Background: an optimization exercise with open tools, aiming at a short achievable clock period and few clock cycles. Do not read the settings as production practice.
Where RTL was checked, it was by simulation tests only, not by an equivalence proof against the original.
The series may have gaps, and a smaller design here may also do less where the tests do not look.
No functional check of the RTL was part of runs 2 to 4 and 6.
Power is estimated from default activity; no workload was simulated.

--- flow/config.mk ---
export PLATFORM = sky130hd
export DESIGN_NAME = npc
export DESIGN_NICKNAME = npc
export VERILOG_FILES = /design/flow/design.v
export SDC_FILE = /design/flow/constraint.sdc
export NUM_CORES = 4
export LEC_CHECK = 0
export CAP_MARGIN = 20
export CORE_MARGIN = 2
export CORE_UTILIZATION = 40
export SETUP_SLACK_MARGIN = 0.3
export SLEW_MARGIN = 20
--- flow/constraint.sdc ---
create_clock -name core_clock -period 11.0 [get_ports {clk}]
set_input_delay 2.2000 -clock core_clock [delete_from_list [all_inputs] [get_ports {clk}]]
set_output_delay 2.2000 -clock core_clock [all_outputs]
set_load 0.01 [all_outputs]
--- flow/design.v ---
module inst_decoder(
	input  logic [31:0] instr,       
	output logic [6:0]  opcode,
	output logic [4:0]  rd,
	output logic [4:0]  rs1,
	output logic [4:0]  rs2,
	output logic [2:0]  funct3,
	output logic [6:0]  funct7
);
	assign opcode = instr[6:0];
	assign rd     = instr[11:7];
	assign funct3 = instr[14:12];
	assign rs1    = instr[19:15];
	assign rs2    = instr[24:20];
	assign funct7 = instr[31:25];
endmodule
module control(
	input  logic [6:0] opcode,
	input  logic [2:0] funct3,
	input  logic [6:0] funct7,
	input  logic [4:0] rs2,
	output logic       Branch,
	output logic       MemRead,
	output logic       MemtoReg,
	output logic [1:0] ALUOp,
	output logic       MemWrite,
	output logic       ALUSrc,
	output logic       RegWrite,
	output logic       Jump,     
	output logic       Jalr,      
	output logic [1:0] NByteOp,   
	output logic       Unsigned,
	output logic       CSRRead,   
	output logic       CSRWrite,  
	output logic       IsEcall,
	output logic       IsMret
);
	always_comb begin
		Branch   = 1'b0;
		MemRead  = 1'b0;
		MemtoReg = 1'b0;
		ALUOp    = 2'b00;
		MemWrite = 1'b0;
		ALUSrc   = 1'b0;
		RegWrite = 1'b0;
		Jump     = 1'b0;
		Jalr     = 1'b0;
		NByteOp  = 2'b00;  
		Unsigned = 1'b0;
		CSRRead  = 1'b0;
		CSRWrite = 1'b0;
		IsEcall  = 1'b0;
		IsMret   = 1'b0;
		unique case (opcode)
			7'b1110011: begin  
				if (funct3 == 3'b000) begin
					if (funct7 == 7'b0000000 && rs2 == 5'b00000) IsEcall = 1'b1;
					if (funct7 == 7'b0011000 && rs2 == 5'b00010) IsMret  = 1'b1;
				end else begin  
					RegWrite = 1'b1;  
					CSRRead  = 1'b1;  
					CSRWrite = 1'b1;  
				end
			end
			7'b0110011: begin  
				RegWrite = 1'b1;
				ALUSrc   = 1'b0;
				ALUOp    = 2'b10;
			end
			7'b0010011: begin  
				RegWrite = 1'b1;
				ALUSrc   = 1'b1;
				ALUOp    = 2'b10;
			end
			7'b0110111: begin  
				RegWrite = 1'b1;
				ALUSrc   = 1'b1;
				ALUOp    = 2'b11;
			end
			7'b0010111: begin  
				RegWrite = 1'b1;
				ALUSrc   = 1'b1;
				ALUOp    = 2'b11;
			end
			7'b0000011: begin  
				RegWrite = 1'b1;
				MemRead  = 1'b1;
				MemtoReg = 1'b1;
				ALUSrc   = 1'b1;
				ALUOp    = 2'b00;
				case (funct3)
					3'b000: NByteOp = 2'b01;  
					3'b001: NByteOp = 2'b10;  
					3'b010: NByteOp = 2'b00;  
					3'b100: begin
						NByteOp = 2'b01;  
						Unsigned = 1'b1;
					end
					3'b101: begin
						NByteOp = 2'b10;  
						Unsigned = 1'b1;
					end
					default: NByteOp = 2'b11;
				endcase
			end
			7'b0100011: begin  
				RegWrite = 1'b0;
				MemWrite = 1'b1;
				ALUSrc   = 1'b1;
				ALUOp    = 2'b00;
				case (funct3)
					3'b000: NByteOp = 2'b01;  
					3'b001: NByteOp = 2'b10;  
					3'b010: NByteOp = 2'b00;  
					default: NByteOp = 2'bxx;
				endcase
			end
			7'b1100011: begin  
				Branch   = 1'b1;
				ALUSrc   = 1'b0;
				ALUOp    = 2'b01;
			end
			7'b1100111: begin  
				Jump     = 1'b1;   
				Jalr     = 1'b1;   
				RegWrite = 1'b1;   
				ALUSrc   = 1'b1;   
				ALUOp    = 2'b00;  
			end
			7'b1101111: begin  
				Jump     = 1'b1;   
				Jalr     = 1'b0;
				RegWrite = 1'b1;   
				ALUOp    = 2'b00;  
			end
			default: begin
			end
		endcase
	end
endmodule
module control_ALU(
    input  logic [1:0] ALUOp,
    input  logic [6:0] opcode,
    input  logic [2:0] funct3,
    input  logic [6:0] funct7,
    output logic [3:0] ALU_ctl
);
    logic funct30;
    assign funct30 = funct7[5];  
    localparam ALU_ADD  = 4'b0010;
    localparam ALU_SUB  = 4'b0110;
    localparam ALU_AND  = 4'b0000;
    localparam ALU_OR   = 4'b0111;
    localparam ALU_XOR  = 4'b0100;
    localparam ALU_SLT  = 4'b1010;  
    localparam ALU_SLTU = 4'b0011;
    localparam ALU_SLL  = 4'b0001;
    localparam ALU_SRL  = 4'b0101;
    localparam ALU_SRA  = 4'b1101;
    localparam ALU_LUI  = 4'b1111;  
    localparam ALU_COPY_B = 4'b1000;  
    always_comb begin
        unique case (ALUOp)
            2'b00: ALU_ctl = ALU_ADD;   
            2'b01: ALU_ctl = ALU_SUB;   
            2'b11: ALU_ctl = ALU_COPY_B;  
            2'b10: begin  
                unique case (funct3)
                    3'b000: ALU_ctl = (funct7[5] && opcode == 7'b0110011) ? ALU_SUB : ALU_ADD;  
                    3'b001: ALU_ctl = ALU_SLL;   
                    3'b010: ALU_ctl = ALU_SLT;   
                    3'b011: ALU_ctl = ALU_SLTU;  
                    3'b100: ALU_ctl = ALU_XOR;   
                    3'b101: ALU_ctl = (funct7[5]) ? ALU_SRA : ALU_SRL;  
                    3'b110: ALU_ctl = ALU_OR;    
                    3'b111: ALU_ctl = ALU_AND;   
                    default: ALU_ctl = 4'bxxxx;
                endcase
            end
            default: ALU_ctl = 4'bxxxx;
        endcase
    end
endmodule
module immGen(
    input  logic [31:0] instr,        
    input  logic [31:0] pc,           
    output logic [31:0] imm_out       
);
    localparam OP_LUI   = 7'b0110111;  
    localparam OP_AUIPC = 7'b0010111;  
    localparam OP_JAL   = 7'b1101111;  
    localparam OP_JALR  = 7'b1100111;  
    localparam OP_BRANCH= 7'b1100011;  
    localparam OP_LOAD  = 7'b0000011;  
    localparam OP_STORE = 7'b0100011;  
    localparam OP_IMM   = 7'b0010011;  
    localparam OP_SYSTEM= 7'b1110011;  
    logic [6:0] opcode;
    assign opcode = instr[6:0];
    always_comb begin
        unique case (opcode)
            OP_IMM,      
            OP_JALR,     
            OP_LOAD,     
            OP_SYSTEM:   
                imm_out = {{20{instr[31]}}, instr[31:20]};
            OP_STORE:    
                imm_out = {{20{instr[31]}}, instr[31:25], instr[11:7]};
            OP_LUI:      
                imm_out = {instr[31:12], 12'b0};
            OP_AUIPC:    
                imm_out = {instr[31:12], 12'b0} + pc;
            OP_BRANCH:   
                imm_out = {{19{instr[31]}}, instr[31], instr[7], instr[30:25], instr[11:8], 1'b0};
            OP_JAL:      
                imm_out = {{11{instr[31]}}, instr[31], instr[19:12], instr[20], instr[30:21], 1'b0};
            default:
                imm_out = 32'b0;  
        endcase
    end
endmodule
module register_file #(ADDR_WIDTH = 5, DATA_WIDTH = 32) (
    input  logic        clk,
    input  logic        RegWrite,
    input  logic [ADDR_WIDTH-1:0]  rs1_addr,
    input  logic [ADDR_WIDTH-1:0]  rs2_addr,
    input  logic [ADDR_WIDTH-1:0]  rd_addr,
    input  logic [DATA_WIDTH-1:0] rd_wdata,
    output logic [DATA_WIDTH-1:0] rs1_rdata,
    output logic [DATA_WIDTH-1:0] rs2_rdata
);
    logic [DATA_WIDTH-1:0] regs [0:2**ADDR_WIDTH-1];
    always_ff @(posedge clk) begin
        if (RegWrite && (rd_addr != {ADDR_WIDTH{1'b0}})) begin
            regs[rd_addr] <= rd_wdata;
        end
    end
    assign rs1_rdata = (rs1_addr == {ADDR_WIDTH{1'b0}}) ? {DATA_WIDTH{1'b0}} : regs[rs1_addr];
    assign rs2_rdata = (rs2_addr == {ADDR_WIDTH{1'b0}}) ? {DATA_WIDTH{1'b0}} : regs[rs2_addr];
endmodule
module csr_file(
    input  logic        clk,
    input  logic        rst,
    input  logic [11:0] csr_addr,
    input  logic [31:0] csr_wdata,
    input  logic        csr_write,
    input  logic [31:0] pc,
    input  logic        is_ecall,
    input  logic        is_mret,
    output logic [31:0] csr_rdata,
    output logic [31:0] mtvec_out,
    output logic [31:0] mepc_out
);
    localparam MSTATUS_ADDR   = 12'h300;
    localparam MTVEC_ADDR     = 12'h305;
    localparam MEPC_ADDR      = 12'h341;
    localparam MCAUSE_ADDR    = 12'h342;
    localparam MCYCLE_ADDR    = 12'hB00;
    localparam MCYCLEH_ADDR   = 12'hB80;
    localparam MVENDORID_ADDR = 12'hF11;
    localparam MARCHID_ADDR   = 12'hF12;
    logic [63:0] mcycle;
    logic [31:0] mstatus;
    logic [31:0] mtvec;
    logic [31:0] mepc;
    logic [31:0] mcause;
    assign mtvec_out = mtvec;
    assign mepc_out  = mepc;
    always_comb begin
        case (csr_addr)
            MSTATUS_ADDR:   csr_rdata = mstatus;
            MTVEC_ADDR:     csr_rdata = mtvec;
            MEPC_ADDR:      csr_rdata = mepc;
            MCAUSE_ADDR:    csr_rdata = mcause;
            MCYCLE_ADDR:    csr_rdata = mcycle[31:0];
            MCYCLEH_ADDR:   csr_rdata = mcycle[63:32];
            MVENDORID_ADDR: csr_rdata = 32'h79737978;  
            MARCHID_ADDR:   csr_rdata = 32'h26964ECE;  
            default:        csr_rdata = 32'b0;
        endcase
    end
    always_ff @(posedge clk or posedge rst) begin
        if (rst) begin
            mcycle  <= 64'b0;
            mstatus <= 32'h1800;  
            mtvec   <= 32'b0;
            mepc    <= 32'b0;
            mcause  <= 32'b0;
        end else begin
            mcycle <= mcycle + 1;
            if (is_ecall) begin
                mepc   <= pc;
                mcause <= 32'd11;  
            end else if (csr_write) begin
                case (csr_addr)
                    MSTATUS_ADDR: mstatus <= csr_wdata;
                    MTVEC_ADDR:   mtvec   <= csr_wdata;
                    MEPC_ADDR:    mepc    <= csr_wdata;
                    MCAUSE_ADDR:  mcause  <= csr_wdata;
                    MCYCLE_ADDR:  mcycle[31:0]  <= csr_wdata;
                    MCYCLEH_ADDR: mcycle[63:32] <= csr_wdata;
                endcase
            end
        end
    end
endmodule
module alu(
    input  logic [3:0]  alu_ctrl,
    input  logic [31:0] data1,
    input  logic [31:0] data2,
    output logic [31:0] ALU_out,
    output logic        zero,
    output logic        less,
    output logic        less_unsigned
);
    logic [4:0] shift_amount;
    assign shift_amount = data2[4:0];  
    assign less = ($signed(data1) < $signed(data2));
    assign less_unsigned = (data1 < data2);
    always_comb begin
        unique case (alu_ctrl)
            4'b0010: ALU_out = data1 + data2;  
            4'b0110: ALU_out = data1 - data2;  
            4'b0000: ALU_out = data1 & data2;  
            4'b0111: ALU_out = data1 | data2;  
            4'b0100: ALU_out = data1 ^ data2;  
            4'b1010: ALU_out = ($signed(data1) < $signed(data2)) ? 32'd1 : 32'd0;  
            4'b0011: ALU_out = (data1 < data2) ? 32'd1 : 32'd0;  
            4'b0001: ALU_out = data1 << shift_amount;  
            4'b0101: ALU_out = data1 >> shift_amount;  
            4'b1101: ALU_out = $signed(data1) >>> shift_amount;  
            4'b1000: ALU_out = data2;  
            default: ALU_out = 32'hdeadbeef;
        endcase
    end
    assign zero = (ALU_out == 32'b0);
endmodule
module mux_rs2orImm(
    input  logic        ALUSrc,     
    input  logic [31:0] rs2_data,
    input  logic [31:0] imm_data,
    output logic [31:0] mux_out    
);
    always_comb begin
        if (ALUSrc) begin
            mux_out = imm_data;  
        end else begin
            mux_out = rs2_data;  
        end
    end
endmodule
module memory(
  input  logic        clk,
  input  logic        MemRead,
  input  logic        MemWrite,
  input  logic [1:0]  NByteOp,     
  input  logic        Unsigned,
  input  logic [31:0] addr,
  input  logic [31:0] write_data,
  output logic [31:0] read_data,
  input  logic [31:0] mem_rdata,   
  output logic        mem_we,      
  output logic [1:0]  mem_size,    
  output logic [31:0] mem_wdata
);
  always_comb begin
    mem_we    = 1'b0;
    mem_size  = NByteOp;
    mem_wdata = 32'b0;
    if (MemWrite) begin
      if (NByteOp == 2'b01) begin  
          mem_we = 1'b1;
          mem_wdata = write_data & 32'h000000FF;
      end else if (NByteOp == 2'b10) begin  
          mem_we = 1'b1;
          mem_wdata = write_data & 32'h0000FFFF;
      end else if (NByteOp == 2'b00) begin  
          mem_we = 1'b1;
          mem_wdata = write_data;
      end
    end
  end
  logic [31:0] mem_data;
  always_comb begin
    if (MemRead) begin
      mem_data = mem_rdata;
      unique case ({NByteOp, Unsigned})
        {2'b01, 1'b1}:  
          read_data = mem_data & 32'h000000FF;
        {2'b01, 1'b0}:  
          read_data = {{24{mem_data[7]}}, mem_data[7:0]};
        {2'b10, 1'b1}:  
          read_data = mem_data & 32'h0000FFFF;
        {2'b10, 1'b0}:  
          read_data = {{16{mem_data[15]}}, mem_data[15:0]};
        {2'b00, 1'b0},  
        {2'b00, 1'b1}:
          read_data = mem_data;
        default:
          read_data = 32'hdeadbeef;  
      endcase
    end else begin
      mem_data = 32'b0;  
      read_data = 32'b0;  
    end
  end
endmodule
module mux_memorAluorPc(
  input logic        Jump,
  input logic        MemtoReg,
  input logic        CSRRead,  
  input logic [31:0] alu_result,
  input logic [31:0] pc,
  input logic [31:0] mem_read_data,
  input logic [31:0] csr_rdata,  
  output logic [31:0] wb_data
);
  always_comb begin
    if (Jump) begin
      wb_data = pc + 4;
    end else if (MemtoReg) begin
      wb_data = mem_read_data;
    end else if (CSRRead) begin  
      wb_data = csr_rdata;
    end else begin
      wb_data = alu_result;
    end
  end
endmodule
module add_branch(
    input  logic [31:0] pc,
    input  logic [31:0] imm,
    output logic [31:0] branch_target
);
    assign branch_target = pc + imm;
endmodule
module mux_branch(
    input  logic        Branch,
    input  logic        zero,
    input  logic        less,
    input  logic        less_unsigned,
    input  logic [2:0]  funct3,
    input  logic        Jump,            
    input  logic        Jalr,            
    input  logic        IsEcall,         
    input  logic        IsMret,          
    input  logic [31:0] pc,
    input  logic [31:0] branch_target,  
    input  logic [31:0] jalr_target,    
    input  logic [31:0] mtvec,          
    input  logic [31:0] mepc,           
    output logic [31:0] pc_next
);
    logic branch_taken;
    always_comb begin
        case (funct3)
            3'b000: branch_taken = zero;           
            3'b001: branch_taken = !zero;          
            3'b100: branch_taken = less;           
            3'b101: branch_taken = !less;          
            3'b110: branch_taken = less_unsigned;  
            3'b111: branch_taken = !less_unsigned; 
            default: branch_taken = 1'b0;
        endcase
    end
    always_comb begin
        if (IsEcall) begin
            pc_next = mtvec;
        end else if (IsMret) begin
            pc_next = mepc;
        end else if (Jump && Jalr) begin              
            pc_next = {jalr_target[31:1], 1'b0};
        end else if (Jump && !Jalr) begin    
            pc_next = branch_target;
        end else if (Branch && branch_taken) begin
            pc_next = branch_target;
        end else begin
            pc_next = pc + 4;
        end
    end
endmodule
module pc(
    input  logic        clk,
    input  logic        rst,
    input  logic [31:0] next_pc,
    output logic [31:0] pc
);
    always_ff @(posedge clk or posedge rst) begin
        if (rst) begin
            pc <= 32'h80000000;  
        end else begin
            pc <= next_pc;  
        end
    end
endmodule  
module npc(
    input  wire clk,
    input  wire rst,
    output wire [31:0] pc,           
    input  wire [31:0] instr,        
    output wire [31:0] dmem_addr,    
    input  wire [31:0] dmem_rdata,   
    output wire        dmem_we,
    output wire [1:0]  dmem_size,
    output wire [31:0] dmem_wdata
);
    wire [31:0] t_pc, t_pc_next;
    wire [31:0] t_instr;
    wire        t_Branch, t_MemRead, t_MemtoReg, t_MemWrite, t_ALUSrc, t_RegWrite, t_Jump, t_Jalr, t_Unsigned;
    wire        t_CSRRead, t_CSRWrite;  
    wire        t_zero, t_less, t_less_unsigned;
    wire [1:0]  t_ALUOp, t_NByteOp;
    wire [3:0]  t_ALU_control;
    wire [6:0]  t_opcode;
    wire [4:0]  t_rd, t_rs1, t_rs2;
    wire [2:0]  t_funct3;
    wire [6:0]  t_funct7;
    wire [31:0] t_rs1_rdata, t_rs2_rdata, t_imm_data;
    wire [31:0] t_ALU_input2, t_ALU_result;
    wire [31:0] t_mem_read_data;
    wire [31:0] t_write_back_data;
    wire [31:0] t_branch_target;
    wire [31:0] t_csr_rdata;  
    wire [31:0] t_csr_wdata;  
    wire [11:0] t_csr_addr;   
    wire        t_IsEcall, t_IsMret;
    wire [31:0] t_mtvec, t_mepc;
    reg  [31:0] t_csr_wdata_comb;
    assign pc =  t_pc;
    assign dmem_addr = t_ALU_result;
    assign t_instr = instr;
    assign t_csr_addr = t_imm_data[11:0];  
    assign t_csr_wdata = t_csr_wdata_comb;
    pc pc_inst( 
        .clk        (clk),
        .rst        (rst),
        .next_pc    (t_pc_next),
        .pc         (t_pc)
    );
    inst_decoder inst_decoder_inst( 
        .instr      (t_instr),
        .opcode     (t_opcode),
        .rd         (t_rd),
        .rs1        (t_rs1),
        .rs2        (t_rs2),
        .funct3     (t_funct3),
        .funct7     (t_funct7)
    );
    control control_inst( 
        .opcode     (t_opcode),
        .funct3     (t_funct3),
        .funct7     (t_funct7),
        .rs2        (t_rs2),
        .Branch     (t_Branch),
        .MemRead    (t_MemRead),
        .MemtoReg   (t_MemtoReg),
        .ALUOp      (t_ALUOp),
        .MemWrite   (t_MemWrite),
        .ALUSrc     (t_ALUSrc),
        .RegWrite   (t_RegWrite),
        .Jump       (t_Jump),
        .Jalr       (t_Jalr),
        .NByteOp    (t_NByteOp),
        .Unsigned   (t_Unsigned),
        .CSRRead    (t_CSRRead),
        .CSRWrite   (t_CSRWrite),
        .IsEcall    (t_IsEcall),
        .IsMret     (t_IsMret)
    );
    register_file register_file_inst( 
        .clk        (clk),
        .RegWrite   (t_RegWrite),
        .rs1_addr   (t_rs1),
        .rs2_addr   (t_rs2),
        .rd_addr    (t_rd),
        .rd_wdata   (t_write_back_data),
        .rs1_rdata  (t_rs1_rdata),
        .rs2_rdata  (t_rs2_rdata)
    );
    csr_file csr_file_inst( 
        .clk        (clk),
        .rst        (rst),
        .csr_addr   (t_csr_addr),
        .csr_wdata  (t_csr_wdata),
        .csr_write  (t_CSRWrite && (
            (t_funct3 == 3'b001) ||  
            (t_funct3 == 3'b101) ||  
            ((t_funct3 == 3'b010 || t_funct3 == 3'b011) && t_rs1 != 5'b0) ||  
            ((t_funct3 == 3'b110 || t_funct3 == 3'b111) && t_rs1 != 5'b0)     
        )),
        .pc         (t_pc),
        .is_ecall   (t_IsEcall),
        .is_mret    (t_IsMret),
        .csr_rdata  (t_csr_rdata),
        .mtvec_out  (t_mtvec),
        .mepc_out   (t_mepc)
    );
    always_comb begin
        case (t_funct3)
            3'b001: t_csr_wdata_comb = t_rs1_rdata;  
            3'b010: t_csr_wdata_comb = t_csr_rdata | t_rs1_rdata;  
            3'b011: t_csr_wdata_comb = t_csr_rdata & ~t_rs1_rdata;  
            3'b101: t_csr_wdata_comb = {27'b0, t_rs1};  
            3'b110: t_csr_wdata_comb = t_csr_rdata | {27'b0, t_rs1};  
            3'b111: t_csr_wdata_comb = t_csr_rdata & ~{27'b0, t_rs1};  
            default: t_csr_wdata_comb = 32'b0;
        endcase
    end
    immGen immGen_inst( 
        .instr     (t_instr),
        .pc        (t_pc),
        .imm_out   (t_imm_data)
    );
    control_ALU control_ALU_inst( 
        .ALUOp      (t_ALUOp),
        .opcode     (t_opcode),
        .funct3     (t_funct3),
        .funct7     (t_funct7),
        .ALU_ctl    (t_ALU_control)
    );
    mux_rs2orImm mux_rs2orImm_inst( 
        .ALUSrc     (t_ALUSrc),
        .rs2_data   (t_rs2_rdata),
        .imm_data   (t_imm_data),
        .mux_out    (t_ALU_input2)
    );
    alu alu_inst( 
        .alu_ctrl   (t_ALU_control),
        .data1      (t_rs1_rdata),
        .data2      (t_ALU_input2),
        .ALU_out    (t_ALU_result),
        .zero       (t_zero),
        .less       (t_less),
        .less_unsigned(t_less_unsigned)
    );
    memory memory_inst( 
        .clk         (clk),
        .MemRead     (t_MemRead),
        .MemWrite    (t_MemWrite),
        .NByteOp     (t_NByteOp),
        .Unsigned    (t_Unsigned),
        .addr        (t_ALU_result),
        .write_data  (t_rs2_rdata),
        .read_data   (t_mem_read_data),
        .mem_rdata   (dmem_rdata),
        .mem_we      (dmem_we),
        .mem_size    (dmem_size),
        .mem_wdata   (dmem_wdata)
    );
    mux_memorAluorPc mux_memorAluorPc_inst( 
        .Jump         (t_Jump),
        .MemtoReg     (t_MemtoReg),
        .CSRRead      (t_CSRRead),
        .alu_result   (t_ALU_result),
        .pc           (t_pc),
        .mem_read_data(t_mem_read_data),
        .csr_rdata    (t_csr_rdata),
        .wb_data      (t_write_back_data)
    );
    add_branch add_branch_inst( 
        .pc           (t_pc),
        .imm          (t_imm_data),
        .branch_target(t_branch_target)
    );
    mux_branch mux_branch_inst( 
        .Branch       (t_Branch),
        .zero         (t_zero),
        .less         (t_less),
        .less_unsigned(t_less_unsigned),
        .funct3       (t_funct3),
        .Jump         (t_Jump),
        .Jalr         (t_Jalr),
        .IsEcall      (t_IsEcall),
        .IsMret       (t_IsMret),
        .pc           (t_pc),
        .branch_target(t_branch_target),
        .jalr_target  (t_ALU_result),
        .mtvec        (t_mtvec),
        .mepc         (t_mepc),
        .pc_next      (t_pc_next)
    );
endmodule
--- flow/run.sh ---
#!/bin/bash
# synth_recipe.tcl (not shown) runs the flow's synth.tcl, then flattens the netlist and writes it again
# the make line also repeats each setting of config.mk as NAME=value (left out here)
make -C /OpenROAD-flow-scripts/flow DESIGN_CONFIG=/design/flow/config.mk WORK_HOME=/design/flow/orfs CLKGATE_MAP_FILE= SYNTH_SCRIPT=/design/flow/synth_recipe.tcl finish
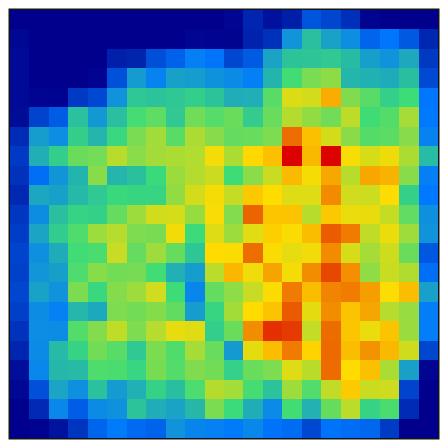
run_1/wire_density.png
The die is cut into 22 by 22 equal tiles; dark blue is low, red is high, scaled to the fullest tile. Values are wire area over tile area, all layers added.
The emptiest ninth of the die: north-west. The fullest tile reaches 0.73. The mean over all tiles is 0.33. 9.7% of the tiles are nearly empty. 49% of the tiles are over half the peak.

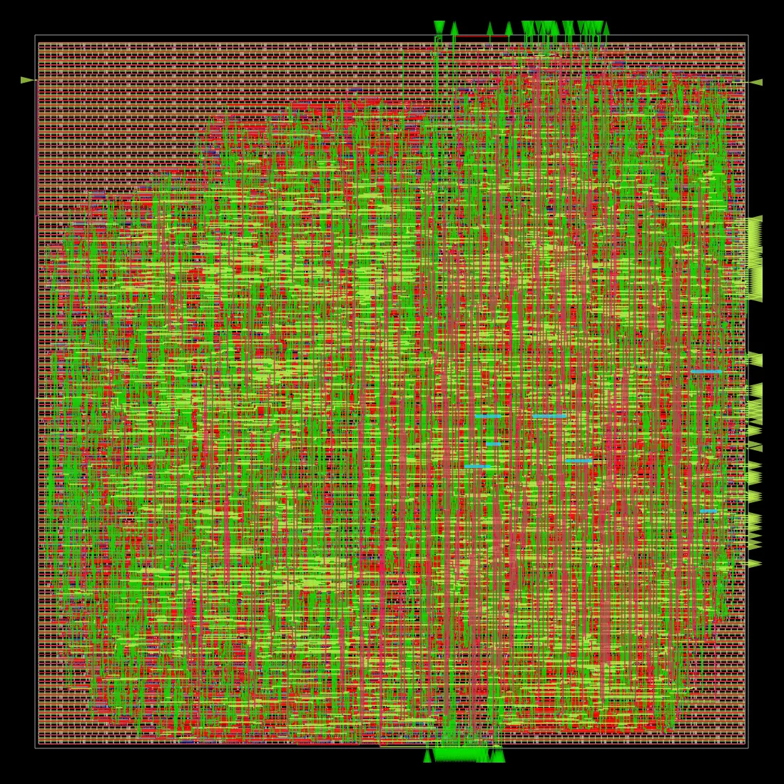
run_1/final_routing.png
Total Routing Usage GR: 37.29%
DR top layer: met5
routed length on met3: 38,070 um
met1 WL: 131,000 um
DRT Wirelength: 357,600 um

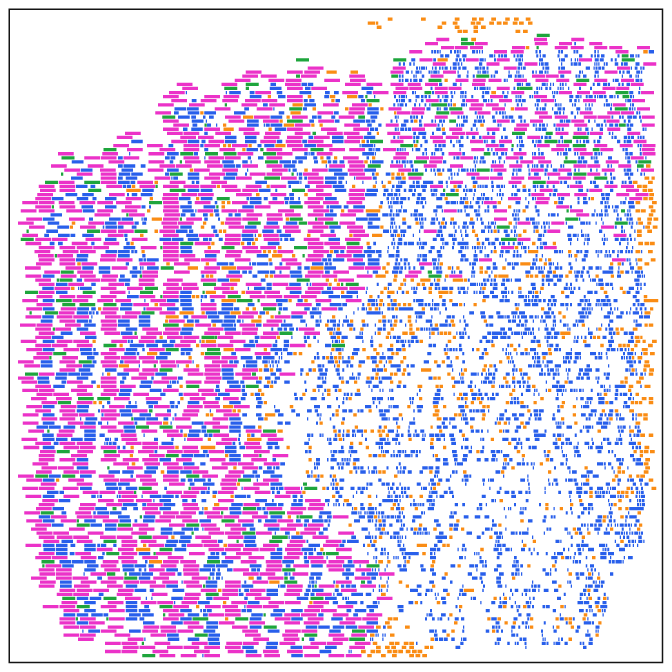
run_1/cell_classes.png
Drawn at 1.5 px/um.
Orange is other buffers and delay cells, cells 888. Green is clock drivers and dummy loads, cells 242. Magenta is flip-flops, cells 1,248. Blue is all other logic, cells 4,327.
Util after Layout: 48.22%
row count: 157

==> out/metrics.cfg, run 1 <==
[logic_synthesis]
muxShareOfSynthArea_pct=19.94
synth_warnings=12
synthCells=5980
synth_top_area_cell=edfxtp_1
syn-mean-instance-area_um2=12.40
synthAdderAreaFrac_pct=2.640
synth-xor-area-share_pct=1.725
ys.flop_type=edfxtp_1
synthArstFlopShare_pct=17.95
synth_compound_area_share_pct=14.00
ys_seq_area_share_pct=49.05
synth_top_family_by_area=multiplexers
synth_top_area_share_pct=41.48
synthTopCellsByCount=edfxtp_1, nand2_1, mux4_2, nor2_1, o21ai_0
netlist_area_um2=74120
yosysMostFrequentCell=edfxtp_1
synthSimpleGateAreaFrac_pct=9.264
ys_ff_latch=1248
synth_edf_count=1024
synth.area.top_cells=edfxtp_1, mux4_2, dfrtp_1, mux2i_1, nand2_1
yosysUniqueCellTypes=119

[timing]
fin_crit_ps=10700
fmax_ghz=0.09343
fin_ws_ps=297.1
drv_slew=0
tightest_slew_ps=1343
setup_viol=0
rsz0062_at_grt=yes
whs_ps=481.7
slew_headroom_pct=10.47
fin_crit_sh_pct=97.30
fin_skew_ps=67.49
finalHoldViolCount=0

[cells_and_area]
instances_no_fill=9180
layout-drive-gt1-share_pct=25.56
nNetsFinal=6821
area_growth_pct=19.49
nFillCells=16350

[floorplanning]
dieArea_um2=188800
io_pins=165
die_h_um=434.5
start_util_pct=40.36
design.core.area_um2=183700
die_x_um=434.5

[cts]
clock_tree.buffer_depth=3
cts_tree=done
clk_pin_slew_ps=60
clock_sinks=1248
hold_buffers=0
cts_max_level=4
clk_latency_ps=840
cts_buffers=136
root_buffer=clkbuf_16

[power_and_ir_drop]
p_leak_nw=32.39
powerDensity_nw_per_um2=179.7
vdd_ir_drop_max_v=0.0001282
power_mw=15.92

[routing]
drtIter0Drc=9736
vias=62600
remaining_drc_errors=0
wl_met2_um=156800
wl_per_cell_um=38.95
ant_nets=0
via_per_inst=6.819
firstDrtPassIters=6

[global_route]
grt_pass1_wl_um=485600
grt_overflow=0
grt_pass1_vias=59460
grt_start_max_net_pins=101
grt_antenna_before_repair=29

[setup_path]
endpoint_kind=primary output
cp.required_ps=8800
path_max_fanout=7
cp-start-kind=primary input
path_class=primary input to primary output
crit_arrival_ps=8500

[placed_design]
gp_congestion=1.090
detailedPlace.worstSlack_ps=-84.44
place_hpwl_um=254600
port_buffers=164
dp_cells=8905

[status]
outcome=complete, no violations

[worst_hold_path]
hold_class=register to register

[run]
max-cap-violations=0

Testbench counts for the RTL of run 1, summed over its fixed seeds: cycles 542,865.
==> run 1: state kept, by name, summed over array words and instances, names as in the netlist <==
signal	cells
register_file_inst.regs	1024
csr_file_inst.mcycle	64
csr_file_inst.mcause	32
csr_file_inst.mepc	32
csr_file_inst.mstatus	32
csr_file_inst.mtvec	32
pc_inst.pc	32
==> run 1: routing by layer <==
layer / GRT usage (%) / vias up
met1: 47.59 / 31850
met3: 8.122 / 1136
met2: 56.14 / 4548
met4: 27.11 / 14
li1: - / 25050
met5: 0 / -
==> run 1: path summary, 6_finish.rpt <==
check / depth (start not counted) / end / startpoint / slack, ps
max: 25 / dmem_addr[31] / instr[14] / 300
min: 2 / csr_file_inst.mstatus[2]$_DFFE_PP0P_ / csr_file_inst.mstatus[2]$_DFFE_PP0P_ / 480
max reg2reg: 32 / pc_inst.pc[5]$_DFF_PP0_ / pc_inst.pc[14]$_DFF_PP0_ / 2710
min reg2reg: 2 / csr_file_inst.mstatus[2]$_DFFE_PP0P_ / csr_file_inst.mstatus[2]$_DFFE_PP0P_ / 480
max in group asynchronous: 4 / pc_inst.pc[12]$_DFF_PP0_ / rst / 6860
min in group asynchronous: 2 / csr_file_inst.mcycle[60]$_DFF_PP0_ / rst / 1880
==> run 1: cells by family (layout without fill, tap and decap cells) <==
| family | after synthesis | count (layout) |
|---|---|---|
| AO/OA/AOI/OAI | 1513 | 1513 |
| XOR/XNOR | 146 | 146 |
| adder cells (fa/ha/maj) | 154 | 154 |
| buffers and inverters | 581 | 1275 |
| flip-flops | 1248 | 1248 |
| multiplexers | 847 | 847 |
| other | 1 | 43 |
| AND/OR/NAND/NOR | 1490 | 1490 |
==> run 1: critical path: stages <==
cell	delay, ps
clkdlybuf4s50_1	540
ha_1	410
a21oi_1	90
o21bai_1	200
a21oi_1	130
o21ai_0	360
a21oi_1	140
xnor2_1	480
mux2i_1	140
o21ai_1	350
buf_4	250
a21o_1	150
ha_1	320
a21oi_2	240
nor2_1	100
nor2_1	160
o311ai_1	220
buf_4	220
a21o_1	220
a2111o_1	420
o311ai_0	160
nand2_1	100
mux2_2	280
o211ai_1	280
dlygate4sd2_1	340
==> run 1: power by group <==
group          total, mW  internal [mW]  switching, mW
Sequential          5.96           5.77          0.188
Clock               4.58           2.56           2.03
Combinational       5.37           1.84           3.54
==> run 1: stage by stage <==
step	setup TNS [ps]	instance area, um^2
global placement	-38.05	83290
finish	0	88570
detailed placement	-101.8	83310
CTS	0	88060
floorplan	0	74260
global route	0	88550
==> run 1: what timing repair did <==
action | CTS | global route
gates resized for setup | 27 | 64
setup buffers | 6 | 8
pin swaps | 1 | 8
endpoints found under the setup margin | 9 | 12
cloned | 3 | 3
==> run 1: layout make-up <==
class | instances | area (um^2) | share of cell area [%]
Antenna cell | 11 | 27.53 | 0.03108
Multi-Input combinational cell | 4182 | 36250 | 40.93
Sequential cell | 1248 | 36360 | 41.05
Clock inverter | 78 | 878.3 | 0.9917
Timing Repair Buffer | 888 | 7780 | 8.784
Tap cell | 2464 | 3083 | 3.481
Clock buffer | 164 | 3628 | 4.097
Inverter | 145 | 559.3 | 0.6315
==> run 1: placed cells by master (no fill, tap or decap), types with 135 or more instances in the layout <==
cell,n
mux2i_1,283
ha_1,149
a22oi_1,185
nand2_1,505
edfxtp_1,1024
dfrtp_1,221
nand3_1,168
clkdlybuf4s50_1,145
nor2_1,361
a21oi_1,240
buf_4,671
o21ai_0,327
inv_1,135
clkbuf_16,139
mux4_2,494
run_1/metal_stack.png
Drawn at 1 px/um. Two of the layers only.
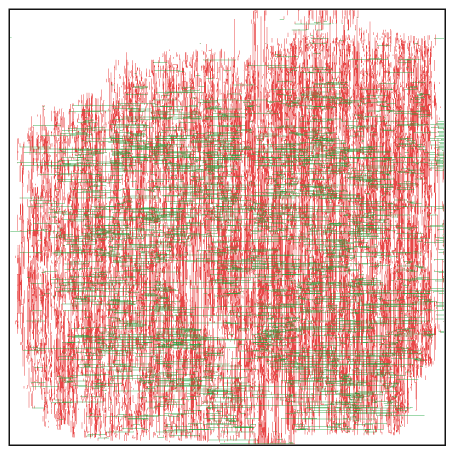

==> run 2: a larger rewrite; changed files in full <==
==> flow/design.v <==
module npc(
    input  wire        clk,
    input  wire        rst,
    output wire [31:0] pc,
    input  wire [31:0] instr,
    output wire [31:0] dmem_addr,
    input  wire [31:0] dmem_rdata,
    output wire        dmem_we,
    output wire [1:0]  dmem_size,
    output wire [31:0] dmem_wdata
);
    localparam OP_LUI   = 7'b0110111;
    localparam OP_AUIPC = 7'b0010111;
    localparam OP_JAL   = 7'b1101111;
    localparam OP_JALR  = 7'b1100111;
    localparam OP_BR    = 7'b1100011;
    localparam OP_LD    = 7'b0000011;
    localparam OP_ST    = 7'b0100011;
    localparam OP_IMM   = 7'b0010011;
    localparam OP_OP    = 7'b0110011;
    localparam OP_SYS   = 7'b1110011;
    reg  [31:0] pc_f;
    reg         v_d;
    reg  [31:0] ins_d, pc_d;
    reg         v_x;
    reg  [31:0] pc_x, a_x, b_x, s_x, dval_x, alt_x, imm_x;
    reg  [4:0]  rd_x, zimm_x;
    reg  [2:0]  f3_x;
    reg         wen_x, ld_x, st_x, br_x, jalr_x, ecall_x, csr_x, csrw_x, pred_x;
    reg         sub_x;
    reg         s_add, s_sll, s_sr, s_sra, s_slt, s_sltu, s_xor, s_or, s_and, s_dval, s_csr;
    reg         fa_m, fa_w, fb_m, fb_w, fs_m, fs_w;
    reg         c_mstatus, c_mtvec, c_mepc, c_mcause, c_mvendorid, c_marchid;
    reg         wen_m, ld_m, we_m;
    reg  [4:0]  rd_m;
    reg  [2:0]  f3_m;
    reg  [31:0] res_m, wd_m;
    reg  [1:0]  sz_m;
    reg         wen_w;
    reg  [4:0]  rd_w;
    reg  [31:0] res_w;
    reg  [31:0] regs [1:31];
    reg  [31:0] mstatus, mtvec, mepc, mcause;
    wire [6:0] op_d  = ins_d[6:0];
    wire [4:0] rd_d  = ins_d[11:7];
    wire [2:0] f3_d  = ins_d[14:12];
    wire [4:0] rs1_d = ins_d[19:15];
    wire [4:0] rs2_d = ins_d[24:20];
    wire is_lui   = op_d == OP_LUI;
    wire is_auipc = op_d == OP_AUIPC;
    wire is_jal   = op_d == OP_JAL;
    wire is_jalr  = op_d == OP_JALR;
    wire is_br    = op_d == OP_BR;
    wire is_ld    = op_d == OP_LD;
    wire is_st    = op_d == OP_ST;
    wire is_imm   = op_d == OP_IMM;
    wire is_op    = op_d == OP_OP;
    wire is_sys   = op_d == OP_SYS;
    wire is_csr   = is_sys && f3_d != 3'b000;
    wire is_ecall = is_sys && f3_d == 3'b000 && ins_d[31:25] == 7'b0000000 && rs2_d == 5'b00000;
    wire is_mret  = is_sys && f3_d == 3'b000 && ins_d[31:25] == 7'b0011000 && rs2_d == 5'b00010;
    wire [31:0] imm_i = {{20{ins_d[31]}}, ins_d[31:20]};
    wire [31:0] imm_s = {{20{ins_d[31]}}, ins_d[31:25], ins_d[11:7]};
    wire [31:0] imm_b = {{19{ins_d[31]}}, ins_d[31], ins_d[7], ins_d[30:25], ins_d[11:8], 1'b0};
    wire [31:0] imm_u = {ins_d[31:12], 12'b0};
    wire [31:0] imm_j = {{11{ins_d[31]}}, ins_d[31], ins_d[19:12], ins_d[20], ins_d[30:21], 1'b0};
    wire [31:0] imm_d = is_st ? imm_s : imm_i;                  
    wire [31:0] tgt_d = pc_d + (is_jal ? imm_j : imm_b);        
    wire [31:0] pc4_d = pc_d + 32'd4;
    wire [31:0] dval_d = is_lui ? imm_u : is_auipc ? (pc_d + imm_u) : pc4_d;
    wire wen_d  = (is_lui | is_auipc | is_jal | is_jalr | is_ld | is_imm | is_op | is_csr) && rd_d != 5'd0;
    wire use1_d = is_jalr | is_br | is_ld | is_st | is_imm | is_op | (is_csr & ~f3_d[2]);
    wire use2_d = is_br | is_st | is_op;
    wire useimm_d = is_ld | is_st | is_imm | is_jalr;
    wire [31:0] rf1 = (rs1_d == 5'd0) ? 32'd0 : (wen_w && rd_w == rs1_d) ? res_w : regs[rs1_d];
    wire [31:0] rf2 = (rs2_d == 5'd0) ? 32'd0 : (wen_w && rd_w == rs2_d) ? res_w : regs[rs2_d];
    wire m1 = wen_x && rd_x == rs1_d;
    wire w1 = wen_m && rd_m == rs1_d;
    wire m2 = wen_x && rd_x == rs2_d;
    wire w2 = wen_m && rd_m == rs2_d;
    wire lduse   = v_x && ld_x && ((use1_d && m1) || (use2_d && m2));
    wire csrhaz  = v_x && (csr_x || ecall_x) && (is_ecall || is_mret);
    wire stall_d = v_d && (lduse || csrhaz);
    wire pred_d  = is_jal || (is_br && ins_d[31]) || is_ecall || is_mret;
    wire [31:0] dtgt_d = is_ecall ? mtvec : is_mret ? mepc : tgt_d;
    wire [31:0] A  = fa_m ? res_m : fa_w ? res_w : a_x;
    wire [31:0] B  = fb_m ? res_m : fb_w ? res_w : b_x;
    wire [31:0] SD = fs_m ? res_m : fs_w ? res_w : s_x;
    wire [31:0] sum  = A + B;
    wire [31:0] diff = A - B;
    wire        eq   = A == B;
    wire        ltu  = A < B;
    wire        lts  = $signed(A) < $signed(B);
    wire [31:0] shl  = A << B[4:0];
    wire [31:0] shr  = {{32{s_sra & A[31]}}, A} >> B[4:0];
    wire [31:0] csr_old = ({32{c_mstatus}} & mstatus) | ({32{c_mtvec}} & mtvec) |
                          ({32{c_mepc}} & mepc) | ({32{c_mcause}} & mcause) |
                          ({32{c_mvendorid}} & 32'h79737978) | ({32{c_marchid}} & 32'h26964ECE);
    wire [31:0] csr_src = f3_x[2] ? {27'd0, zimm_x} : A;
    wire [31:0] csr_new = (f3_x[1:0] == 2'b01) ? csr_src :
                          (f3_x[1:0] == 2'b10) ? (csr_old | csr_src) : (csr_old & ~csr_src);
    wire [31:0] res_x = ({32{s_add & ~sub_x}} & sum) | ({32{s_add & sub_x}} & diff) |
                        ({32{s_sll}} & shl) | ({32{s_sr}} & shr[31:0]) |
                        {31'd0, (s_slt & lts) | (s_sltu & ltu)} |
                        ({32{s_xor}} & (A ^ B)) | ({32{s_or}} & (A | B)) | ({32{s_and}} & (A & B)) |
                        ({32{s_dval}} & dval_x) | ({32{s_csr}} & csr_old);
    reg taken_x;
    always @(*) begin
        case (f3_x)
            3'b000: taken_x = eq;
            3'b001: taken_x = ~eq;
            3'b100: taken_x = lts;
            3'b101: taken_x = ~lts;
            3'b110: taken_x = ltu;
            3'b111: taken_x = ~ltu;
            default: taken_x = 1'b0;
        endcase
    end
    wire redir_x = v_x && ((br_x && (taken_x != pred_x)) || jalr_x);
    wire [31:0] xtgt = jalr_x ? {sum[31:1], 1'b0} : alt_x;
    reg [31:0] ldv;
    always @(*) begin
        case (f3_m[1:0])
            2'b00:   ldv = {{24{~f3_m[2] & dmem_rdata[7]}},  dmem_rdata[7:0]};
            2'b01:   ldv = {{16{~f3_m[2] & dmem_rdata[15]}}, dmem_rdata[15:0]};
            default: ldv = dmem_rdata;
        endcase
    end
    assign pc         = pc_f;
    assign dmem_addr  = res_m;
    assign dmem_we    = we_m;
    assign dmem_size  = sz_m;
    assign dmem_wdata = wd_m;
    wire redir_d = v_d && pred_d && !stall_d;
    always @(posedge clk or posedge rst) begin
        if (rst) begin
            pc_f  <= 32'h80000000;
            v_d   <= 1'b0;
            v_x   <= 1'b0;
            wen_x <= 1'b0;
            ld_x  <= 1'b0;
            st_x  <= 1'b0;
            br_x  <= 1'b0;
            jalr_x  <= 1'b0;
            ecall_x <= 1'b0;
            csr_x   <= 1'b0;
            csrw_x  <= 1'b0;
            wen_m <= 1'b0;
            we_m  <= 1'b0;
            ld_m  <= 1'b0;
            wen_w <= 1'b0;
            mstatus <= 32'h1800;
            mtvec   <= 32'd0;
            mepc    <= 32'd0;
            mcause  <= 32'd0;
        end else begin
            if (redir_x)       pc_f <= xtgt;
            else if (stall_d)  pc_f <= pc_f;
            else if (redir_d)  pc_f <= dtgt_d;
            else               pc_f <= pc_f + 32'd4;
            if (redir_x || redir_d) v_d <= 1'b0;
            else if (!stall_d)      v_d <= 1'b1;
            v_x     <= v_d && !stall_d && !redir_x;
            wen_x   <= v_d && !stall_d && !redir_x && wen_d;
            ld_x    <= v_d && !stall_d && !redir_x && is_ld;
            st_x    <= v_d && !stall_d && !redir_x && is_st;
            br_x    <= v_d && !stall_d && !redir_x && is_br;
            jalr_x  <= v_d && !stall_d && !redir_x && is_jalr;
            ecall_x <= v_d && !stall_d && !redir_x && is_ecall;
            csr_x   <= v_d && !stall_d && !redir_x && is_csr;
            csrw_x  <= v_d && !stall_d && !redir_x && is_csr &&
                       (f3_d[1:0] == 2'b01 || (f3_d[1] && rs1_d != 5'd0));
            wen_m <= wen_x;
            ld_m  <= ld_x;
            we_m  <= st_x && (f3_x[1:0] != 2'b11);
            wen_w <= wen_m;
            if (ecall_x) begin
                mepc   <= pc_x;
                mcause <= 32'd11;
            end else if (csrw_x) begin
                if (c_mstatus) mstatus <= csr_new;
                if (c_mtvec)   mtvec   <= csr_new;
                if (c_mepc)    mepc    <= csr_new;
                if (c_mcause)  mcause  <= csr_new;
            end
        end
    end
    always @(posedge clk) begin
        if (!stall_d) begin
            ins_d <= instr;
            pc_d  <= pc_f;
        end
        pc_x   <= pc_d;
        a_x    <= rf1;
        b_x    <= useimm_d ? imm_d : rf2;
        s_x    <= rf2;
        imm_x  <= imm_d;
        dval_x <= dval_d;
        alt_x  <= pred_d ? pc4_d : tgt_d;
        rd_x   <= rd_d;
        zimm_x <= rs1_d;
        f3_x   <= f3_d;
        pred_x <= pred_d;
        sub_x  <= (is_op && f3_d == 3'b000 && ins_d[30]);
        s_add  <= (is_op || is_imm) && f3_d == 3'b000 || is_ld || is_st;
        s_sll  <= (is_op || is_imm) && f3_d == 3'b001;
        s_sr   <= (is_op || is_imm) && f3_d == 3'b101;
        s_sra  <= (is_op || is_imm) && f3_d == 3'b101 && ins_d[30];
        s_slt  <= (is_op || is_imm) && f3_d == 3'b010;
        s_sltu <= (is_op || is_imm) && f3_d == 3'b011;
        s_xor  <= (is_op || is_imm) && f3_d == 3'b100;
        s_or   <= (is_op || is_imm) && f3_d == 3'b110;
        s_and  <= (is_op || is_imm) && f3_d == 3'b111;
        s_dval <= is_lui || is_auipc || is_jal || is_jalr;
        s_csr  <= is_csr;
        fa_m   <= m1;
        fa_w   <= !m1 && w1;
        fb_m   <= !useimm_d && m2;
        fb_w   <= !useimm_d && !m2 && w2;
        fs_m   <= m2;
        fs_w   <= !m2 && w2;
        c_mstatus   <= ins_d[31:20] == 12'h300;
        c_mtvec     <= ins_d[31:20] == 12'h305;
        c_mepc      <= ins_d[31:20] == 12'h341;
        c_mcause    <= ins_d[31:20] == 12'h342;
        c_mvendorid <= ins_d[31:20] == 12'hF11;
        c_marchid   <= ins_d[31:20] == 12'hF12;
        res_m <= res_x;
        rd_m  <= rd_x;
        f3_m  <= f3_x;
        sz_m  <= (f3_x[1:0] == 2'b00) ? 2'b01 : (f3_x[1:0] == 2'b01) ? 2'b10 : 2'b00;
        wd_m  <= (f3_x[1:0] == 2'b00) ? {24'd0, SD[7:0]} :
                 (f3_x[1:0] == 2'b01) ? {16'd0, SD[15:0]} : SD;
        res_w <= ld_m ? ldv : res_m;
        rd_w  <= rd_m;
        if (wen_w) regs[rd_w] <= res_w;
    end
endmodule
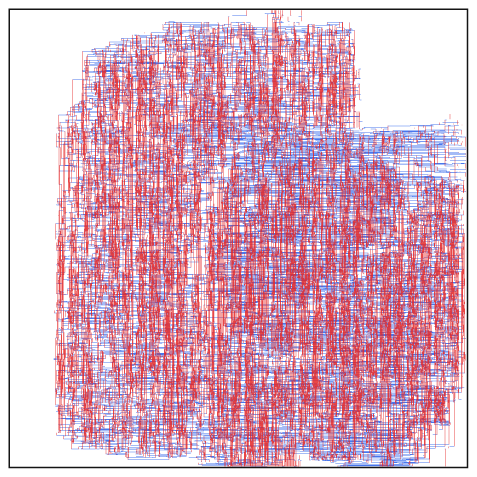
run_2/metal_stack.png
Drawn at 1 px/um. Two of the layers only.
Red is met2, wire length 143 mm. Blue is met1, wire length 124 mm.

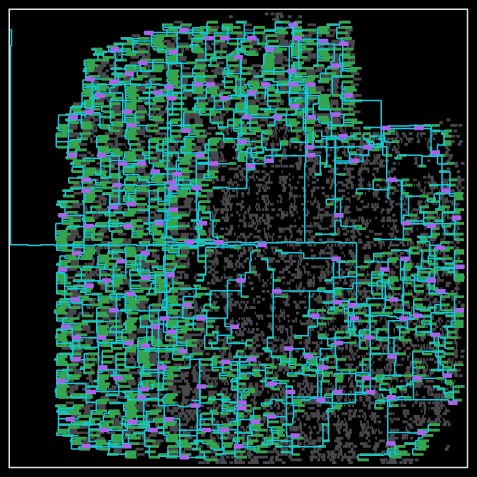
run_2/clock_map.png
Drawn at 1 px/um.
Purple is cells driving clock nets, count 170. Green is flip-flops, count 1,575. Cyan is clock wires, length 20.3 mm.
Position of the flops: all over the die.
clock skew: 48.80 ps
Worst-Skew Late Latency: 870 ps
Clk. pwr: 5.71 mW
clock power share: 33.6%

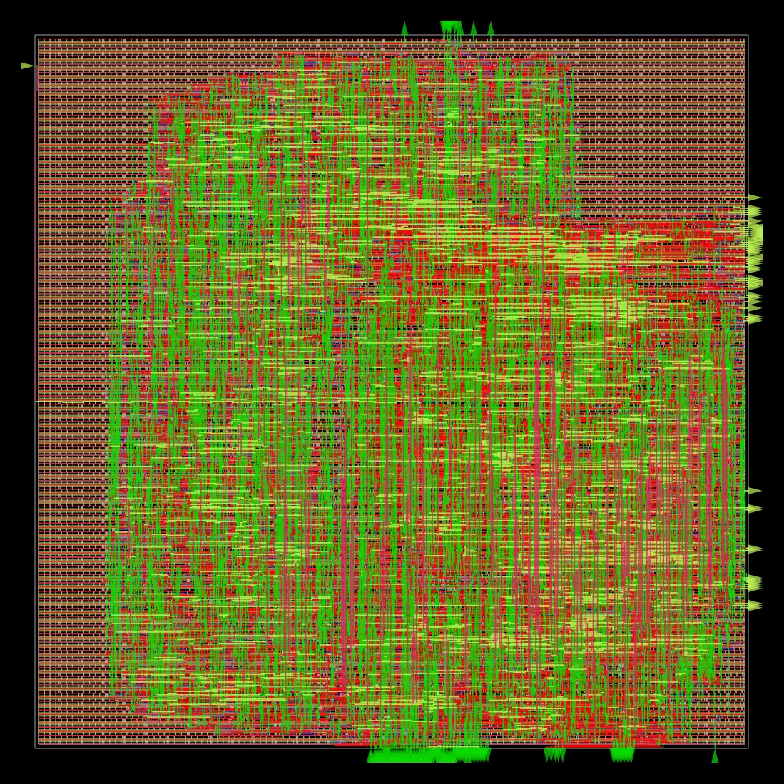
run_2/final_routing.png
Total Routing Usage GR: 29.79%
WL per Instance: 33.64 um
met1 WL: 124,100 um
detailed-route via count: 59,900

==> out/metrics.cfg, run 2 <==
[cts]
cts-resized-gates=0
cts_tree=done
root_buffer=clkbuf_16
hold_buffers=0
clk_pin_slew_ps=60
cts_max_level=4
cts_setup_buffers=0
cts_buffers=170
clock_tree.buffer_depth=3
clock_sinks=1575

[timing]
finalHoldViolCount=0
slew_headroom_pct=17.44
setup_viol=0
fin_crit_sh_pct=56.12
rsz0062_at_grt=no
drv_slew=0
fin_crit_ps=6173
fmax_ghz=0.1620
tns_ps=0
tightest_slew_ps=1238

[routing]
firstDrtPassIters=6
via_per_inst=6.363
remaining_drc_errors=0
drt-total-wl_um=316700
drtIter0Drc=8466
ant_nets=0

[power_and_ir_drop]
p_int_mw=11.36
p_sw_share_pct=33.10
p_sw_mw=5.622
seqPwrFrac_pct=43.4
p_leak_nw=32.48
power_mw=16.98
powerDensity_nw_per_um2=184.0
vdd_ir_drop_max_v=0.0001493
combPwrFrac_pct=23.0

[placed_design]
port_buffers=164
place_hpwl_um=211000
gp_congestion=1.023
placed_area_um2=86730

[global_route]
grt_start_max_net_pins=109
grt_pass1_wl_um=444400
grt_pass1_vias=58290
grt_antenna_before_repair=14
grt_overflow=0

[cells_and_area]
area_growth_pct=12.59
fin_area_um2=92310
regMostFlops=regs
nNetsFinal=6794
layout_commonest_cell=edfxtp_1
final_cell_mix=edfxtp_1, nand2_1, mux4_2
layout-drive-gt1-share_pct=16.68
largest_reg_flops=992
final_util_pct=45.21

[logic_synthesis]
synthArstFlopShare_pct=11.05
synthTopCellsByCount=edfxtp_1, nand2_1, mux4_2, nor2_1, o21ai_0
synth_top_area_share_pct=38.68
ys_seq_area_share_pct=52.42
yosysMostFrequentCell=edfxtp_1
netlist_area_um2=81990
synth_edf_count=1056
synthCells=6580
ys_ff_latch=1575
syn-mean-instance-area_um2=12.46
ys.flop_type=edfxtp_1
synth_top_area_cell=edfxtp_1
yosysUniqueCellTypes=91
synth_warnings=1
synth.area.top_cells=edfxtp_1, mux4_2, dfxtp_1, dfrtp_1, mux2i_1

[setup_path]
timing.rr.start=fb_w$_DFF_P_
rr_endpoint=csrw_x$_DFF_PP0_
r2r_cells=18
cp.required_ps=11740
path_max_fanout=46
rrSetupSlack_ps=4830
endpoint_kind=register
crit_arrival_ps=6910
path_class=register to register
cp-start-kind=register

[worst_hold_path]
whs_path_depth=0
hold_class=register to register
hp-start=rd_x[3]$_DFF_P_
whs_endpoint=rd_m[3]$_DFF_P_

[floorplanning]
core.rowCount=166
io_pins=165
die_h_um=456.7
dieArea_um2=208600
start_util_pct=40.16
die_x_um=456.7
design.core.area_um2=204200

[status]
outcome=complete, no violations

[run]
max-cap-violations=0

-- run 2: critical path: stages (launching register included) --
cell	delay, ps
dfxtp_2	310
buf_4	510
mux2i_1	270
o21a_2	140
buf_4	550
inv_1	80
buf_4	330
ha_1	330
fa_1	450
nor3_1	270
o31a_1	250
o311a_1	350
o31ai_1	160
and3_1	230
a21o_1	250
a211o_1	280
buf_4	260
or2_1	470
a2111oi_4	370
-- run 2: how the worst max path moves through the flow --
stage,to,cells past startpoint,start,slack [ps]
final,csrw_x$_DFF_PP0_,18,fb_w$_DFF_P_,4830
after global routing,pc_f[31]$_DFFE_PP1P_,17,ins_d[5]$_DFFE_PN_,4550
after CTS,csrw_x$_DFF_PP0_,18,fb_w$_DFF_P_,4990
after floorplan,ins_d[0]$_DFFE_PN_,8,ins_d[3]$_DFFE_PN_,3970
after global placement,csrw_x$_DFF_PP0_,18,fb_w$_DFF_P_,4990
after detailed placement,csrw_x$_DFF_PP0_,18,fb_w$_DFF_P_,5030
-- run 2: metal layers --
metal | part of all wire, % | wire length (um) | global-route usage (%)
met1 | 39 | 124100 | 39.79
met2 | 45 | 142500 | 45.85
met3 | 9.2 | 29020 | 5.307
met4 | 6.7 | 21090 | 16.91
met5 | 0 | 0 | 0
-- run 2: kinds of logic (layout without fill, tap and decap cells) --
group | Yosys count | after routing | share of synthesized area [%]
adders and majority gates | 152 | 152 | 2.356
xor gates and xnor gates | 204 | 204 | 2.196
other | 0 | 11 | 0
DFF | 1575 | 1575 | 52.42
muxes | 959 | 959 | 19.98
AOI/OAI and AO/OA | 1526 | 1526 | 11.92
buffers and inverters | 648 | 784 | 3.058
and+or+nand+nor | 1516 | 1516 | 8.073
-- run 2: power by group through the flow --
stage,combinational [mW],sequential (mW),clock (mW)
finish,3.90,7.37,5.71
global route,4.13,7.36,6.01
global placement,3.77,7.46,0
CTS,3.79,7.33,5.78
floorplan,2.38,7.09,0
detailed placement,3.77,7.45,0
-- run 2: cell type report --
class	count	area [um^2]
clock buffers	220	4576
multi-input cells	4357	36880
well taps	2688	3363
repair buffers	329	2959
inverters	143	543.0
fillers	18340	111900
diodes	11	27.53
clock inverters	92	935.9
flip-flops and latches	1575	43030
-- run 2: through the flow --
stage / worst slack [ps] / cells / hold WS [ps]
2_1_floorplan: 3967 / 6580 / 329.0
3_5_place_dp: 5029 / 9091 / 385.7
3_3_place_gp: 4987 / 9091 / 382.7
5_1_grt: 4551 / 9408 / 409.5
6_report: 4827 / 9415 / 406.5
4_1_cts: 4989 / 9403 / 402.9
run_2/cell_classes.png
Drawn at 1.5 px/um.
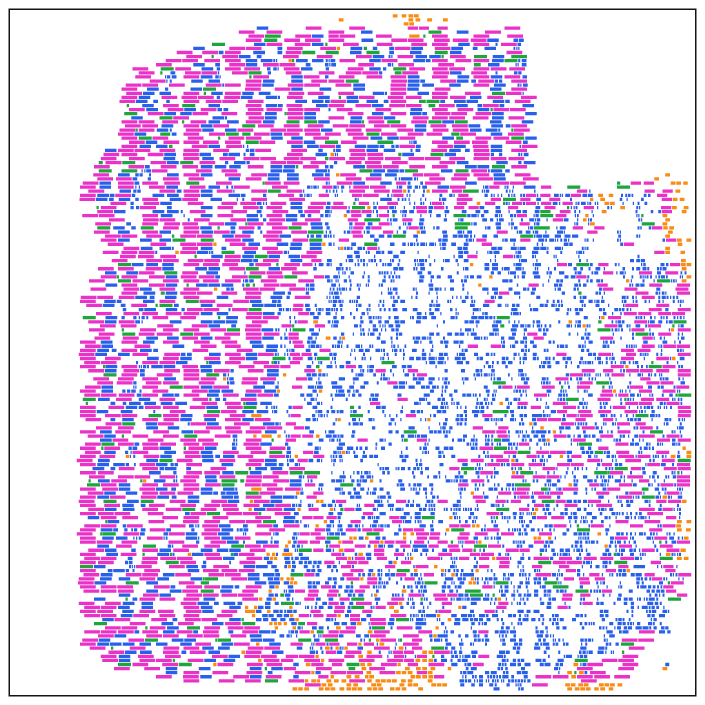

==> run 2 -> run 3 <==
--- a/flow/design.v
+++ b/flow/design.v
@@ -20,8 +20,11 @@
     localparam OP_OP    = 7'b0110011;
     localparam OP_SYS   = 7'b1110011;
     reg  [31:0] pc_f;
-    reg         v_d;
+    reg         v_d, pb_d;
     reg  [31:0] ins_d, pc_d;
+    reg  [7:0]  bt_v;
+    reg  [26:0] bt_tag [0:7];
+    reg  [31:0] bt_tgt [0:7];
     reg         v_x;
     reg  [31:0] pc_x, a_x, b_x, s_x, dval_x, alt_x, imm_x;
     reg  [4:0]  rd_x, zimm_x;
@@ -34,7 +37,7 @@
     reg         wen_m, ld_m, we_m;
     reg  [4:0]  rd_m;
     reg  [2:0]  f3_m;
-    reg  [31:0] res_m, wd_m;
+    reg  [31:0] res_m, wd_m, ad_m;
     reg  [1:0]  sz_m;
     reg         wen_w;
     reg  [4:0]  rd_w;
@@ -79,10 +82,15 @@
     wire m2 = wen_x && rd_x == rs2_d;
     wire w2 = wen_m && rd_m == rs2_d;
     wire lduse   = v_x && ld_x && ((use1_d && m1) || (use2_d && m2));
-    wire csrhaz  = v_x && (csr_x || ecall_x) && (is_ecall || is_mret);
-    wire stall_d = v_d && (lduse || csrhaz);
+    wire stall_d = v_d && lduse;
+    wire [31:0] mtvec_f = (csrw_x && c_mtvec) ? csr_new : mtvec;
+    wire [31:0] mepc_f  = ecall_x ? pc_x : (csrw_x && c_mepc) ? csr_new : mepc;
     wire pred_d  = is_jal || (is_br && ins_d[31]) || is_ecall || is_mret;
-    wire [31:0] dtgt_d = is_ecall ? mtvec : is_mret ? mepc : tgt_d;
+    wire [31:0] dtgt_d = is_ecall ? mtvec_f : is_mret ? mepc_f : tgt_d;
+    wire dfix_d  = pred_d ? (!pb_d || ((is_ecall || is_mret) && pc_f != dtgt_d)) : pb_d;
+    wire [31:0] dnext_d = pred_d ? dtgt_d : pc4_d;
+    wire [2:0]  bi_f  = pc_f[4:2];
+    wire        hit_f = bt_v[bi_f] && bt_tag[bi_f] == pc_f[31:5];
     wire [31:0] A  = fa_m ? res_m : fa_w ? res_w : a_x;
     wire [31:0] B  = fb_m ? res_m : fb_w ? res_w : b_x;
     wire [31:0] SD = fs_m ? res_m : fs_w ? res_w : s_x;
@@ -127,15 +135,16 @@
         endcase
     end
     assign pc         = pc_f;
-    assign dmem_addr  = res_m;
+    assign dmem_addr  = ad_m;
     assign dmem_we    = we_m;
     assign dmem_size  = sz_m;
     assign dmem_wdata = wd_m;
-    wire redir_d = v_d && pred_d && !stall_d;
+    wire redir_d = v_d && dfix_d && !stall_d;
     always @(posedge clk or posedge rst) begin
         if (rst) begin
             pc_f  <= 32'h80000000;
             v_d   <= 1'b0;
+            bt_v  <= 8'd0;
             v_x   <= 1'b0;
             wen_x <= 1'b0;
             ld_x  <= 1'b0;
@@ -156,8 +165,10 @@
         end else begin
             if (redir_x)       pc_f <= xtgt;
             else if (stall_d)  pc_f <= pc_f;
-            else if (redir_d)  pc_f <= dtgt_d;
+            else if (redir_d)  pc_f <= dnext_d;
+            else if (hit_f)    pc_f <= bt_tgt[bi_f];
             else               pc_f <= pc_f + 32'd4;
+            if (redir_d && !redir_x && pred_d) bt_v[pc_d[4:2]] <= 1'b1;
             if (redir_x || redir_d) v_d <= 1'b0;
             else if (!stall_d)      v_d <= 1'b1;
             v_x     <= v_d && !stall_d && !redir_x;
@@ -189,6 +200,11 @@
         if (!stall_d) begin
             ins_d <= instr;
             pc_d  <= pc_f;
+            pb_d  <= hit_f;
+        end
+        if (redir_d && !redir_x && pred_d) begin
+            bt_tag[pc_d[4:2]] <= pc_d[31:5];
+            bt_tgt[pc_d[4:2]] <= dtgt_d;
         end
         pc_x   <= pc_d;
         a_x    <= rf1;
@@ -226,6 +242,7 @@
         c_mvendorid <= ins_d[31:20] == 12'hF11;
         c_marchid   <= ins_d[31:20] == 12'hF12;
         res_m <= res_x;
+        if (ld_x || st_x) ad_m <= sum;
         rd_m  <= rd_x;
         f3_m  <= f3_x;
         sz_m  <= (f3_x[1:0] == 2'b00) ? 2'b01 : (f3_x[1:0] == 2'b01) ? 2'b10 : 2'b00;
==> flow/flow/run.sh (new file) <==
#!/bin/bash
# Own layout flow: the standard synthesis unchanged, then the standard ORFS layout with
# a larger setup margin for repair_timing, so the resizer aims at a cycle much shorter than
# the 11 ns clock of the (unchanged) SDC. Each tool's output goes to a log file here.
set -euo pipefail
MARGIN=$(cat flow/margin.txt)
bash standard.sh synth > synth.log 2>&1
bash standard.sh SETUP_SLACK_MARGIN=$MARGIN finish > layout.log 2>&1
==> flow/flow/margin.txt (new file) <==
7.4
==> flow/standard.sh (new file) <==
#!/bin/bash
# synth_recipe.tcl (not shown) runs the flow's synth.tcl, then flattens the netlist and writes it again
# the make line also repeats each setting of config.mk as NAME=value (left out here)
make -C /OpenROAD-flow-scripts/flow DESIGN_CONFIG=/design/flow/config.mk WORK_HOME=/design/flow/orfs CLKGATE_MAP_FILE= SYNTH_SCRIPT=/design/flow/synth_recipe.tcl "${@:-finish}"
--- a/flow/config.mk
+++ b/flow/config.mk
@@ -5,8 +5,8 @@
 export SDC_FILE = /design/flow/constraint.sdc
 export NUM_CORES = 4
 export LEC_CHECK = 0
+export ABC_CLOCK_PERIOD_IN_PS = 3000
 export CAP_MARGIN = 20
 export CORE_MARGIN = 2
 export CORE_UTILIZATION = 40
-export SETUP_SLACK_MARGIN = 0.3
 export SLEW_MARGIN = 20
removed: flow/run.sh
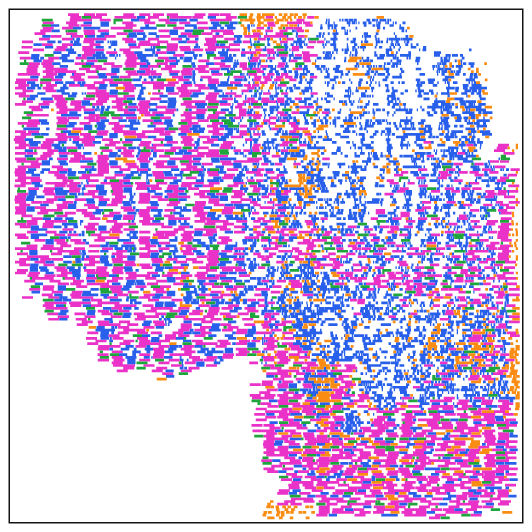
run_3/cell_classes.png
Drawn at 1 px/um.
Orange is other buffers and delay cells, cells 887. Magenta is flip-flops, cells 2,087. Blue is all other logic, cells 5,098. Green is clock drivers and dummy loads, cells 413.

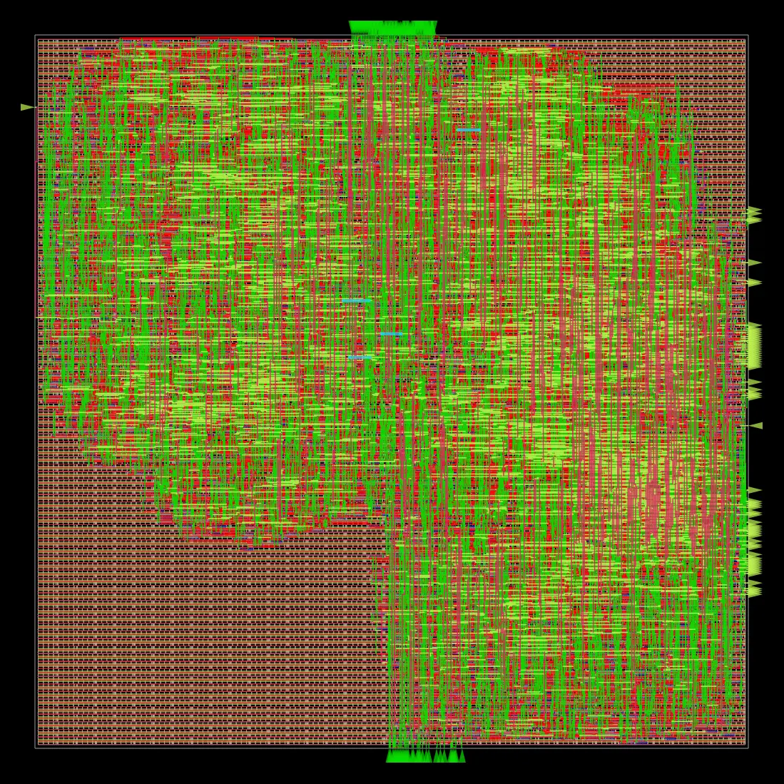
run_3/final_routing.png
DRT Wirelength: 431,300 um
routed length on met3: 48,510 um
met1 WL: 158,600 um
WL per Instance: 36.30 um

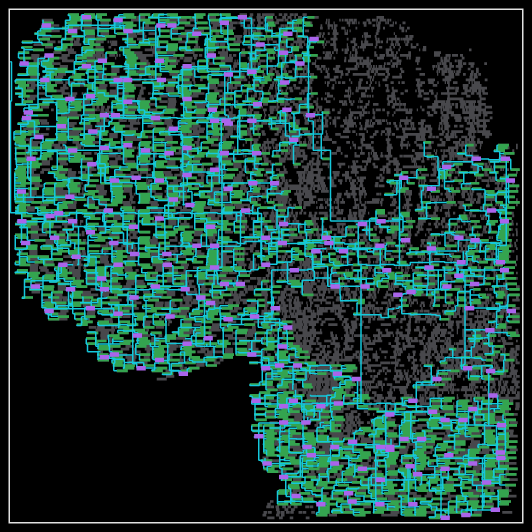
run_3/clock_map.png
Drawn at 1 px/um.
Green is flip-flops, count 2,087. Purple is cells driving clock nets, count 218. Cyan is clock wires, length 25.4 mm.
There are 219 routed clock nets. Position of the flops: all over the die.
Clk. pwr: 7.69 mW
Worst-Skew Late Latency: 940 ps

==> out/metrics.cfg, run 3 <==
[status]
outcome=complete, no violations

[cells_and_area]
nFillCells=21740
layout_commonest_cell=edfxtp_1
layout-drive-gt1-share_pct=29.12
final_util_pct=49.61
regArea_um2=58490
instances_no_fill=11880
regMostFlops=regs
multi_input_area_um2=45960
largest_reg_flops=992
final_cell_mix=edfxtp_1, mux4_2, nand2_1
nNetsFinal=8513

[placed_design]
port_buffers=164
detailedPlace.worstSlack_ps=3503
place_hpwl_um=270000
dp_cells=10970
placed_area_um2=109700

[global_route]
grt_start_max_net_pins=95
grt.total_usage_pct=31.64
grt_pass1_vias=73500
grt_pass1_wl_um=584200
grt_antenna_before_repair=28

[logic_synthesis]
synth_top_area_cell=edfxtp_1
yosysMostFrequentCell=edfxtp_1
ys_seq_area_share_pct=56.52
yosysUniqueCellTypes=94
ys_ff_latch=2087
netlist_area_um2=103200
synthTopCellsByCount=edfxtp_1, mux4_2, nand2_1, nor2_1, clkbuf_1
synth_edf_count=1561
synth.area.top_cells=edfxtp_1, mux4_2, dfxtp_1, dfrtp_1, mux2i_1
syn-mean-instance-area_um2=13.28
synthArstFlopShare_pct=8.673
synthCells=7769
synth_top_area_share_pct=45.43
ys.flop_type=edfxtp_1

[floorplanning]
core.rowCount=186
dieArea_um2=262000
die_h_um=511.9
design.core.area_um2=256700
io_pins=165
start_util_pct=40.20
die_x_um=511.9

[routing]
ant_nets=0
firstDrtPassIters=8
vias=77270
via_per_inst=6.503
drtIter0Drc=11540
remaining_drc_errors=0

[run]
max-cap-violations=0

[timing]
fin_crit_sh_pct=54.19
fmax_ghz=0.1678
fin_skew_ps=119.0
fin_crit_ps=5961
tightest_slew_ps=1357
rsz0062_at_grt=yes
tns_ps=0
finalHoldViolCount=0
fin_ws_ps=5039
setup_viol=0

[cts]
clock_tree.buffer_depth=3
cts_max_level=4
cts_tree=done
clock_sinks=2087
clk_pin_slew_ps=60
root_buffer=clkbuf_16

[power_and_ir_drop]
vdd_ir_drop_max_v=0.0001988
clockPowerShare_pct=29.3
p_leak_nw=45.07
p_sw_mw=9.207
combPwrFrac_pct=34.2
p_int_mw=17.05
seqPwrFrac_pct=36.5

[worst_hold_path]
hold_class=register to register

[setup_path]
endpoint_kind=register
cp-start-kind=register
cp.required_ps=11630
path_max_fanout=10
path_class=register to register

run 3: worst max-delay path, cell delays in order (launching register included):
cell and delay, ps:
dfxtp_4 400, buf_4 140, buf_16 120, mux2i_1 240, o21a_2 230, inv_1 140, a21boi_1 780, o211ai_1 460
a221o_2 610, xnor2_1 380, nand4_1 140, or4_4 540, nor4_4 170, nand4_1 190, o21ai_4 210, nor2_4 90
buf_6 130, nand3_4 110, buf_6 140, nor2_4 40, buf_12 160, buf_8 140, buf_16 130
run 3: kinds of logic (layout without fill, tap and decap cells):
kind of cell | count (synthesis) | in the layout | share of synthesized area (%)
other | 0 | 13 | 0
XOR/XNOR | 244 | 244 | 2.071
multiplexers | 1086 | 1086 | 18.50
flip-flops | 2087 | 2087 | 56.52
adder cells (fa/ha/maj) | 155 | 155 | 1.909
buffers and inverters | 754 | 1466 | 2.805
AND/OR/NAND/NOR | 1734 | 1738 | 7.393
AO/OA/AOI/OAI | 1709 | 1709 | 10.81
run 3: path summary, 6_finish.rpt:
check	from	endpoint	slack (ps)	cells past startpoint
setup / recovery	fa_w$_DFF_P_	bt_tag[4][1]$_DFFE_PP_	5040	22
hold / removal	rd_x[3]$_DFF_P_	rd_m[3]$_DFF_P_	390	0
setup reg to reg	fa_w$_DFF_P_	bt_tag[4][1]$_DFFE_PP_	5040	22
hold reg to reg	rd_x[3]$_DFF_P_	rd_m[3]$_DFF_P_	390	0
max in group asynchronous	rst	mtvec[3]$_DFFE_PP0P_	7570	4
min in group asynchronous	rst	jalr_x$_DFF_PP0_	1960	2
run 3: power by group through the flow:
stage / Clock (mW) / Sequential (mW) / Combinational (mW)
2_1_floorplan: 0 / 9.64 / 3.79
3_3_place_gp: 0 / 9.94 / 6.48
3_5_place_dp: 0 / 9.94 / 6.49
4_1_cts: 7.76 / 9.58 / 7.97
5_1_grt: 8.06 / 9.59 / 9.14
6_report: 7.69 / 9.59 / 8.97
run 3: metrics by stage:
step,hold slack (ps),power (mW)
after detailed placement,386.7,16.44
after global placement,387.4,16.42
after floorplan,329.0,13.44
after CTS,390.4,25.32
final,391.5,26.26
after global routing,386.8,26.80
run 3: area by class of cell:
| cell class | count | area share [%] |
|---|---|---|
| Clock buffer | 281 | 4.705 |
| Inverter | 166 | 0.5188 |
| Clock inverter | 132 | 1.238 |
| Sequential cell | 2087 | 45.93 |
| Timing Repair Buffer | 887 | 8.165 |
| Multi-Input combinational cell | 4932 | 36.09 |
| Antenna cell | 13 | 0.02555 |
| Tap cell | 3384 | 3.325 |
run 3: metal layers:
layer | GRT usage [%] | share of wire (%) | vias to the layer above
li1 | - | - | 31320
met1 | 40.98 | 37 | 39390
met2 | 48.12 | 44 | 5325
met3 | 7.415 | 11 | 1235
met4 | 19.61 | 7.6 | 8
met5 | 0 | 0.014 | -
run 3: timing repair:
action / in CTS / in global routing
endpoints found under the setup margin: 1178 / 1001
hold buffers: 0 / 0
cloned: 58 / 28
pin swaps: 161 / 165
resized for setup: 1166 / 308
buffers inserted: 290 / 106
run_3/wire_density.png
The die is cut into 26 by 26 equal tiles; dark blue is low, red is high, scaled to the fullest tile. Values are wire area over tile area, all layers added.
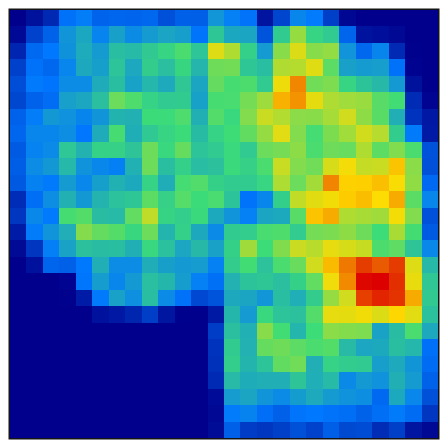

==> run 4: a larger rewrite; changed files in full <==
==> flow/design.v <==
module npc(
    input  wire        clk,
    input  wire        rst,
    output wire [31:0] pc,
    input  wire [31:0] instr,
    output wire [31:0] dmem_addr,
    input  wire [31:0] dmem_rdata,
    output wire        dmem_we,
    output wire [1:0]  dmem_size,
    output wire [31:0] dmem_wdata
);
    localparam OP_LUI   = 7'b0110111;
    localparam OP_AUIPC = 7'b0010111;
    localparam OP_JAL   = 7'b1101111;
    localparam OP_JALR  = 7'b1100111;
    localparam OP_BR    = 7'b1100011;
    localparam OP_LD    = 7'b0000011;
    localparam OP_ST    = 7'b0100011;
    localparam OP_IMM   = 7'b0010011;
    localparam OP_OP    = 7'b0110011;
    localparam OP_SYS   = 7'b1110011;
    reg  [31:0] pc_f;
    reg  [7:0]  bt_v;
    reg  [26:0] bt_tag [0:7];
    reg  [31:0] bt_tgt [0:7];
    reg         v_d, pb_d;
    reg  [31:0] ins_d, pc_d;
    reg         v_x;
    reg  [31:0] pc_x, a_x, b_x, s_x, dval_x, alt_x;
    reg  [4:0]  rd_x, zimm_x;
    reg  [2:0]  f3_x;
    reg         wen_x, ld_x, st_x, br_x, jalr_x, ecall_x, csrw_x, dv_x, pred_x;
    reg         sub_x;
    reg         s_add, s_sll, s_sr, s_sra, s_slt, s_sltu, s_xor, s_or, s_and, s_dval, s_csr;
    reg         c_mstatus, c_mtvec, c_mepc, c_mcause, c_mvendorid, c_marchid;
    reg         wen_m, ld_m, we_m;
    reg  [4:0]  rd_m;
    reg  [2:0]  f3_m;
    reg  [31:0] res_m, wd_m, ad_m;
    reg  [1:0]  sz_m;
    reg         wen_w;
    reg  [4:0]  rd_w;
    reg  [31:0] res_w;
    reg  [31:0] regs [1:31];
    reg  [31:0] mstatus, mtvec, mepc, mcause;
    wire [31:0] res_x, wres_m, mtvec_fw, mepc_fw;
    wire [6:0] op_d  = ins_d[6:0];
    wire [4:0] rd_d  = ins_d[11:7];
    wire [2:0] f3_d  = ins_d[14:12];
    wire [4:0] rs1_d = ins_d[19:15];
    wire [4:0] rs2_d = ins_d[24:20];
    wire is_lui   = op_d == OP_LUI;
    wire is_auipc = op_d == OP_AUIPC;
    wire is_jal   = op_d == OP_JAL;
    wire is_jalr  = op_d == OP_JALR;
    wire is_br    = op_d == OP_BR;
    wire is_ld    = op_d == OP_LD;
    wire is_st    = op_d == OP_ST;
    wire is_imm   = op_d == OP_IMM;
    wire is_op    = op_d == OP_OP;
    wire is_sys   = op_d == OP_SYS;
    wire is_csr   = is_sys && f3_d != 3'b000;
    wire is_ecall = is_sys && f3_d == 3'b000 && ins_d[31:25] == 7'b0000000 && rs2_d == 5'b00000;
    wire is_mret  = is_sys && f3_d == 3'b000 && ins_d[31:25] == 7'b0011000 && rs2_d == 5'b00010;
    wire [31:0] imm_i = {{20{ins_d[31]}}, ins_d[31:20]};
    wire [31:0] imm_s = {{20{ins_d[31]}}, ins_d[31:25], ins_d[11:7]};
    wire [31:0] imm_b = {{19{ins_d[31]}}, ins_d[31], ins_d[7], ins_d[30:25], ins_d[11:8], 1'b0};
    wire [31:0] imm_u = {ins_d[31:12], 12'b0};
    wire [31:0] imm_j = {{11{ins_d[31]}}, ins_d[31], ins_d[19:12], ins_d[20], ins_d[30:21], 1'b0};
    wire [31:0] imm_d = is_st ? imm_s : imm_i;                  
    wire [31:0] tgt_d = pc_d + (is_jal ? imm_j : imm_b);        
    wire [31:0] pc4_d = pc_d + 32'd4;
    wire [31:0] dval_d = is_lui ? imm_u : is_auipc ? (pc_d + imm_u) : pc4_d;
    wire wen_d  = (is_lui | is_auipc | is_jal | is_jalr | is_ld | is_imm | is_op | is_csr) && rd_d != 5'd0;
    wire use1_d = is_jalr | is_br | is_ld | is_st | is_imm | is_op | (is_csr & ~f3_d[2]);
    wire use2_d = is_br | is_st | is_op;
    wire useimm_d = is_ld | is_st | is_imm | is_jalr;
    wire [31:0] rf1 = (rs1_d == 5'd0) ? 32'd0 : (wen_w && rd_w == rs1_d) ? res_w : regs[rs1_d];
    wire [31:0] rf2 = (rs2_d == 5'd0) ? 32'd0 : (wen_w && rd_w == rs2_d) ? res_w : regs[rs2_d];
    wire m1 = wen_x && rd_x == rs1_d;
    wire w1 = wen_m && rd_m == rs1_d;
    wire m2 = wen_x && rd_x == rs2_d;
    wire w2 = wen_m && rd_m == rs2_d;
    wire [31:0] op1 = m1 ? res_x : w1 ? wres_m : rf1;
    wire [31:0] op2 = m2 ? res_x : w2 ? wres_m : rf2;
    wire lduse   = ld_x && ((use1_d && m1) || (use2_d && m2));
    wire stall_d = v_d && lduse;
    wire jalr_ok = is_jalr && m1 && dv_x;       
    wire [31:0] jtgt = dval_x + imm_i;
    wire want_d  = is_jal || (is_br && ins_d[31]) || is_ecall || is_mret || jalr_ok;
    wire [31:0] dtgt_d = is_ecall ? mtvec_fw : is_mret ? mepc_fw :
                         jalr_ok ? {jtgt[31:1], 1'b0} : tgt_d;
    wire trap_ok = is_ecall ? (pc_f == mtvec && !(csrw_x && c_mtvec)) :
                              (pc_f == mepc && !ecall_x && !(csrw_x && c_mepc));
    wire dfix_d  = want_d ? (!pb_d || ((is_ecall || is_mret) && !trap_ok) || jalr_ok) : pb_d;
    wire [31:0] dnext_d = want_d ? dtgt_d : pc4_d;
    wire [2:0]  bi_f  = pc_f[4:2];
    wire        hit_f = bt_v[bi_f] && bt_tag[bi_f] == pc_f[31:5];
    wire [31:0] pc4_f = pc_f + 32'd4;
    wire [31:0] A = a_x;
    wire [31:0] B = b_x;
    wire [31:0] sum  = A + B;
    wire [31:0] diff = A - B;
    wire        eq   = A == B;
    wire        ltu  = A < B;
    wire        lts  = $signed(A) < $signed(B);
    wire [31:0] shl  = A << B[4:0];
    wire [31:0] shr  = {{32{s_sra & A[31]}}, A} >> B[4:0];
    wire [31:0] csr_old = ({32{c_mstatus}} & mstatus) | ({32{c_mtvec}} & mtvec) |
                          ({32{c_mepc}} & mepc) | ({32{c_mcause}} & mcause) |
                          ({32{c_mvendorid}} & 32'h79737978) | ({32{c_marchid}} & 32'h26964ECE);
    wire [31:0] csr_src = f3_x[2] ? {27'd0, zimm_x} : A;
    wire [31:0] csr_new = (f3_x[1:0] == 2'b01) ? csr_src :
                          (f3_x[1:0] == 2'b10) ? (csr_old | csr_src) : (csr_old & ~csr_src);
    assign mtvec_fw = (csrw_x && c_mtvec) ? csr_new : mtvec;
    assign mepc_fw  = ecall_x ? pc_x : (csrw_x && c_mepc) ? csr_new : mepc;
    assign res_x = ({32{s_add & ~sub_x}} & sum) | ({32{s_add & sub_x}} & diff) |
                   ({32{s_sll}} & shl) | ({32{s_sr}} & shr[31:0]) |
                   {31'd0, (s_slt & lts) | (s_sltu & ltu)} |
                   ({32{s_xor}} & (A ^ B)) | ({32{s_or}} & (A | B)) | ({32{s_and}} & (A & B)) |
                   ({32{s_dval}} & dval_x) | ({32{s_csr}} & csr_old);
    reg taken_x;
    always @(*) begin
        case (f3_x)
            3'b000: taken_x = eq;
            3'b001: taken_x = ~eq;
            3'b100: taken_x = lts;
            3'b101: taken_x = ~lts;
            3'b110: taken_x = ltu;
            3'b111: taken_x = ~ltu;
            default: taken_x = 1'b0;
        endcase
    end
    wire redir_x = v_x && ((br_x && (taken_x != pred_x)) || (jalr_x && !pred_x));
    wire [31:0] xtgt = jalr_x ? {sum[31:1], 1'b0} : alt_x;
    reg [31:0] ldv;
    always @(*) begin
        case (f3_m[1:0])
            2'b00:   ldv = {{24{~f3_m[2] & dmem_rdata[7]}},  dmem_rdata[7:0]};
            2'b01:   ldv = {{16{~f3_m[2] & dmem_rdata[15]}}, dmem_rdata[15:0]};
            default: ldv = dmem_rdata;
        endcase
    end
    assign wres_m = ld_m ? ldv : res_m;
    assign pc         = pc_f;
    assign dmem_addr  = ad_m;
    assign dmem_we    = we_m;
    assign dmem_size  = sz_m;
    assign dmem_wdata = wd_m;
    wire redir_d = v_d && dfix_d && !stall_d;
    wire go_d    = v_d && !stall_d && !redir_x;       
    wire bt_wr   = redir_d && !redir_x && want_d && !jalr_ok;
    always @(posedge clk or posedge rst) begin
        if (rst) begin
            pc_f    <= 32'h80000000;
            bt_v    <= 8'd0;
            v_d     <= 1'b0;
            v_x     <= 1'b0;
            wen_x   <= 1'b0;
            ld_x    <= 1'b0;
            st_x    <= 1'b0;
            br_x    <= 1'b0;
            jalr_x  <= 1'b0;
            ecall_x <= 1'b0;
            csrw_x  <= 1'b0;
            dv_x    <= 1'b0;
            wen_m   <= 1'b0;
            we_m    <= 1'b0;
            ld_m    <= 1'b0;
            wen_w   <= 1'b0;
            mstatus <= 32'h1800;
            mtvec   <= 32'd0;
            mepc    <= 32'd0;
            mcause  <= 32'd0;
        end else begin
            if (redir_x)       pc_f <= xtgt;
            else if (stall_d)  pc_f <= pc_f;
            else if (redir_d)  pc_f <= dnext_d;
            else if (hit_f)    pc_f <= bt_tgt[bi_f];
            else               pc_f <= pc4_f;
            if (bt_wr) bt_v[pc_d[4:2]] <= 1'b1;
            if (redir_x || redir_d) v_d <= 1'b0;
            else if (!stall_d)      v_d <= 1'b1;
            v_x     <= go_d;
            wen_x   <= go_d && wen_d;
            ld_x    <= go_d && is_ld;
            st_x    <= go_d && is_st;
            br_x    <= go_d && is_br;
            jalr_x  <= go_d && is_jalr;
            ecall_x <= go_d && is_ecall;
            dv_x    <= go_d && (is_lui || is_auipc || is_jal || is_jalr);
            csrw_x  <= go_d && is_csr && (f3_d[1:0] == 2'b01 || (f3_d[1] && rs1_d != 5'd0));
            wen_m <= wen_x;
            ld_m  <= ld_x;
            we_m  <= st_x && (f3_x[1:0] != 2'b11);
            wen_w <= wen_m;
            if (ecall_x) begin
                mepc   <= pc_x;
                mcause <= 32'd11;
            end else if (csrw_x) begin
                if (c_mstatus) mstatus <= csr_new;
                if (c_mtvec)   mtvec   <= csr_new;
                if (c_mepc)    mepc    <= csr_new;
                if (c_mcause)  mcause  <= csr_new;
            end
        end
    end
    always @(posedge clk) begin
        if (!stall_d) begin
            ins_d <= instr;
            pc_d  <= pc_f;
            pb_d  <= hit_f;
        end
        if (bt_wr) begin
            bt_tag[pc_d[4:2]] <= pc_d[31:5];
            bt_tgt[pc_d[4:2]] <= dtgt_d;
        end
        pc_x   <= pc_d;
        a_x    <= op1;
        b_x    <= useimm_d ? imm_d : op2;
        s_x    <= op2;
        dval_x <= dval_d;
        alt_x  <= want_d ? pc4_d : tgt_d;
        pred_x <= want_d;
        rd_x   <= rd_d;
        zimm_x <= rs1_d;
        f3_x   <= f3_d;
        sub_x  <= is_op && f3_d == 3'b000 && ins_d[30];
        s_add  <= (is_op || is_imm) && f3_d == 3'b000 || is_ld || is_st;
        s_sll  <= (is_op || is_imm) && f3_d == 3'b001;
        s_sr   <= (is_op || is_imm) && f3_d == 3'b101;
        s_sra  <= (is_op || is_imm) && f3_d == 3'b101 && ins_d[30];
        s_slt  <= (is_op || is_imm) && f3_d == 3'b010;
        s_sltu <= (is_op || is_imm) && f3_d == 3'b011;
        s_xor  <= (is_op || is_imm) && f3_d == 3'b100;
        s_or   <= (is_op || is_imm) && f3_d == 3'b110;
        s_and  <= (is_op || is_imm) && f3_d == 3'b111;
        s_dval <= is_lui || is_auipc || is_jal || is_jalr;
        s_csr  <= is_csr;
        c_mstatus   <= ins_d[31:20] == 12'h300;
        c_mtvec     <= ins_d[31:20] == 12'h305;
        c_mepc      <= ins_d[31:20] == 12'h341;
        c_mcause    <= ins_d[31:20] == 12'h342;
        c_mvendorid <= ins_d[31:20] == 12'hF11;
        c_marchid   <= ins_d[31:20] == 12'hF12;
        res_m <= res_x;
        if (ld_x || st_x) ad_m <= sum;
        rd_m  <= rd_x;
        f3_m  <= f3_x;
        sz_m  <= (f3_x[1:0] == 2'b00) ? 2'b01 : (f3_x[1:0] == 2'b01) ? 2'b10 : 2'b00;
        wd_m  <= (f3_x[1:0] == 2'b00) ? {24'd0, s_x[7:0]} :
                 (f3_x[1:0] == 2'b01) ? {16'd0, s_x[15:0]} : s_x;
        res_w <= wres_m;
        rd_w  <= rd_m;
        if (wen_w) regs[rd_w] <= res_w;
    end
endmodule
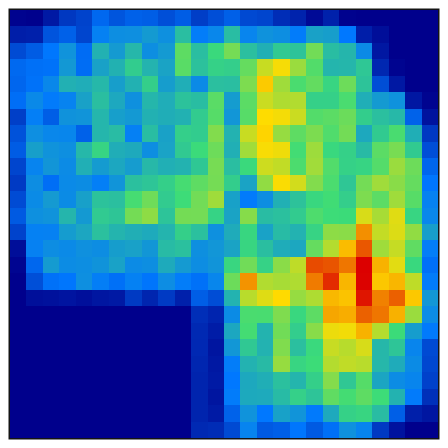
run_4/wire_density.png
The die is cut into 26 by 26 equal tiles; dark blue is low, red is high, scaled to the fullest tile. Values are wire area over tile area, all layers added.
The mean over all tiles is 0.29. The emptiest ninth of the die: south-west. 24% of the tiles are over half the peak. 17% of the tiles are nearly empty.

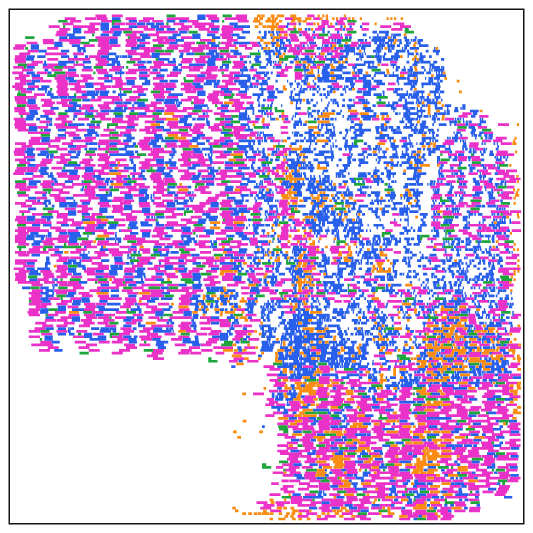
run_4/cell_classes.png
Drawn at 1 px/um.
Magenta is flip-flops, cells 2,087. Blue is all other logic, cells 4,989. Green is clock drivers and dummy loads, cells 424. Orange is other buffers and delay cells, cells 1,035.

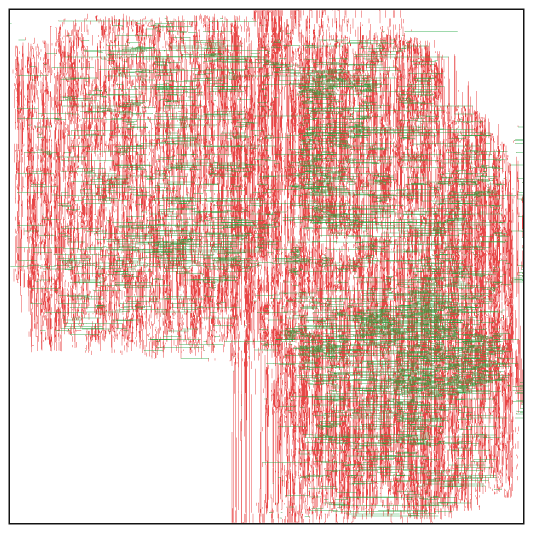
run_4/metal_stack.png
Drawn at 1 px/um. Two of the layers only.
Green is met3, wire length 48.2 mm. Red is met2, wire length 195 mm.

==> out/metrics.cfg, run 4 <==
[status]
outcome=complete, no violations

[global_route]
grt_pass1_vias=74320
grt_pass1_wl_um=588000
grt.total_usage_pct=31.70
grt_antenna_before_repair=25
grt_start_max_net_pins=160
grt_overflow=0

[routing]
remaining_drc_errors=0
drt-total-wl_um=433600
via_per_inst=6.500
wl_per_cell_um=36.32
vias=77600
ant_nets=0
drtIter0Drc=11620
firstDrtPassIters=9

[cts]
clk_latency_ps=950
clk_pin_slew_ps=70
cts_max_level=4
cts_tree=done
clock_sinks=2087
clock_tree.buffer_depth=3
root_buffer=clkbuf_16
cts_buffers=224

[cells_and_area]
regMostFlops=regs
layout-drive-gt1-share_pct=33.16
regArea_um2=58620
nFillCells=21120
final_cell_mix=edfxtp_1, mux4_2, buf_4
layout_commonest_cell=edfxtp_1
multi_input_area_um2=47180
fin_area_um2=130900
nNetsFinal=8590
largest_reg_flops=992
area_growth_pct=26.28
final_util_pct=50.86

[power_and_ir_drop]
p_leak_nw=47.20
power_mw=26.63
clockPowerShare_pct=29.6
p_sw_mw=9.347
p_int_mw=17.28
p_sw_share_pct=35.10
seqPwrFrac_pct=36.4
combPwrFrac_pct=34.1
powerDensity_nw_per_um2=203.4
vdd_ir_drop_max_v=0.0001795

[logic_synthesis]
ys_ff_latch=2087
synthCells=7616
yosysUniqueCellTypes=99
synth_top_area_share_pct=45.22
synth_warnings=1
netlist_area_um2=103700
ys.flop_type=edfxtp_1
yosysMostFrequentCell=edfxtp_1
synthArstFlopShare_pct=8.721
synth_top_area_cell=edfxtp_1
synth.area.top_cells=edfxtp_1, mux4_2, dfxtp_1, dfrtp_1, mux2i_1
synth_edf_count=1561
synthTopCellsByCount=edfxtp_1, mux4_2, nor2_1, nand2_1, o21ai_0
syn-mean-instance-area_um2=13.61
ys_seq_area_share_pct=56.26

[timing]
fmax_ghz=0.2301
rsz0062_at_grt=yes
tightest_slew_ps=1257
finalHoldViolCount=0
drv_slew=0
setup_viol=0
fin_crit_ps=4347
fin_skew_ps=122.2
slew_headroom_pct=14.02
fin_crit_sh_pct=39.52
whs_ps=328.2
tns_ps=0

[setup_path]
crit_buf_inv=7
path_class=register to register
crit_chain=inv_1 > ha_4 > inv_1 > a21o_1 > o41a_1 > o41ai_4 > o32ai_2 > o311a_1 > a221oi_4 > buf_12 > nand3_4 > clkinv_8 > nand3_4 > nor3b_4 > buf_6 > buf_12 > buf_16
rrSetupSlack_ps=6650
endpoint_kind=register
crit_arrival_ps=4950
cp.required_ps=11600
crit_path_top_delay_cell=o41ai_4
cp-start-kind=register
worst_path_largest_cell_delay_ps=480
critPathTopFamily=compound AO/OA/AOI/OAI gates
path_max_fanout=12

[floorplanning]
core.rowCount=186
start_util_pct=40.27
die_x_um=513.1
design.core.area_um2=257400
io_pins=165
die_h_um=513.1
dieArea_um2=263200

[run]
max-cap-violations=0

[placed_design]
gp_congestion=1.031
place_hpwl_um=258000
placed_area_um2=109600
port_buffers=164

[worst_hold_path]
hold_class=register to register

-- run 4: cell count changes after synthesis, moves of 21 or more --
cell	before	now
inv_1	160	183
nand2_1	644	534
nor2_1	612	539
o21a_1	54	18
xnor2_1	162	227
mux4_2	652	709
ha_1	151	182
o21ai_0	385	441
o211ai_1	113	63
mux2i_1	390	311
a221oi_1	43	64
buf_2	15	60
clkbuf_1	445	360
a211oi_1	223	117
-- run 4: power by group through the flow --
stage | logic [mW] | clock network (mW) | registers, mW
2_1_floorplan | 3.76 | 0 | 9.60
3_3_place_gp | 5.99 | 0 | 10.1
3_5_place_dp | 6.01 | 0 | 10.1
4_1_cts | 8.02 | 7.93 | 9.66
5_1_grt | 9.22 | 8.25 | 9.68
6_report | 9.07 | 7.87 | 9.68
-- run 4: cells by family (layout without fill, tap and decap cells) --
kind of cell	Yosys count	count (layout)	synth area share, %
muxes	1058	1058	18.82
adders and majority gates	187	187	2.293
xor gates and xnor gates	324	324	2.737
other	0	20	0
DFF	2087	2087	56.26
AOI/OAI and AO/OA	1655	1657	10.30
and+or+nand+nor	1559	1569	6.759
buffers and inverters	746	1653	2.836
-- run 4: through the flow --
step	instances	setup WS [ps]
floorplan	7616	5570
global route	11930	6583
finish	11940	6653
detailed placement	10800	4437
CTS	11730	6760
global placement	10800	4472
-- run 4: repair_timing --
item	in CTS	in global routing
resized for setup	1436	351
hold buffers	0	0
cloned	90	16
pin swaps	178	195
setup buffers	412	174
setup endpoints to repair	1153	1041
-- run 4: layout make-up --
cell class / instances / area share [%]
timing repair buffer: 1035 / 9.358
multi-input combinational: 4795 / 36.04
antenna: 20 / 0.03823
timing repair inverter: 4 / 0.02676
clock inverter: 152 / 1.333
sequential: 2087 / 44.78
clock buffer: 272 / 4.553
inverter: 190 / 0.6327
tap: 3384 / 3.234
-- run 4: metal layers --
layer,GRT usage [%],part of all wire [%],up-vias
li1,-,-,31290
met1,40.69,36,39560
met2,48.63,45,5465
met3,7.736,11,1280
met4,19.16,7.7,12
met5,0,0.019,-
-- run 4: final timing paths --
| check | from | to | depth (start not counted) |
|---|---|---|---|
| min | s_x[6]$_DFF_P_ | wd_m[6]$_DFF_P_ | 0 |
| max reg2reg | a_x[27]$_DFF_P_ | bt_tgt[5][29]$_DFFE_PP_ | 17 |
| max in group asynchronous | rst | mstatus[29]$_DFFE_PP0P_ | 3 |
| max | a_x[27]$_DFF_P_ | bt_tgt[5][29]$_DFFE_PP_ | 17 |
| min reg2reg | s_x[6]$_DFF_P_ | wd_m[6]$_DFF_P_ | 0 |
| min in group asynchronous | rst | pc_f[3]$_DFFE_PP0P_ | 2 |
-- run 4: worst register-to-register path, stage by stage, from the launching register on --
cell and delay (ps):
dfxtp_4 420, inv_1 100, ha_4 380, inv_1 170
a21o_1 200, o41a_1 140, o41ai_4 480, o32ai_2 180
o311a_1 390, a221oi_4 230, buf_12 160, nand3_4 150
clkinv_8 150, nand3_4 130, nor3b_4 310, buf_6 250
buf_12 130, buf_16 120
run_4/clock_map.png
Drawn at 1 px/um.
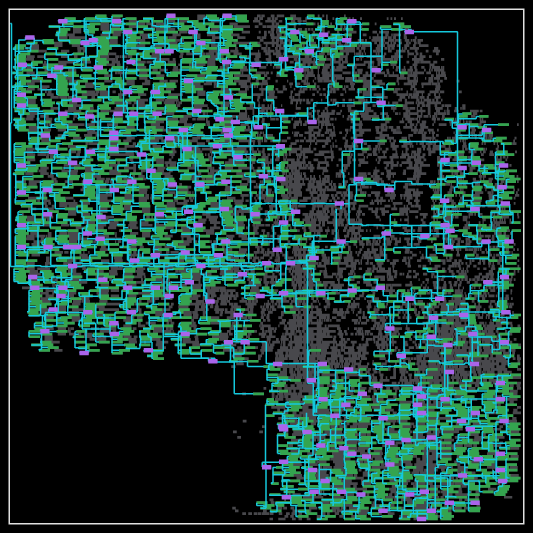

==> run 4 -> run 5 <==
--- a/flow/design.v
+++ b/flow/design.v
@@ -23,8 +23,12 @@
     reg  [7:0]  bt_v;
     reg  [26:0] bt_tag [0:7];
     reg  [31:0] bt_tgt [0:7];
+    reg         bw_v;                 
+    reg  [2:0]  bw_i;
+    reg  [26:0] bw_tag;
+    reg  [31:0] bw_tgt;
     reg         v_d, pb_d;
-    reg  [31:0] ins_d, pc_d;
+    reg  [31:0] ins_d, pc_d, pc4_d;
     reg         v_x;
     reg  [31:0] pc_x, a_x, b_x, s_x, dval_x, alt_x;
     reg  [4:0]  rd_x, zimm_x;
@@ -68,8 +72,9 @@
     wire [31:0] imm_u = {ins_d[31:12], 12'b0};
     wire [31:0] imm_j = {{11{ins_d[31]}}, ins_d[31], ins_d[19:12], ins_d[20], ins_d[30:21], 1'b0};
     wire [31:0] imm_d = is_st ? imm_s : imm_i;                  
-    wire [31:0] tgt_d = pc_d + (is_jal ? imm_j : imm_b);        
-    wire [31:0] pc4_d = pc_d + 32'd4;
+    wire [31:0] tgtb_d = pc_d + imm_b;
+    wire [31:0] tgtj_d = pc_d + imm_j;
+    wire [31:0] tgt_d = is_jal ? tgtj_d : tgtb_d;               
     wire [31:0] dval_d = is_lui ? imm_u : is_auipc ? (pc_d + imm_u) : pc4_d;
     wire wen_d  = (is_lui | is_auipc | is_jal | is_jalr | is_ld | is_imm | is_op | is_csr) && rd_d != 5'd0;
     wire use1_d = is_jalr | is_br | is_ld | is_st | is_imm | is_op | (is_csr & ~f3_d[2]);
@@ -149,11 +154,12 @@
     assign dmem_wdata = wd_m;
     wire redir_d = v_d && dfix_d && !stall_d;
     wire go_d    = v_d && !stall_d && !redir_x;       
-    wire bt_wr   = redir_d && !redir_x && want_d && !jalr_ok;
+    wire bt_wr   = redir_d && want_d && !jalr_ok;
     always @(posedge clk or posedge rst) begin
         if (rst) begin
             pc_f    <= 32'h80000000;
             bt_v    <= 8'd0;
+            bw_v    <= 1'b0;
             v_d     <= 1'b0;
             v_x     <= 1'b0;
             wen_x   <= 1'b0;
@@ -178,7 +184,8 @@
             else if (redir_d)  pc_f <= dnext_d;
             else if (hit_f)    pc_f <= bt_tgt[bi_f];
             else               pc_f <= pc4_f;
-            if (bt_wr) bt_v[pc_d[4:2]] <= 1'b1;
+            bw_v <= bt_wr;
+            if (bw_v) bt_v[bw_i] <= 1'b1;
             if (redir_x || redir_d) v_d <= 1'b0;
             else if (!stall_d)      v_d <= 1'b1;
             v_x     <= go_d;
@@ -210,10 +217,14 @@
             ins_d <= instr;
             pc_d  <= pc_f;
             pb_d  <= hit_f;
+            pc4_d  <= pc4_f;
         end
-        if (bt_wr) begin
-            bt_tag[pc_d[4:2]] <= pc_d[31:5];
-            bt_tgt[pc_d[4:2]] <= dtgt_d;
+        bw_i   <= pc_d[4:2];
+        bw_tag <= pc_d[31:5];
+        bw_tgt <= dtgt_d;
+        if (bw_v) begin
+            bt_tag[bw_i] <= bw_tag;
+            bt_tgt[bw_i] <= bw_tgt;
         end
         pc_x   <= pc_d;
         a_x    <= op1;
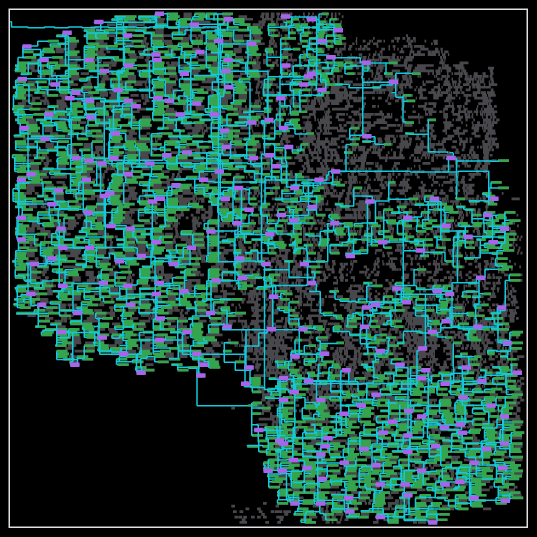
run_5/clock_map.png
Drawn at 1 px/um.
Purple is cells driving clock nets, count 234. Green is flip-flops, count 2,151. Cyan is clock wires, length 27.1 mm.
There are 235 routed clock nets.

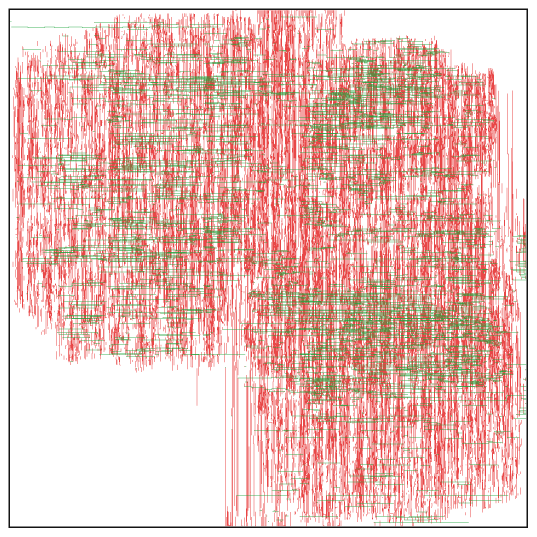
run_5/metal_stack.png
Drawn at 1 px/um. Two of the layers only.
Green is met3, wire length 43.2 mm. Red is met2, wire length 192 mm.

==> out/metrics.cfg, run 5 <==
[status]
outcome=complete, no violations

[setup_path]
r2r_cells=18
path_max_fanout=4
cp-start-kind=register
path_class=register to register
cp.required_ps=11790
endpoint_kind=register
crit_arrival_ps=5220

[floorplanning]
die_h_um=516.5
design.core.area_um2=261800
dieArea_um2=266800
die_x_um=516.5
io_pins=165
start_util_pct=40.14
core.rowCount=188

[cells_and_area]
regMostFlops=regs
layout_commonest_cell=edfxtp_1
nNetsFinal=8333
final_util_pct=48.43
nFillCells=22410
largest_reg_flops=992
final_cell_mix=edfxtp_1, mux4_2, nand2_1
regArea_um2=60200
area_growth_pct=20.67
layout-drive-gt1-share_pct=29.52
multi_input_area_um2=46110

[timing]
tightest_slew_ps=1185
fmax_ghz=0.2258
rsz0062_at_grt=yes
drv_slew=0
fin_crit_sh_pct=40.25
fin_crit_ps=4428
slew_headroom_pct=20.72
tns_ps=0
finalHoldViolCount=0
setup_viol=0
fin_skew_ps=107.5

[cts]
cts_buffers=234
cts_tree=done
clk_latency_ps=920
hold_buffers=0
clock_tree.buffer_depth=4
clock_sinks=2151
clk_pin_slew_ps=60
root_buffer=clkbuf_16
cts_max_level=4

[logic_synthesis]
synth_warnings=1
netlist_area_um2=105100
synthAdderAreaFrac_pct=2.250
syn-mean-instance-area_um2=13.68
synthSimpleGateAreaFrac_pct=6.924
muxShareOfSynthArea_pct=18.38
ys_seq_area_share_pct=57.01
synth_compound_area_share_pct=10.16
synthCells=7682
synth_edf_count=1591
synth_top_family_by_area=multiplexers
ys_ff_latch=2151
synthArstFlopShare_pct=8.508
ys.flop_type=edfxtp_1
synthTopCellsByCount=edfxtp_1, mux4_2, nand2_1, nor2_1, o21ai_0
synth.area.top_cells=edfxtp_1, mux4_2, dfxtp_1, dfrtp_1, mux2i_1
synth_top_area_share_pct=45.47
synth_top_area_cell=edfxtp_1
yosysMostFrequentCell=edfxtp_1
synth-xor-area-share_pct=2.484
yosysUniqueCellTypes=96

[global_route]
grt_pass1_wl_um=576000
grt_antenna_before_repair=28
grt_pass1_vias=72750
grt_overflow=0
grt_start_max_net_pins=159

[routing]
remaining_drc_errors=0
firstDrtPassIters=8
via_per_inst=6.391
drtIter0Drc=9960
ant_nets=0

[placed_design]
place_hpwl_um=267300
gp_congestion=1.003
port_buffers=164

[power_and_ir_drop]
powerDensity_nw_per_um2=207.3
vdd_ir_drop_max_v=0.0001597
p_leak_nw=45.07

[worst_hold_path]
hold_class=register to register
whs_path_depth=0

[run]
max-cap-violations=0

Testbench counts for the RTL of run 5, summed over its fixed seeds: cycles 636,206.
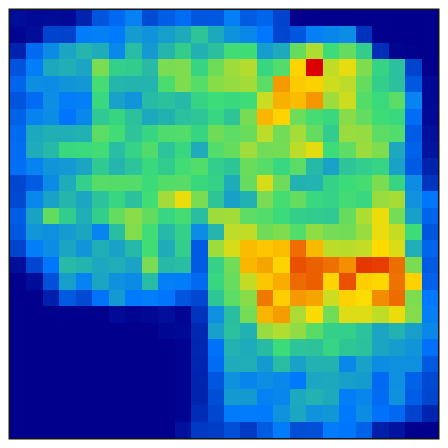
run_5/wire_density.png
The die is cut into 26 by 26 equal tiles; dark blue is low, red is high, scaled to the fullest tile. Values are wire area over tile area, all layers added.
The emptiest ninth of the die: south-west. The fullest tile reaches 0.76. 28% of the tiles are over half the peak.
Total Routing Usage GR: 30.69%
WL per Instance: 35.60 um
DRT Wirelength: 419,900 um
detailed-route via count: 75,380

## run 5: cell count changes after synthesis, sizes merged, moves of 30 or more
cell	change
nand2	+80
mux2i	-46
buf	-49
a211oi	+61
nand3	-41
clkbuf	+66
dfxtp	+33
edfxtp	+30
xor2	+46
a21oi	-58
xnor2	-72
## run 5: metal layers
layer | part of all wire (%) | up-vias | track usage (%) | wire [um]
met5 | 0.011 | - | 0 | 48
met4 | 7.0 | 8 | 17.69 | 29250
met3 | 10 | 1093 | 6.986 | 43210
met2 | 46 | 4614 | 47.87 | 192400
met1 | 37 | 38860 | 39.33 | 155000
li1 | - | 30810 | - | -
## run 5: kinds of logic after synthesis
logic type	Yosys count
mux	1025
flops	2151
buf+inv	756
compound gates	1645
fa+ha+maj	186
xor+xnor	298
simple gates	1621
## run 5: worst paths after layout
path / from / to / slack, ps
hold / removal: s_x[5]$_DFF_P_ / wd_m[5]$_DFF_P_ / 330
hold reg to reg: s_x[5]$_DFF_P_ / wd_m[5]$_DFF_P_ / 330
min in group asynchronous: rst / br_x$_DFF_PP0_ / 2170
max in group asynchronous: rst / pc_f[21]$_DFFE_PP0P_ / 7620
setup / recovery: ins_d[1]$_DFFE_PN_ / pc_f[21]$_DFFE_PP0P_ / 6570
setup reg to reg: ins_d[1]$_DFFE_PN_ / pc_f[21]$_DFFE_PP0P_ / 6570
## run 5: critical path, cell delays in order (launching register included)
cell and delay [ps]:
edfxtp_1 420, nand3_1 130, or2_4 290, nor2_4 170, mux2_4 330, ha_4 170
fa_2 370, a211oi_2 250, o21ai_2 120, a31oi_4 210, o31ai_4 100, buf_12 160
o31ai_4 350, nor2_4 70, a2111oi_4 350, mux2_4 250, o21ai_2 50, a221o_1 340
a31oi_1 170
## run 5: timing repair
item | 4_1_cts | 5_1_grt
gates cloned | 38 | 7
pin swaps | 142 | 131
endpoints found under the setup margin | 478 | 253
resized for setup | 1197 | 212
buffers inserted | 250 | 83
## run 5: layout make-up
class                   count  area share [%]
well taps                3515           3.468
clock inverters           123          0.9433
repair buffers            729           6.027
flip-flops and latches   2151           47.47
inverters                 183          0.5999
clock buffers             301           5.074
multi-input cells        4777           36.36
repair inverters            5         0.03158
diodes                     11         0.02171
## run 5: metrics by stage
| stage | setup slack (ps) | cell area (um^2) | cells | power, mW | hold WS [ps] |
|---|---|---|---|---|---|
| 3_3_place_gp | 4876 | 111200 | 10980 | 16.62 | 316.4 |
| 4_1_cts | 6636 | 124900 | 11690 | 25.76 | 327.3 |
| 2_1_floorplan | 6452 | 105500 | 7682 | 13.80 | 309.6 |
| 6_report | 6572 | 126800 | 11800 | 26.28 | 327.1 |
| 3_5_place_dp | 4674 | 111200 | 10980 | 16.61 | 314.7 |
| 5_1_grt | 6429 | 126800 | 11790 | 26.94 | 329.1 |
## run 5: power breakdown
| part | internal [mW] | switching (mW) | total, mW |
|---|---|---|---|
| Sequential | 9.51 | 0.987 | 10.5 |
| Combinational | 3.30 | 4.56 | 7.86 |
| Clock | 4.58 | 3.34 | 7.92 |
run_5/final_routing.png
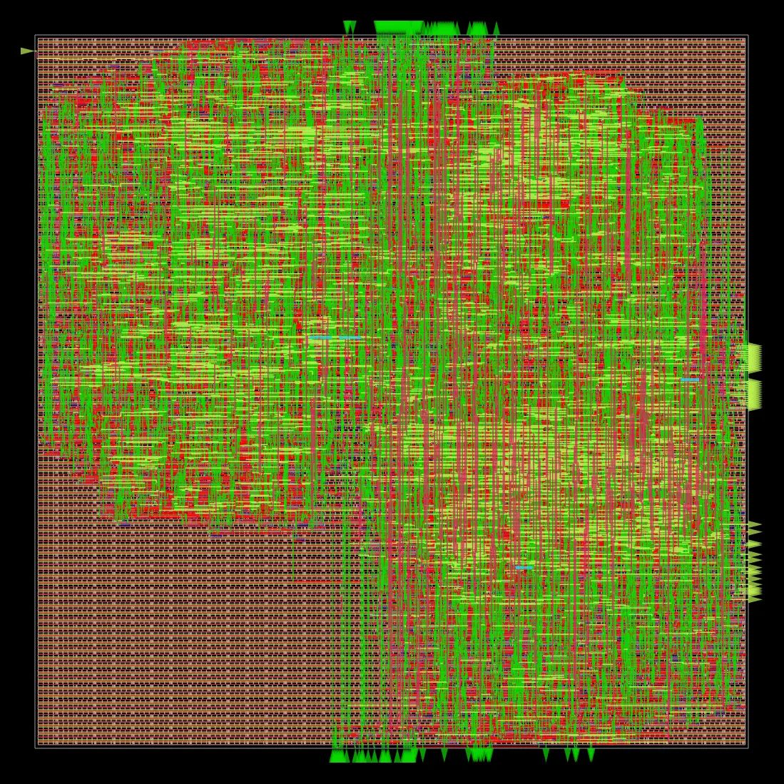

--- run 6: outline of the changes from run 5 ---
flow/design.v: 268 -> 352 lines; modules unchanged: 0
  pfx_gp: new, 4 lines
  pfx_g: new, 3 lines
  ks32: new, 27 lines
  add32: new, 6 lines
  sub32: new, 9 lines
  npc: edited, 268 -> 303 lines
==> module pfx_g as of run 6 <==
module pfx_g(input wire gh, input wire ph, input wire gl, output wire g);
    assign g = gh | (ph & gl);
endmodule
==> module add32 as of run 6 <==
module add32(input wire [31:0] a, input wire [31:0] b, output wire [31:0] s);
    wire [31:0] p = a ^ b;
    wire [31:0] G;
    ks32 u(.g(a & b), .p(p), .G(G));
    assign s = p ^ {G[30:0], 1'b0};
endmodule
==> module ks32 as of run 6 <==
module ks32(input wire [31:0] g, input wire [31:0] p, output wire [31:0] G);
    wire [31:0] gl [0:5];
    wire [31:0] pl [0:4];
    assign gl[0] = g;
    assign pl[0] = p;
    genvar l, i;
    generate
        for (l = 0; l < 5; l = l + 1) begin : lv
            for (i = 0; i < 32; i = i + 1) begin : bt
                if (i >= (1 << l)) begin : c
                    if (l < 4) begin : gp
                        pfx_gp u(.gh(gl[l][i]), .ph(pl[l][i]), .gl(gl[l][i - (1 << l)]),
                                 .pl(pl[l][i - (1 << l)]), .g(gl[l+1][i]), .p(pl[l+1][i]));
                    end else begin : go
                        pfx_g u(.gh(gl[l][i]), .ph(pl[l][i]), .gl(gl[l][i - (1 << l)]), .g(gl[l+1][i]));
                    end
                end else begin : k
                    assign gl[l+1][i] = gl[l][i];
                    if (l < 4) begin : kp
                        assign pl[l+1][i] = pl[l][i];
                    end
                end
            end
        end
    endgenerate
    assign G = gl[5];
endmodule
==> module pfx_gp as of run 6 <==
module pfx_gp(input wire gh, input wire ph, input wire gl, input wire pl, output wire g, output wire p);
    assign g = gh | (ph & gl);
    assign p = ph & pl;
endmodule
==> module sub32 as of run 6 <==
module sub32(input wire [31:0] a, input wire [31:0] b, output wire [31:0] d,
             output wire ltu, output wire lts);
    wire [31:0] p = a ^ ~b;
    wire [31:0] G;
    ks32 u(.g({a[31:1] & ~b[31:1], a[0] | ~b[0]}), .p(p), .G(G));
    assign d   = p ^ {G[30:0], 1'b1};
    assign ltu = ~G[31];
    assign lts = ~G[31] ^ a[31] ^ b[31];
endmodule
==> flow/flow/run.sh (replaced) <==
#!/bin/bash
# Own layout flow: the standard synthesis unchanged, then the standard ORFS layout with
#  - a larger setup margin for repair_timing, so the resizer aims at a cycle much shorter than
#    the 11 ns clock of the (unchanged) SDC;
#  - port buffers of a stronger cell than the default choice (every port still gets one).
# Each tool's output goes to a log file here.
set -euo pipefail
MARGIN=$(cat flow/margin.txt)
bash standard.sh synth > synth.log 2>&1
bash standard.sh SETUP_SLACK_MARGIN=$MARGIN "BUFFER_PORTS_ARGS=-buffer_cell sky130_fd_sc_hd__buf_4" finish > layout.log 2>&1
--- a/flow/config.mk
+++ b/flow/config.mk
@@ -11,2 +11,3 @@
 export CORE_UTILIZATION = 40
 export SLEW_MARGIN = 20
+export SYNTH_HIERARCHICAL = 1
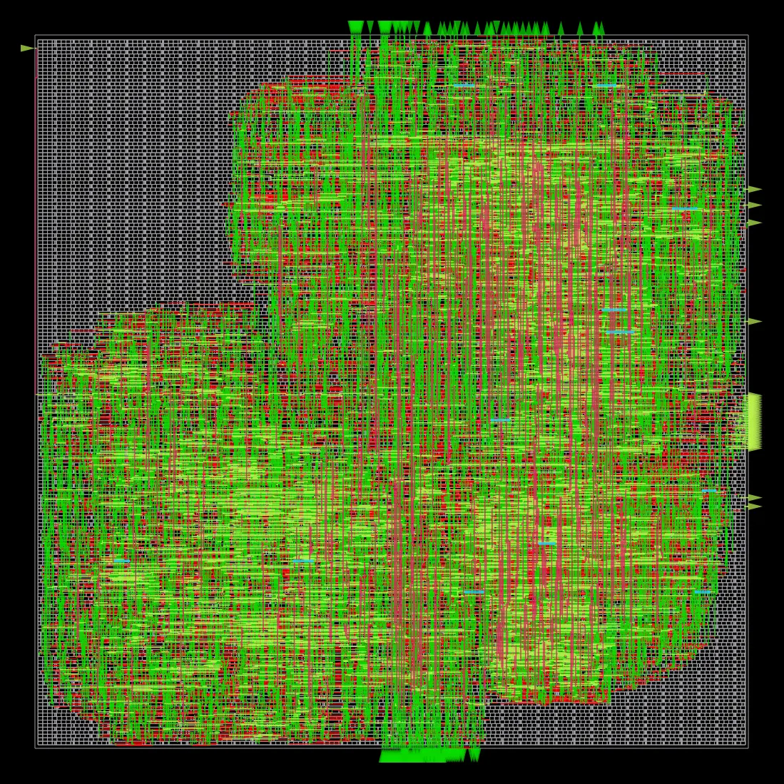
run_6/final_routing.png
Total Routing Usage GR: 31.91%
DRT Wirelength: 497,000 um
detailed-route via count: 86,100

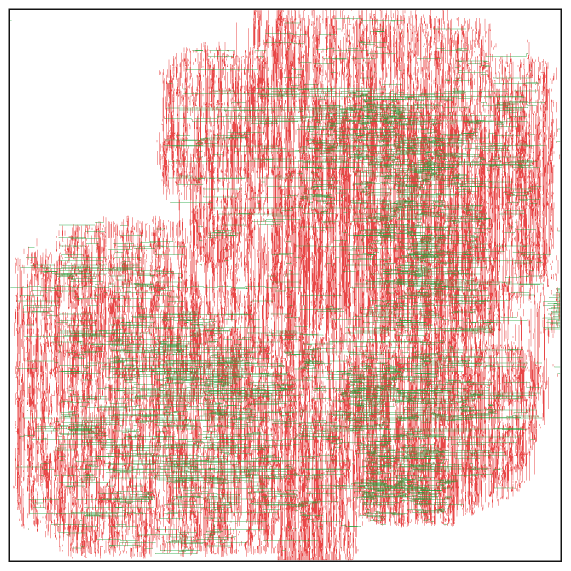
run_6/metal_stack.png
Drawn at 1 px/um. Two of the layers only.
Green is met3, wire length 49.7 mm. Red is met2, wire length 226 mm.

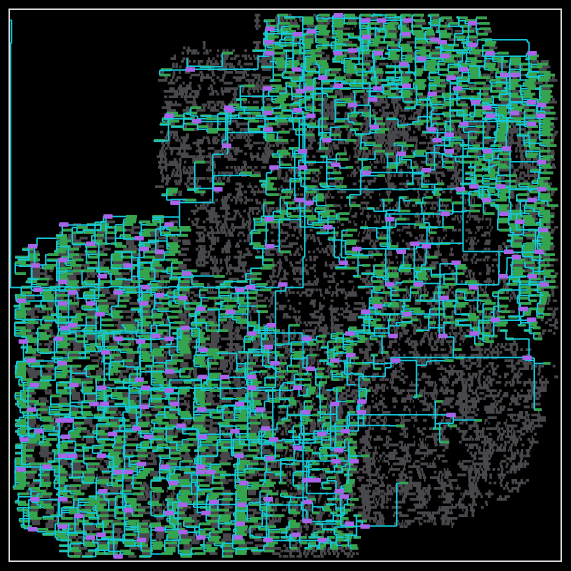
run_6/clock_map.png
Drawn at 1 px/um.
Cyan is clock wires, length 30.4 mm. Purple is cells driving clock nets, count 264. Green is flip-flops, count 2,320.
There are 265 routed clock nets. Position of the flops: all over the die.

==> out/metrics.cfg, run 6 <==
[floorplanning]
core.rowCount=200
dieArea_um2=303100
io_pins=165
die_h_um=550.5
design.core.area_um2=297000
die_x_um=550.5
start_util_pct=40.22

[global_route]
grt_antenna_before_repair=40
grt_start_max_net_pins=85
grt_overflow=0
grt_pass1_wl_um=675600
grt_pass1_vias=83460

[routing]
ant_nets=0
drt-met1-wl_um=189200
via_per_inst=6.329
wl_met3_um=49700
wl_met2_um=226300
drtIter0Drc=12250
top_layer_used=met5
wl_per_cell_um=36.54
firstDrtPassIters=9
remaining_drc_errors=0

[cts]
clock_sinks=2320
clock_tree.buffer_depth=4
cts_max_level=5
cts_buffers=264
clk_latency_ps=920
clk_pin_slew_ps=60
cts_tree=done

[setup_path]
endpoint_kind=register
cp-start-kind=register
crit_buf_inv=5
path_max_fanout=11
cp.required_ps=11770
crit_chain=ha_4 > and2_4 > a21o_1 > a21o_1 > a21o_1 > a21o_4 > xnor3_1 > mux2i_2 > xnor2_1 > nand2_1 > nand4_1 > and3_4 > buf_12 > clkinvlp_4 > buf_8 > buf_6 > buf_4 > nor2_4 > nor2_4 > a211oi_2
crit_path_top_delay_cell=dfxtp_4
crit_top_cell=a21o_1
path_class=register to register
worst_path_largest_cell_delay_ps=520
crit_arrival_ps=5010

[cells_and_area]
nFillCells=25610
final_cell_mix=edfxtp_1, a21o_1, mux4_2
nNetsFinal=9765
layout_commonest_cell=edfxtp_1
regMostFlops=regs
layout-drive-gt1-share_pct=28.07
area_growth_pct=20.01

[timing]
setup_viol=0
rsz0062_at_grt=yes
fin_crit_sh_pct=38.54
tns_ps=0
slew_headroom_pct=9.423
fin_skew_ps=83.61
finalHoldViolCount=0
fin_crit_ps=4240
whs_ps=326.2
drv_slew=0

[power_and_ir_drop]
p_int_mw=20.20
p_leak_nw=55.05
vdd_ir_drop_max_v=0.0001539
seqPwrFrac_pct=37.7
clockPowerShare_pct=28.5
p_sw_mw=11.23
p_sw_share_pct=35.73
combPwrFrac_pct=33.8
powerDensity_nw_per_um2=219.2

[status]
outcome=complete, no violations

[placed_design]
gp_congestion=1.022
port_buffers=164
place_hpwl_um=327700

[logic_synthesis]
syn-mean-instance-area_um2=13.13
synthCells=9096
synth_warnings=8
netlist_area_um2=119500

[worst_hold_path]
hold_class=register to register

[run]
max-cap-violations=0

==> run 6: worst paths after layout <==
path	depth (start not counted)	startpoint	end	slack, ps
min reg2reg	0	pc_d[3]$_DFFE_PN_	pc_x[3]$_DFF_P_	330
max reg2reg	20	a_x[2]$_DFF_P_	pc_o[29]$_SDFF_PP0_	6760
min	0	pc_d[3]$_DFFE_PN_	pc_x[3]$_DFF_P_	330
max in group asynchronous	3	rst	pc_f[2]$_DFF_PP0_	8420
min in group asynchronous	3	rst	pc_f[20]$_DFF_PP0_	1760
max	20	a_x[2]$_DFF_P_	pc_o[29]$_SDFF_PP0_	6760
==> run 6: timing repair <==
action,CTS,global route
gates resized for setup,678,257
pin swaps,53,79
setup buffers,157,93
gates cloned,29,10
setup endpoints to repair,467,248
hold buffers,0,0
==> run 6: per-stage QoR <==
| step | cells | power, mW | cell area (um^2) | utilization, % | worst slack (ps) |
|---|---|---|---|---|---|
| final | 13600 | 31.42 | 143400 | 48.27 | 6760 |
| after global routing | 13590 | 32.22 | 143300 | 48.26 | 6718 |
| after CTS | 13480 | 30.86 | 141000 | 47.47 | 6841 |
| after detailed placement | 12820 | 21.19 | 127200 | 42.82 | 5314 |
| after global placement | 12820 | 21.18 | 127100 | 42.79 | 5318 |
| after floorplan | 9109 | 17.10 | 121500 | - | 7137 |
==> run 6: per-layer routing <==
metal / vias to the layer above / global-route usage [%]
li1: 35580 / -
met1: 44070 / 41.26
met2: 5225 / 49.93
met3: 1192 / 7.321
met4: 24 / 16.98
met5: - / 0
==> run 6: layout make-up <==
type / instances / area [um^2] / area share [%]
Timing Repair Buffer: 707 / 7759 / 5.411
Timing Repair inverter: 1 / 8.758 / 0.006108
Clock buffer: 359 / 7480 / 5.217
Antenna cell: 16 / 40.04 / 0.02792
Sequential cell: 2320 / 64910 / 45.27
Tap cell: 3939 / 4928 / 3.437
Inverter: 242 / 957.2 / 0.6676
Multi-Input combinational cell: 5902 / 56100 / 39.12
Clock inverter: 117 / 1197 / 0.8351
==> run 6: worst register-to-register path: cells and delay by family (launching register included) <==
| family | cells | cell delay [ps] |
|---|---|---|
| xor+xnor | 2 | 390 |
| buf+inv | 5 | 810 |
| fa+ha+maj | 1 | 280 |
| mux | 1 | 230 |
| flops | 1 | 520 |
| simple gates | 6 | 860 |
| compound gates | 5 | 1060 |
==> run 6: power by group through the flow <==
stage / logic [mW] / clock network, mW / registers [mW]
finish: 10.6 / 8.96 / 11.8
global route: 11.0 / 9.37 / 11.9
CTS: 9.99 / 9.03 / 11.8
detailed placement: 9.15 / 0 / 12.0
global placement: 9.17 / 0 / 12.0
floorplan: 5.70 / 0 / 11.4

-- port drivers added, routing unchanged --
How much do the figures lean on ideal ports? The routed layouts below were timed once more, with nothing changed but the port constraints.
Step 1 assumes that a clkbuf_16 drives the clock port and a buf_2 every other input.
Step 2, shift: input delay + t, output delay - t, t = (earliest + latest rising clock arrival at the registers) / 2. This alone moves slack from input paths to output paths.
Three values: no drivers, after step 1, after step 2; two values: the first two.
run | t (ns) | setup WS [ns] | worst setup path at the end | worst register clock-pin slew, ns
run 1 | 0.891 | 0.297 / 0.244 / 0.244 | input to output | 0.08 / 0.08
run 2 | 0.938 | 4.827 / 4.827 / 4.827 | register to register | 0.07 / 0.07
run 3 | 0.972 | 5.039 / 5.039 / 5.039 | register to register | 0.07 / 0.07
run 4 | 0.979 | 6.653 / 6.653 / 6.123 | input to register | 0.07 / 0.07
run 5 | 0.972 | 6.572 / 6.572 / 6.464 | input to register | 0.07 / 0.07
run 6 | 0.977 | 6.760 / 6.760 / 6.233 | input to register | 0.07 / 0.07
After both steps every run listed still meets setup and hold. The setup slack of run 4, which loses most, moves by 0.000 ns with the drivers and by -0.530 ns with both steps.
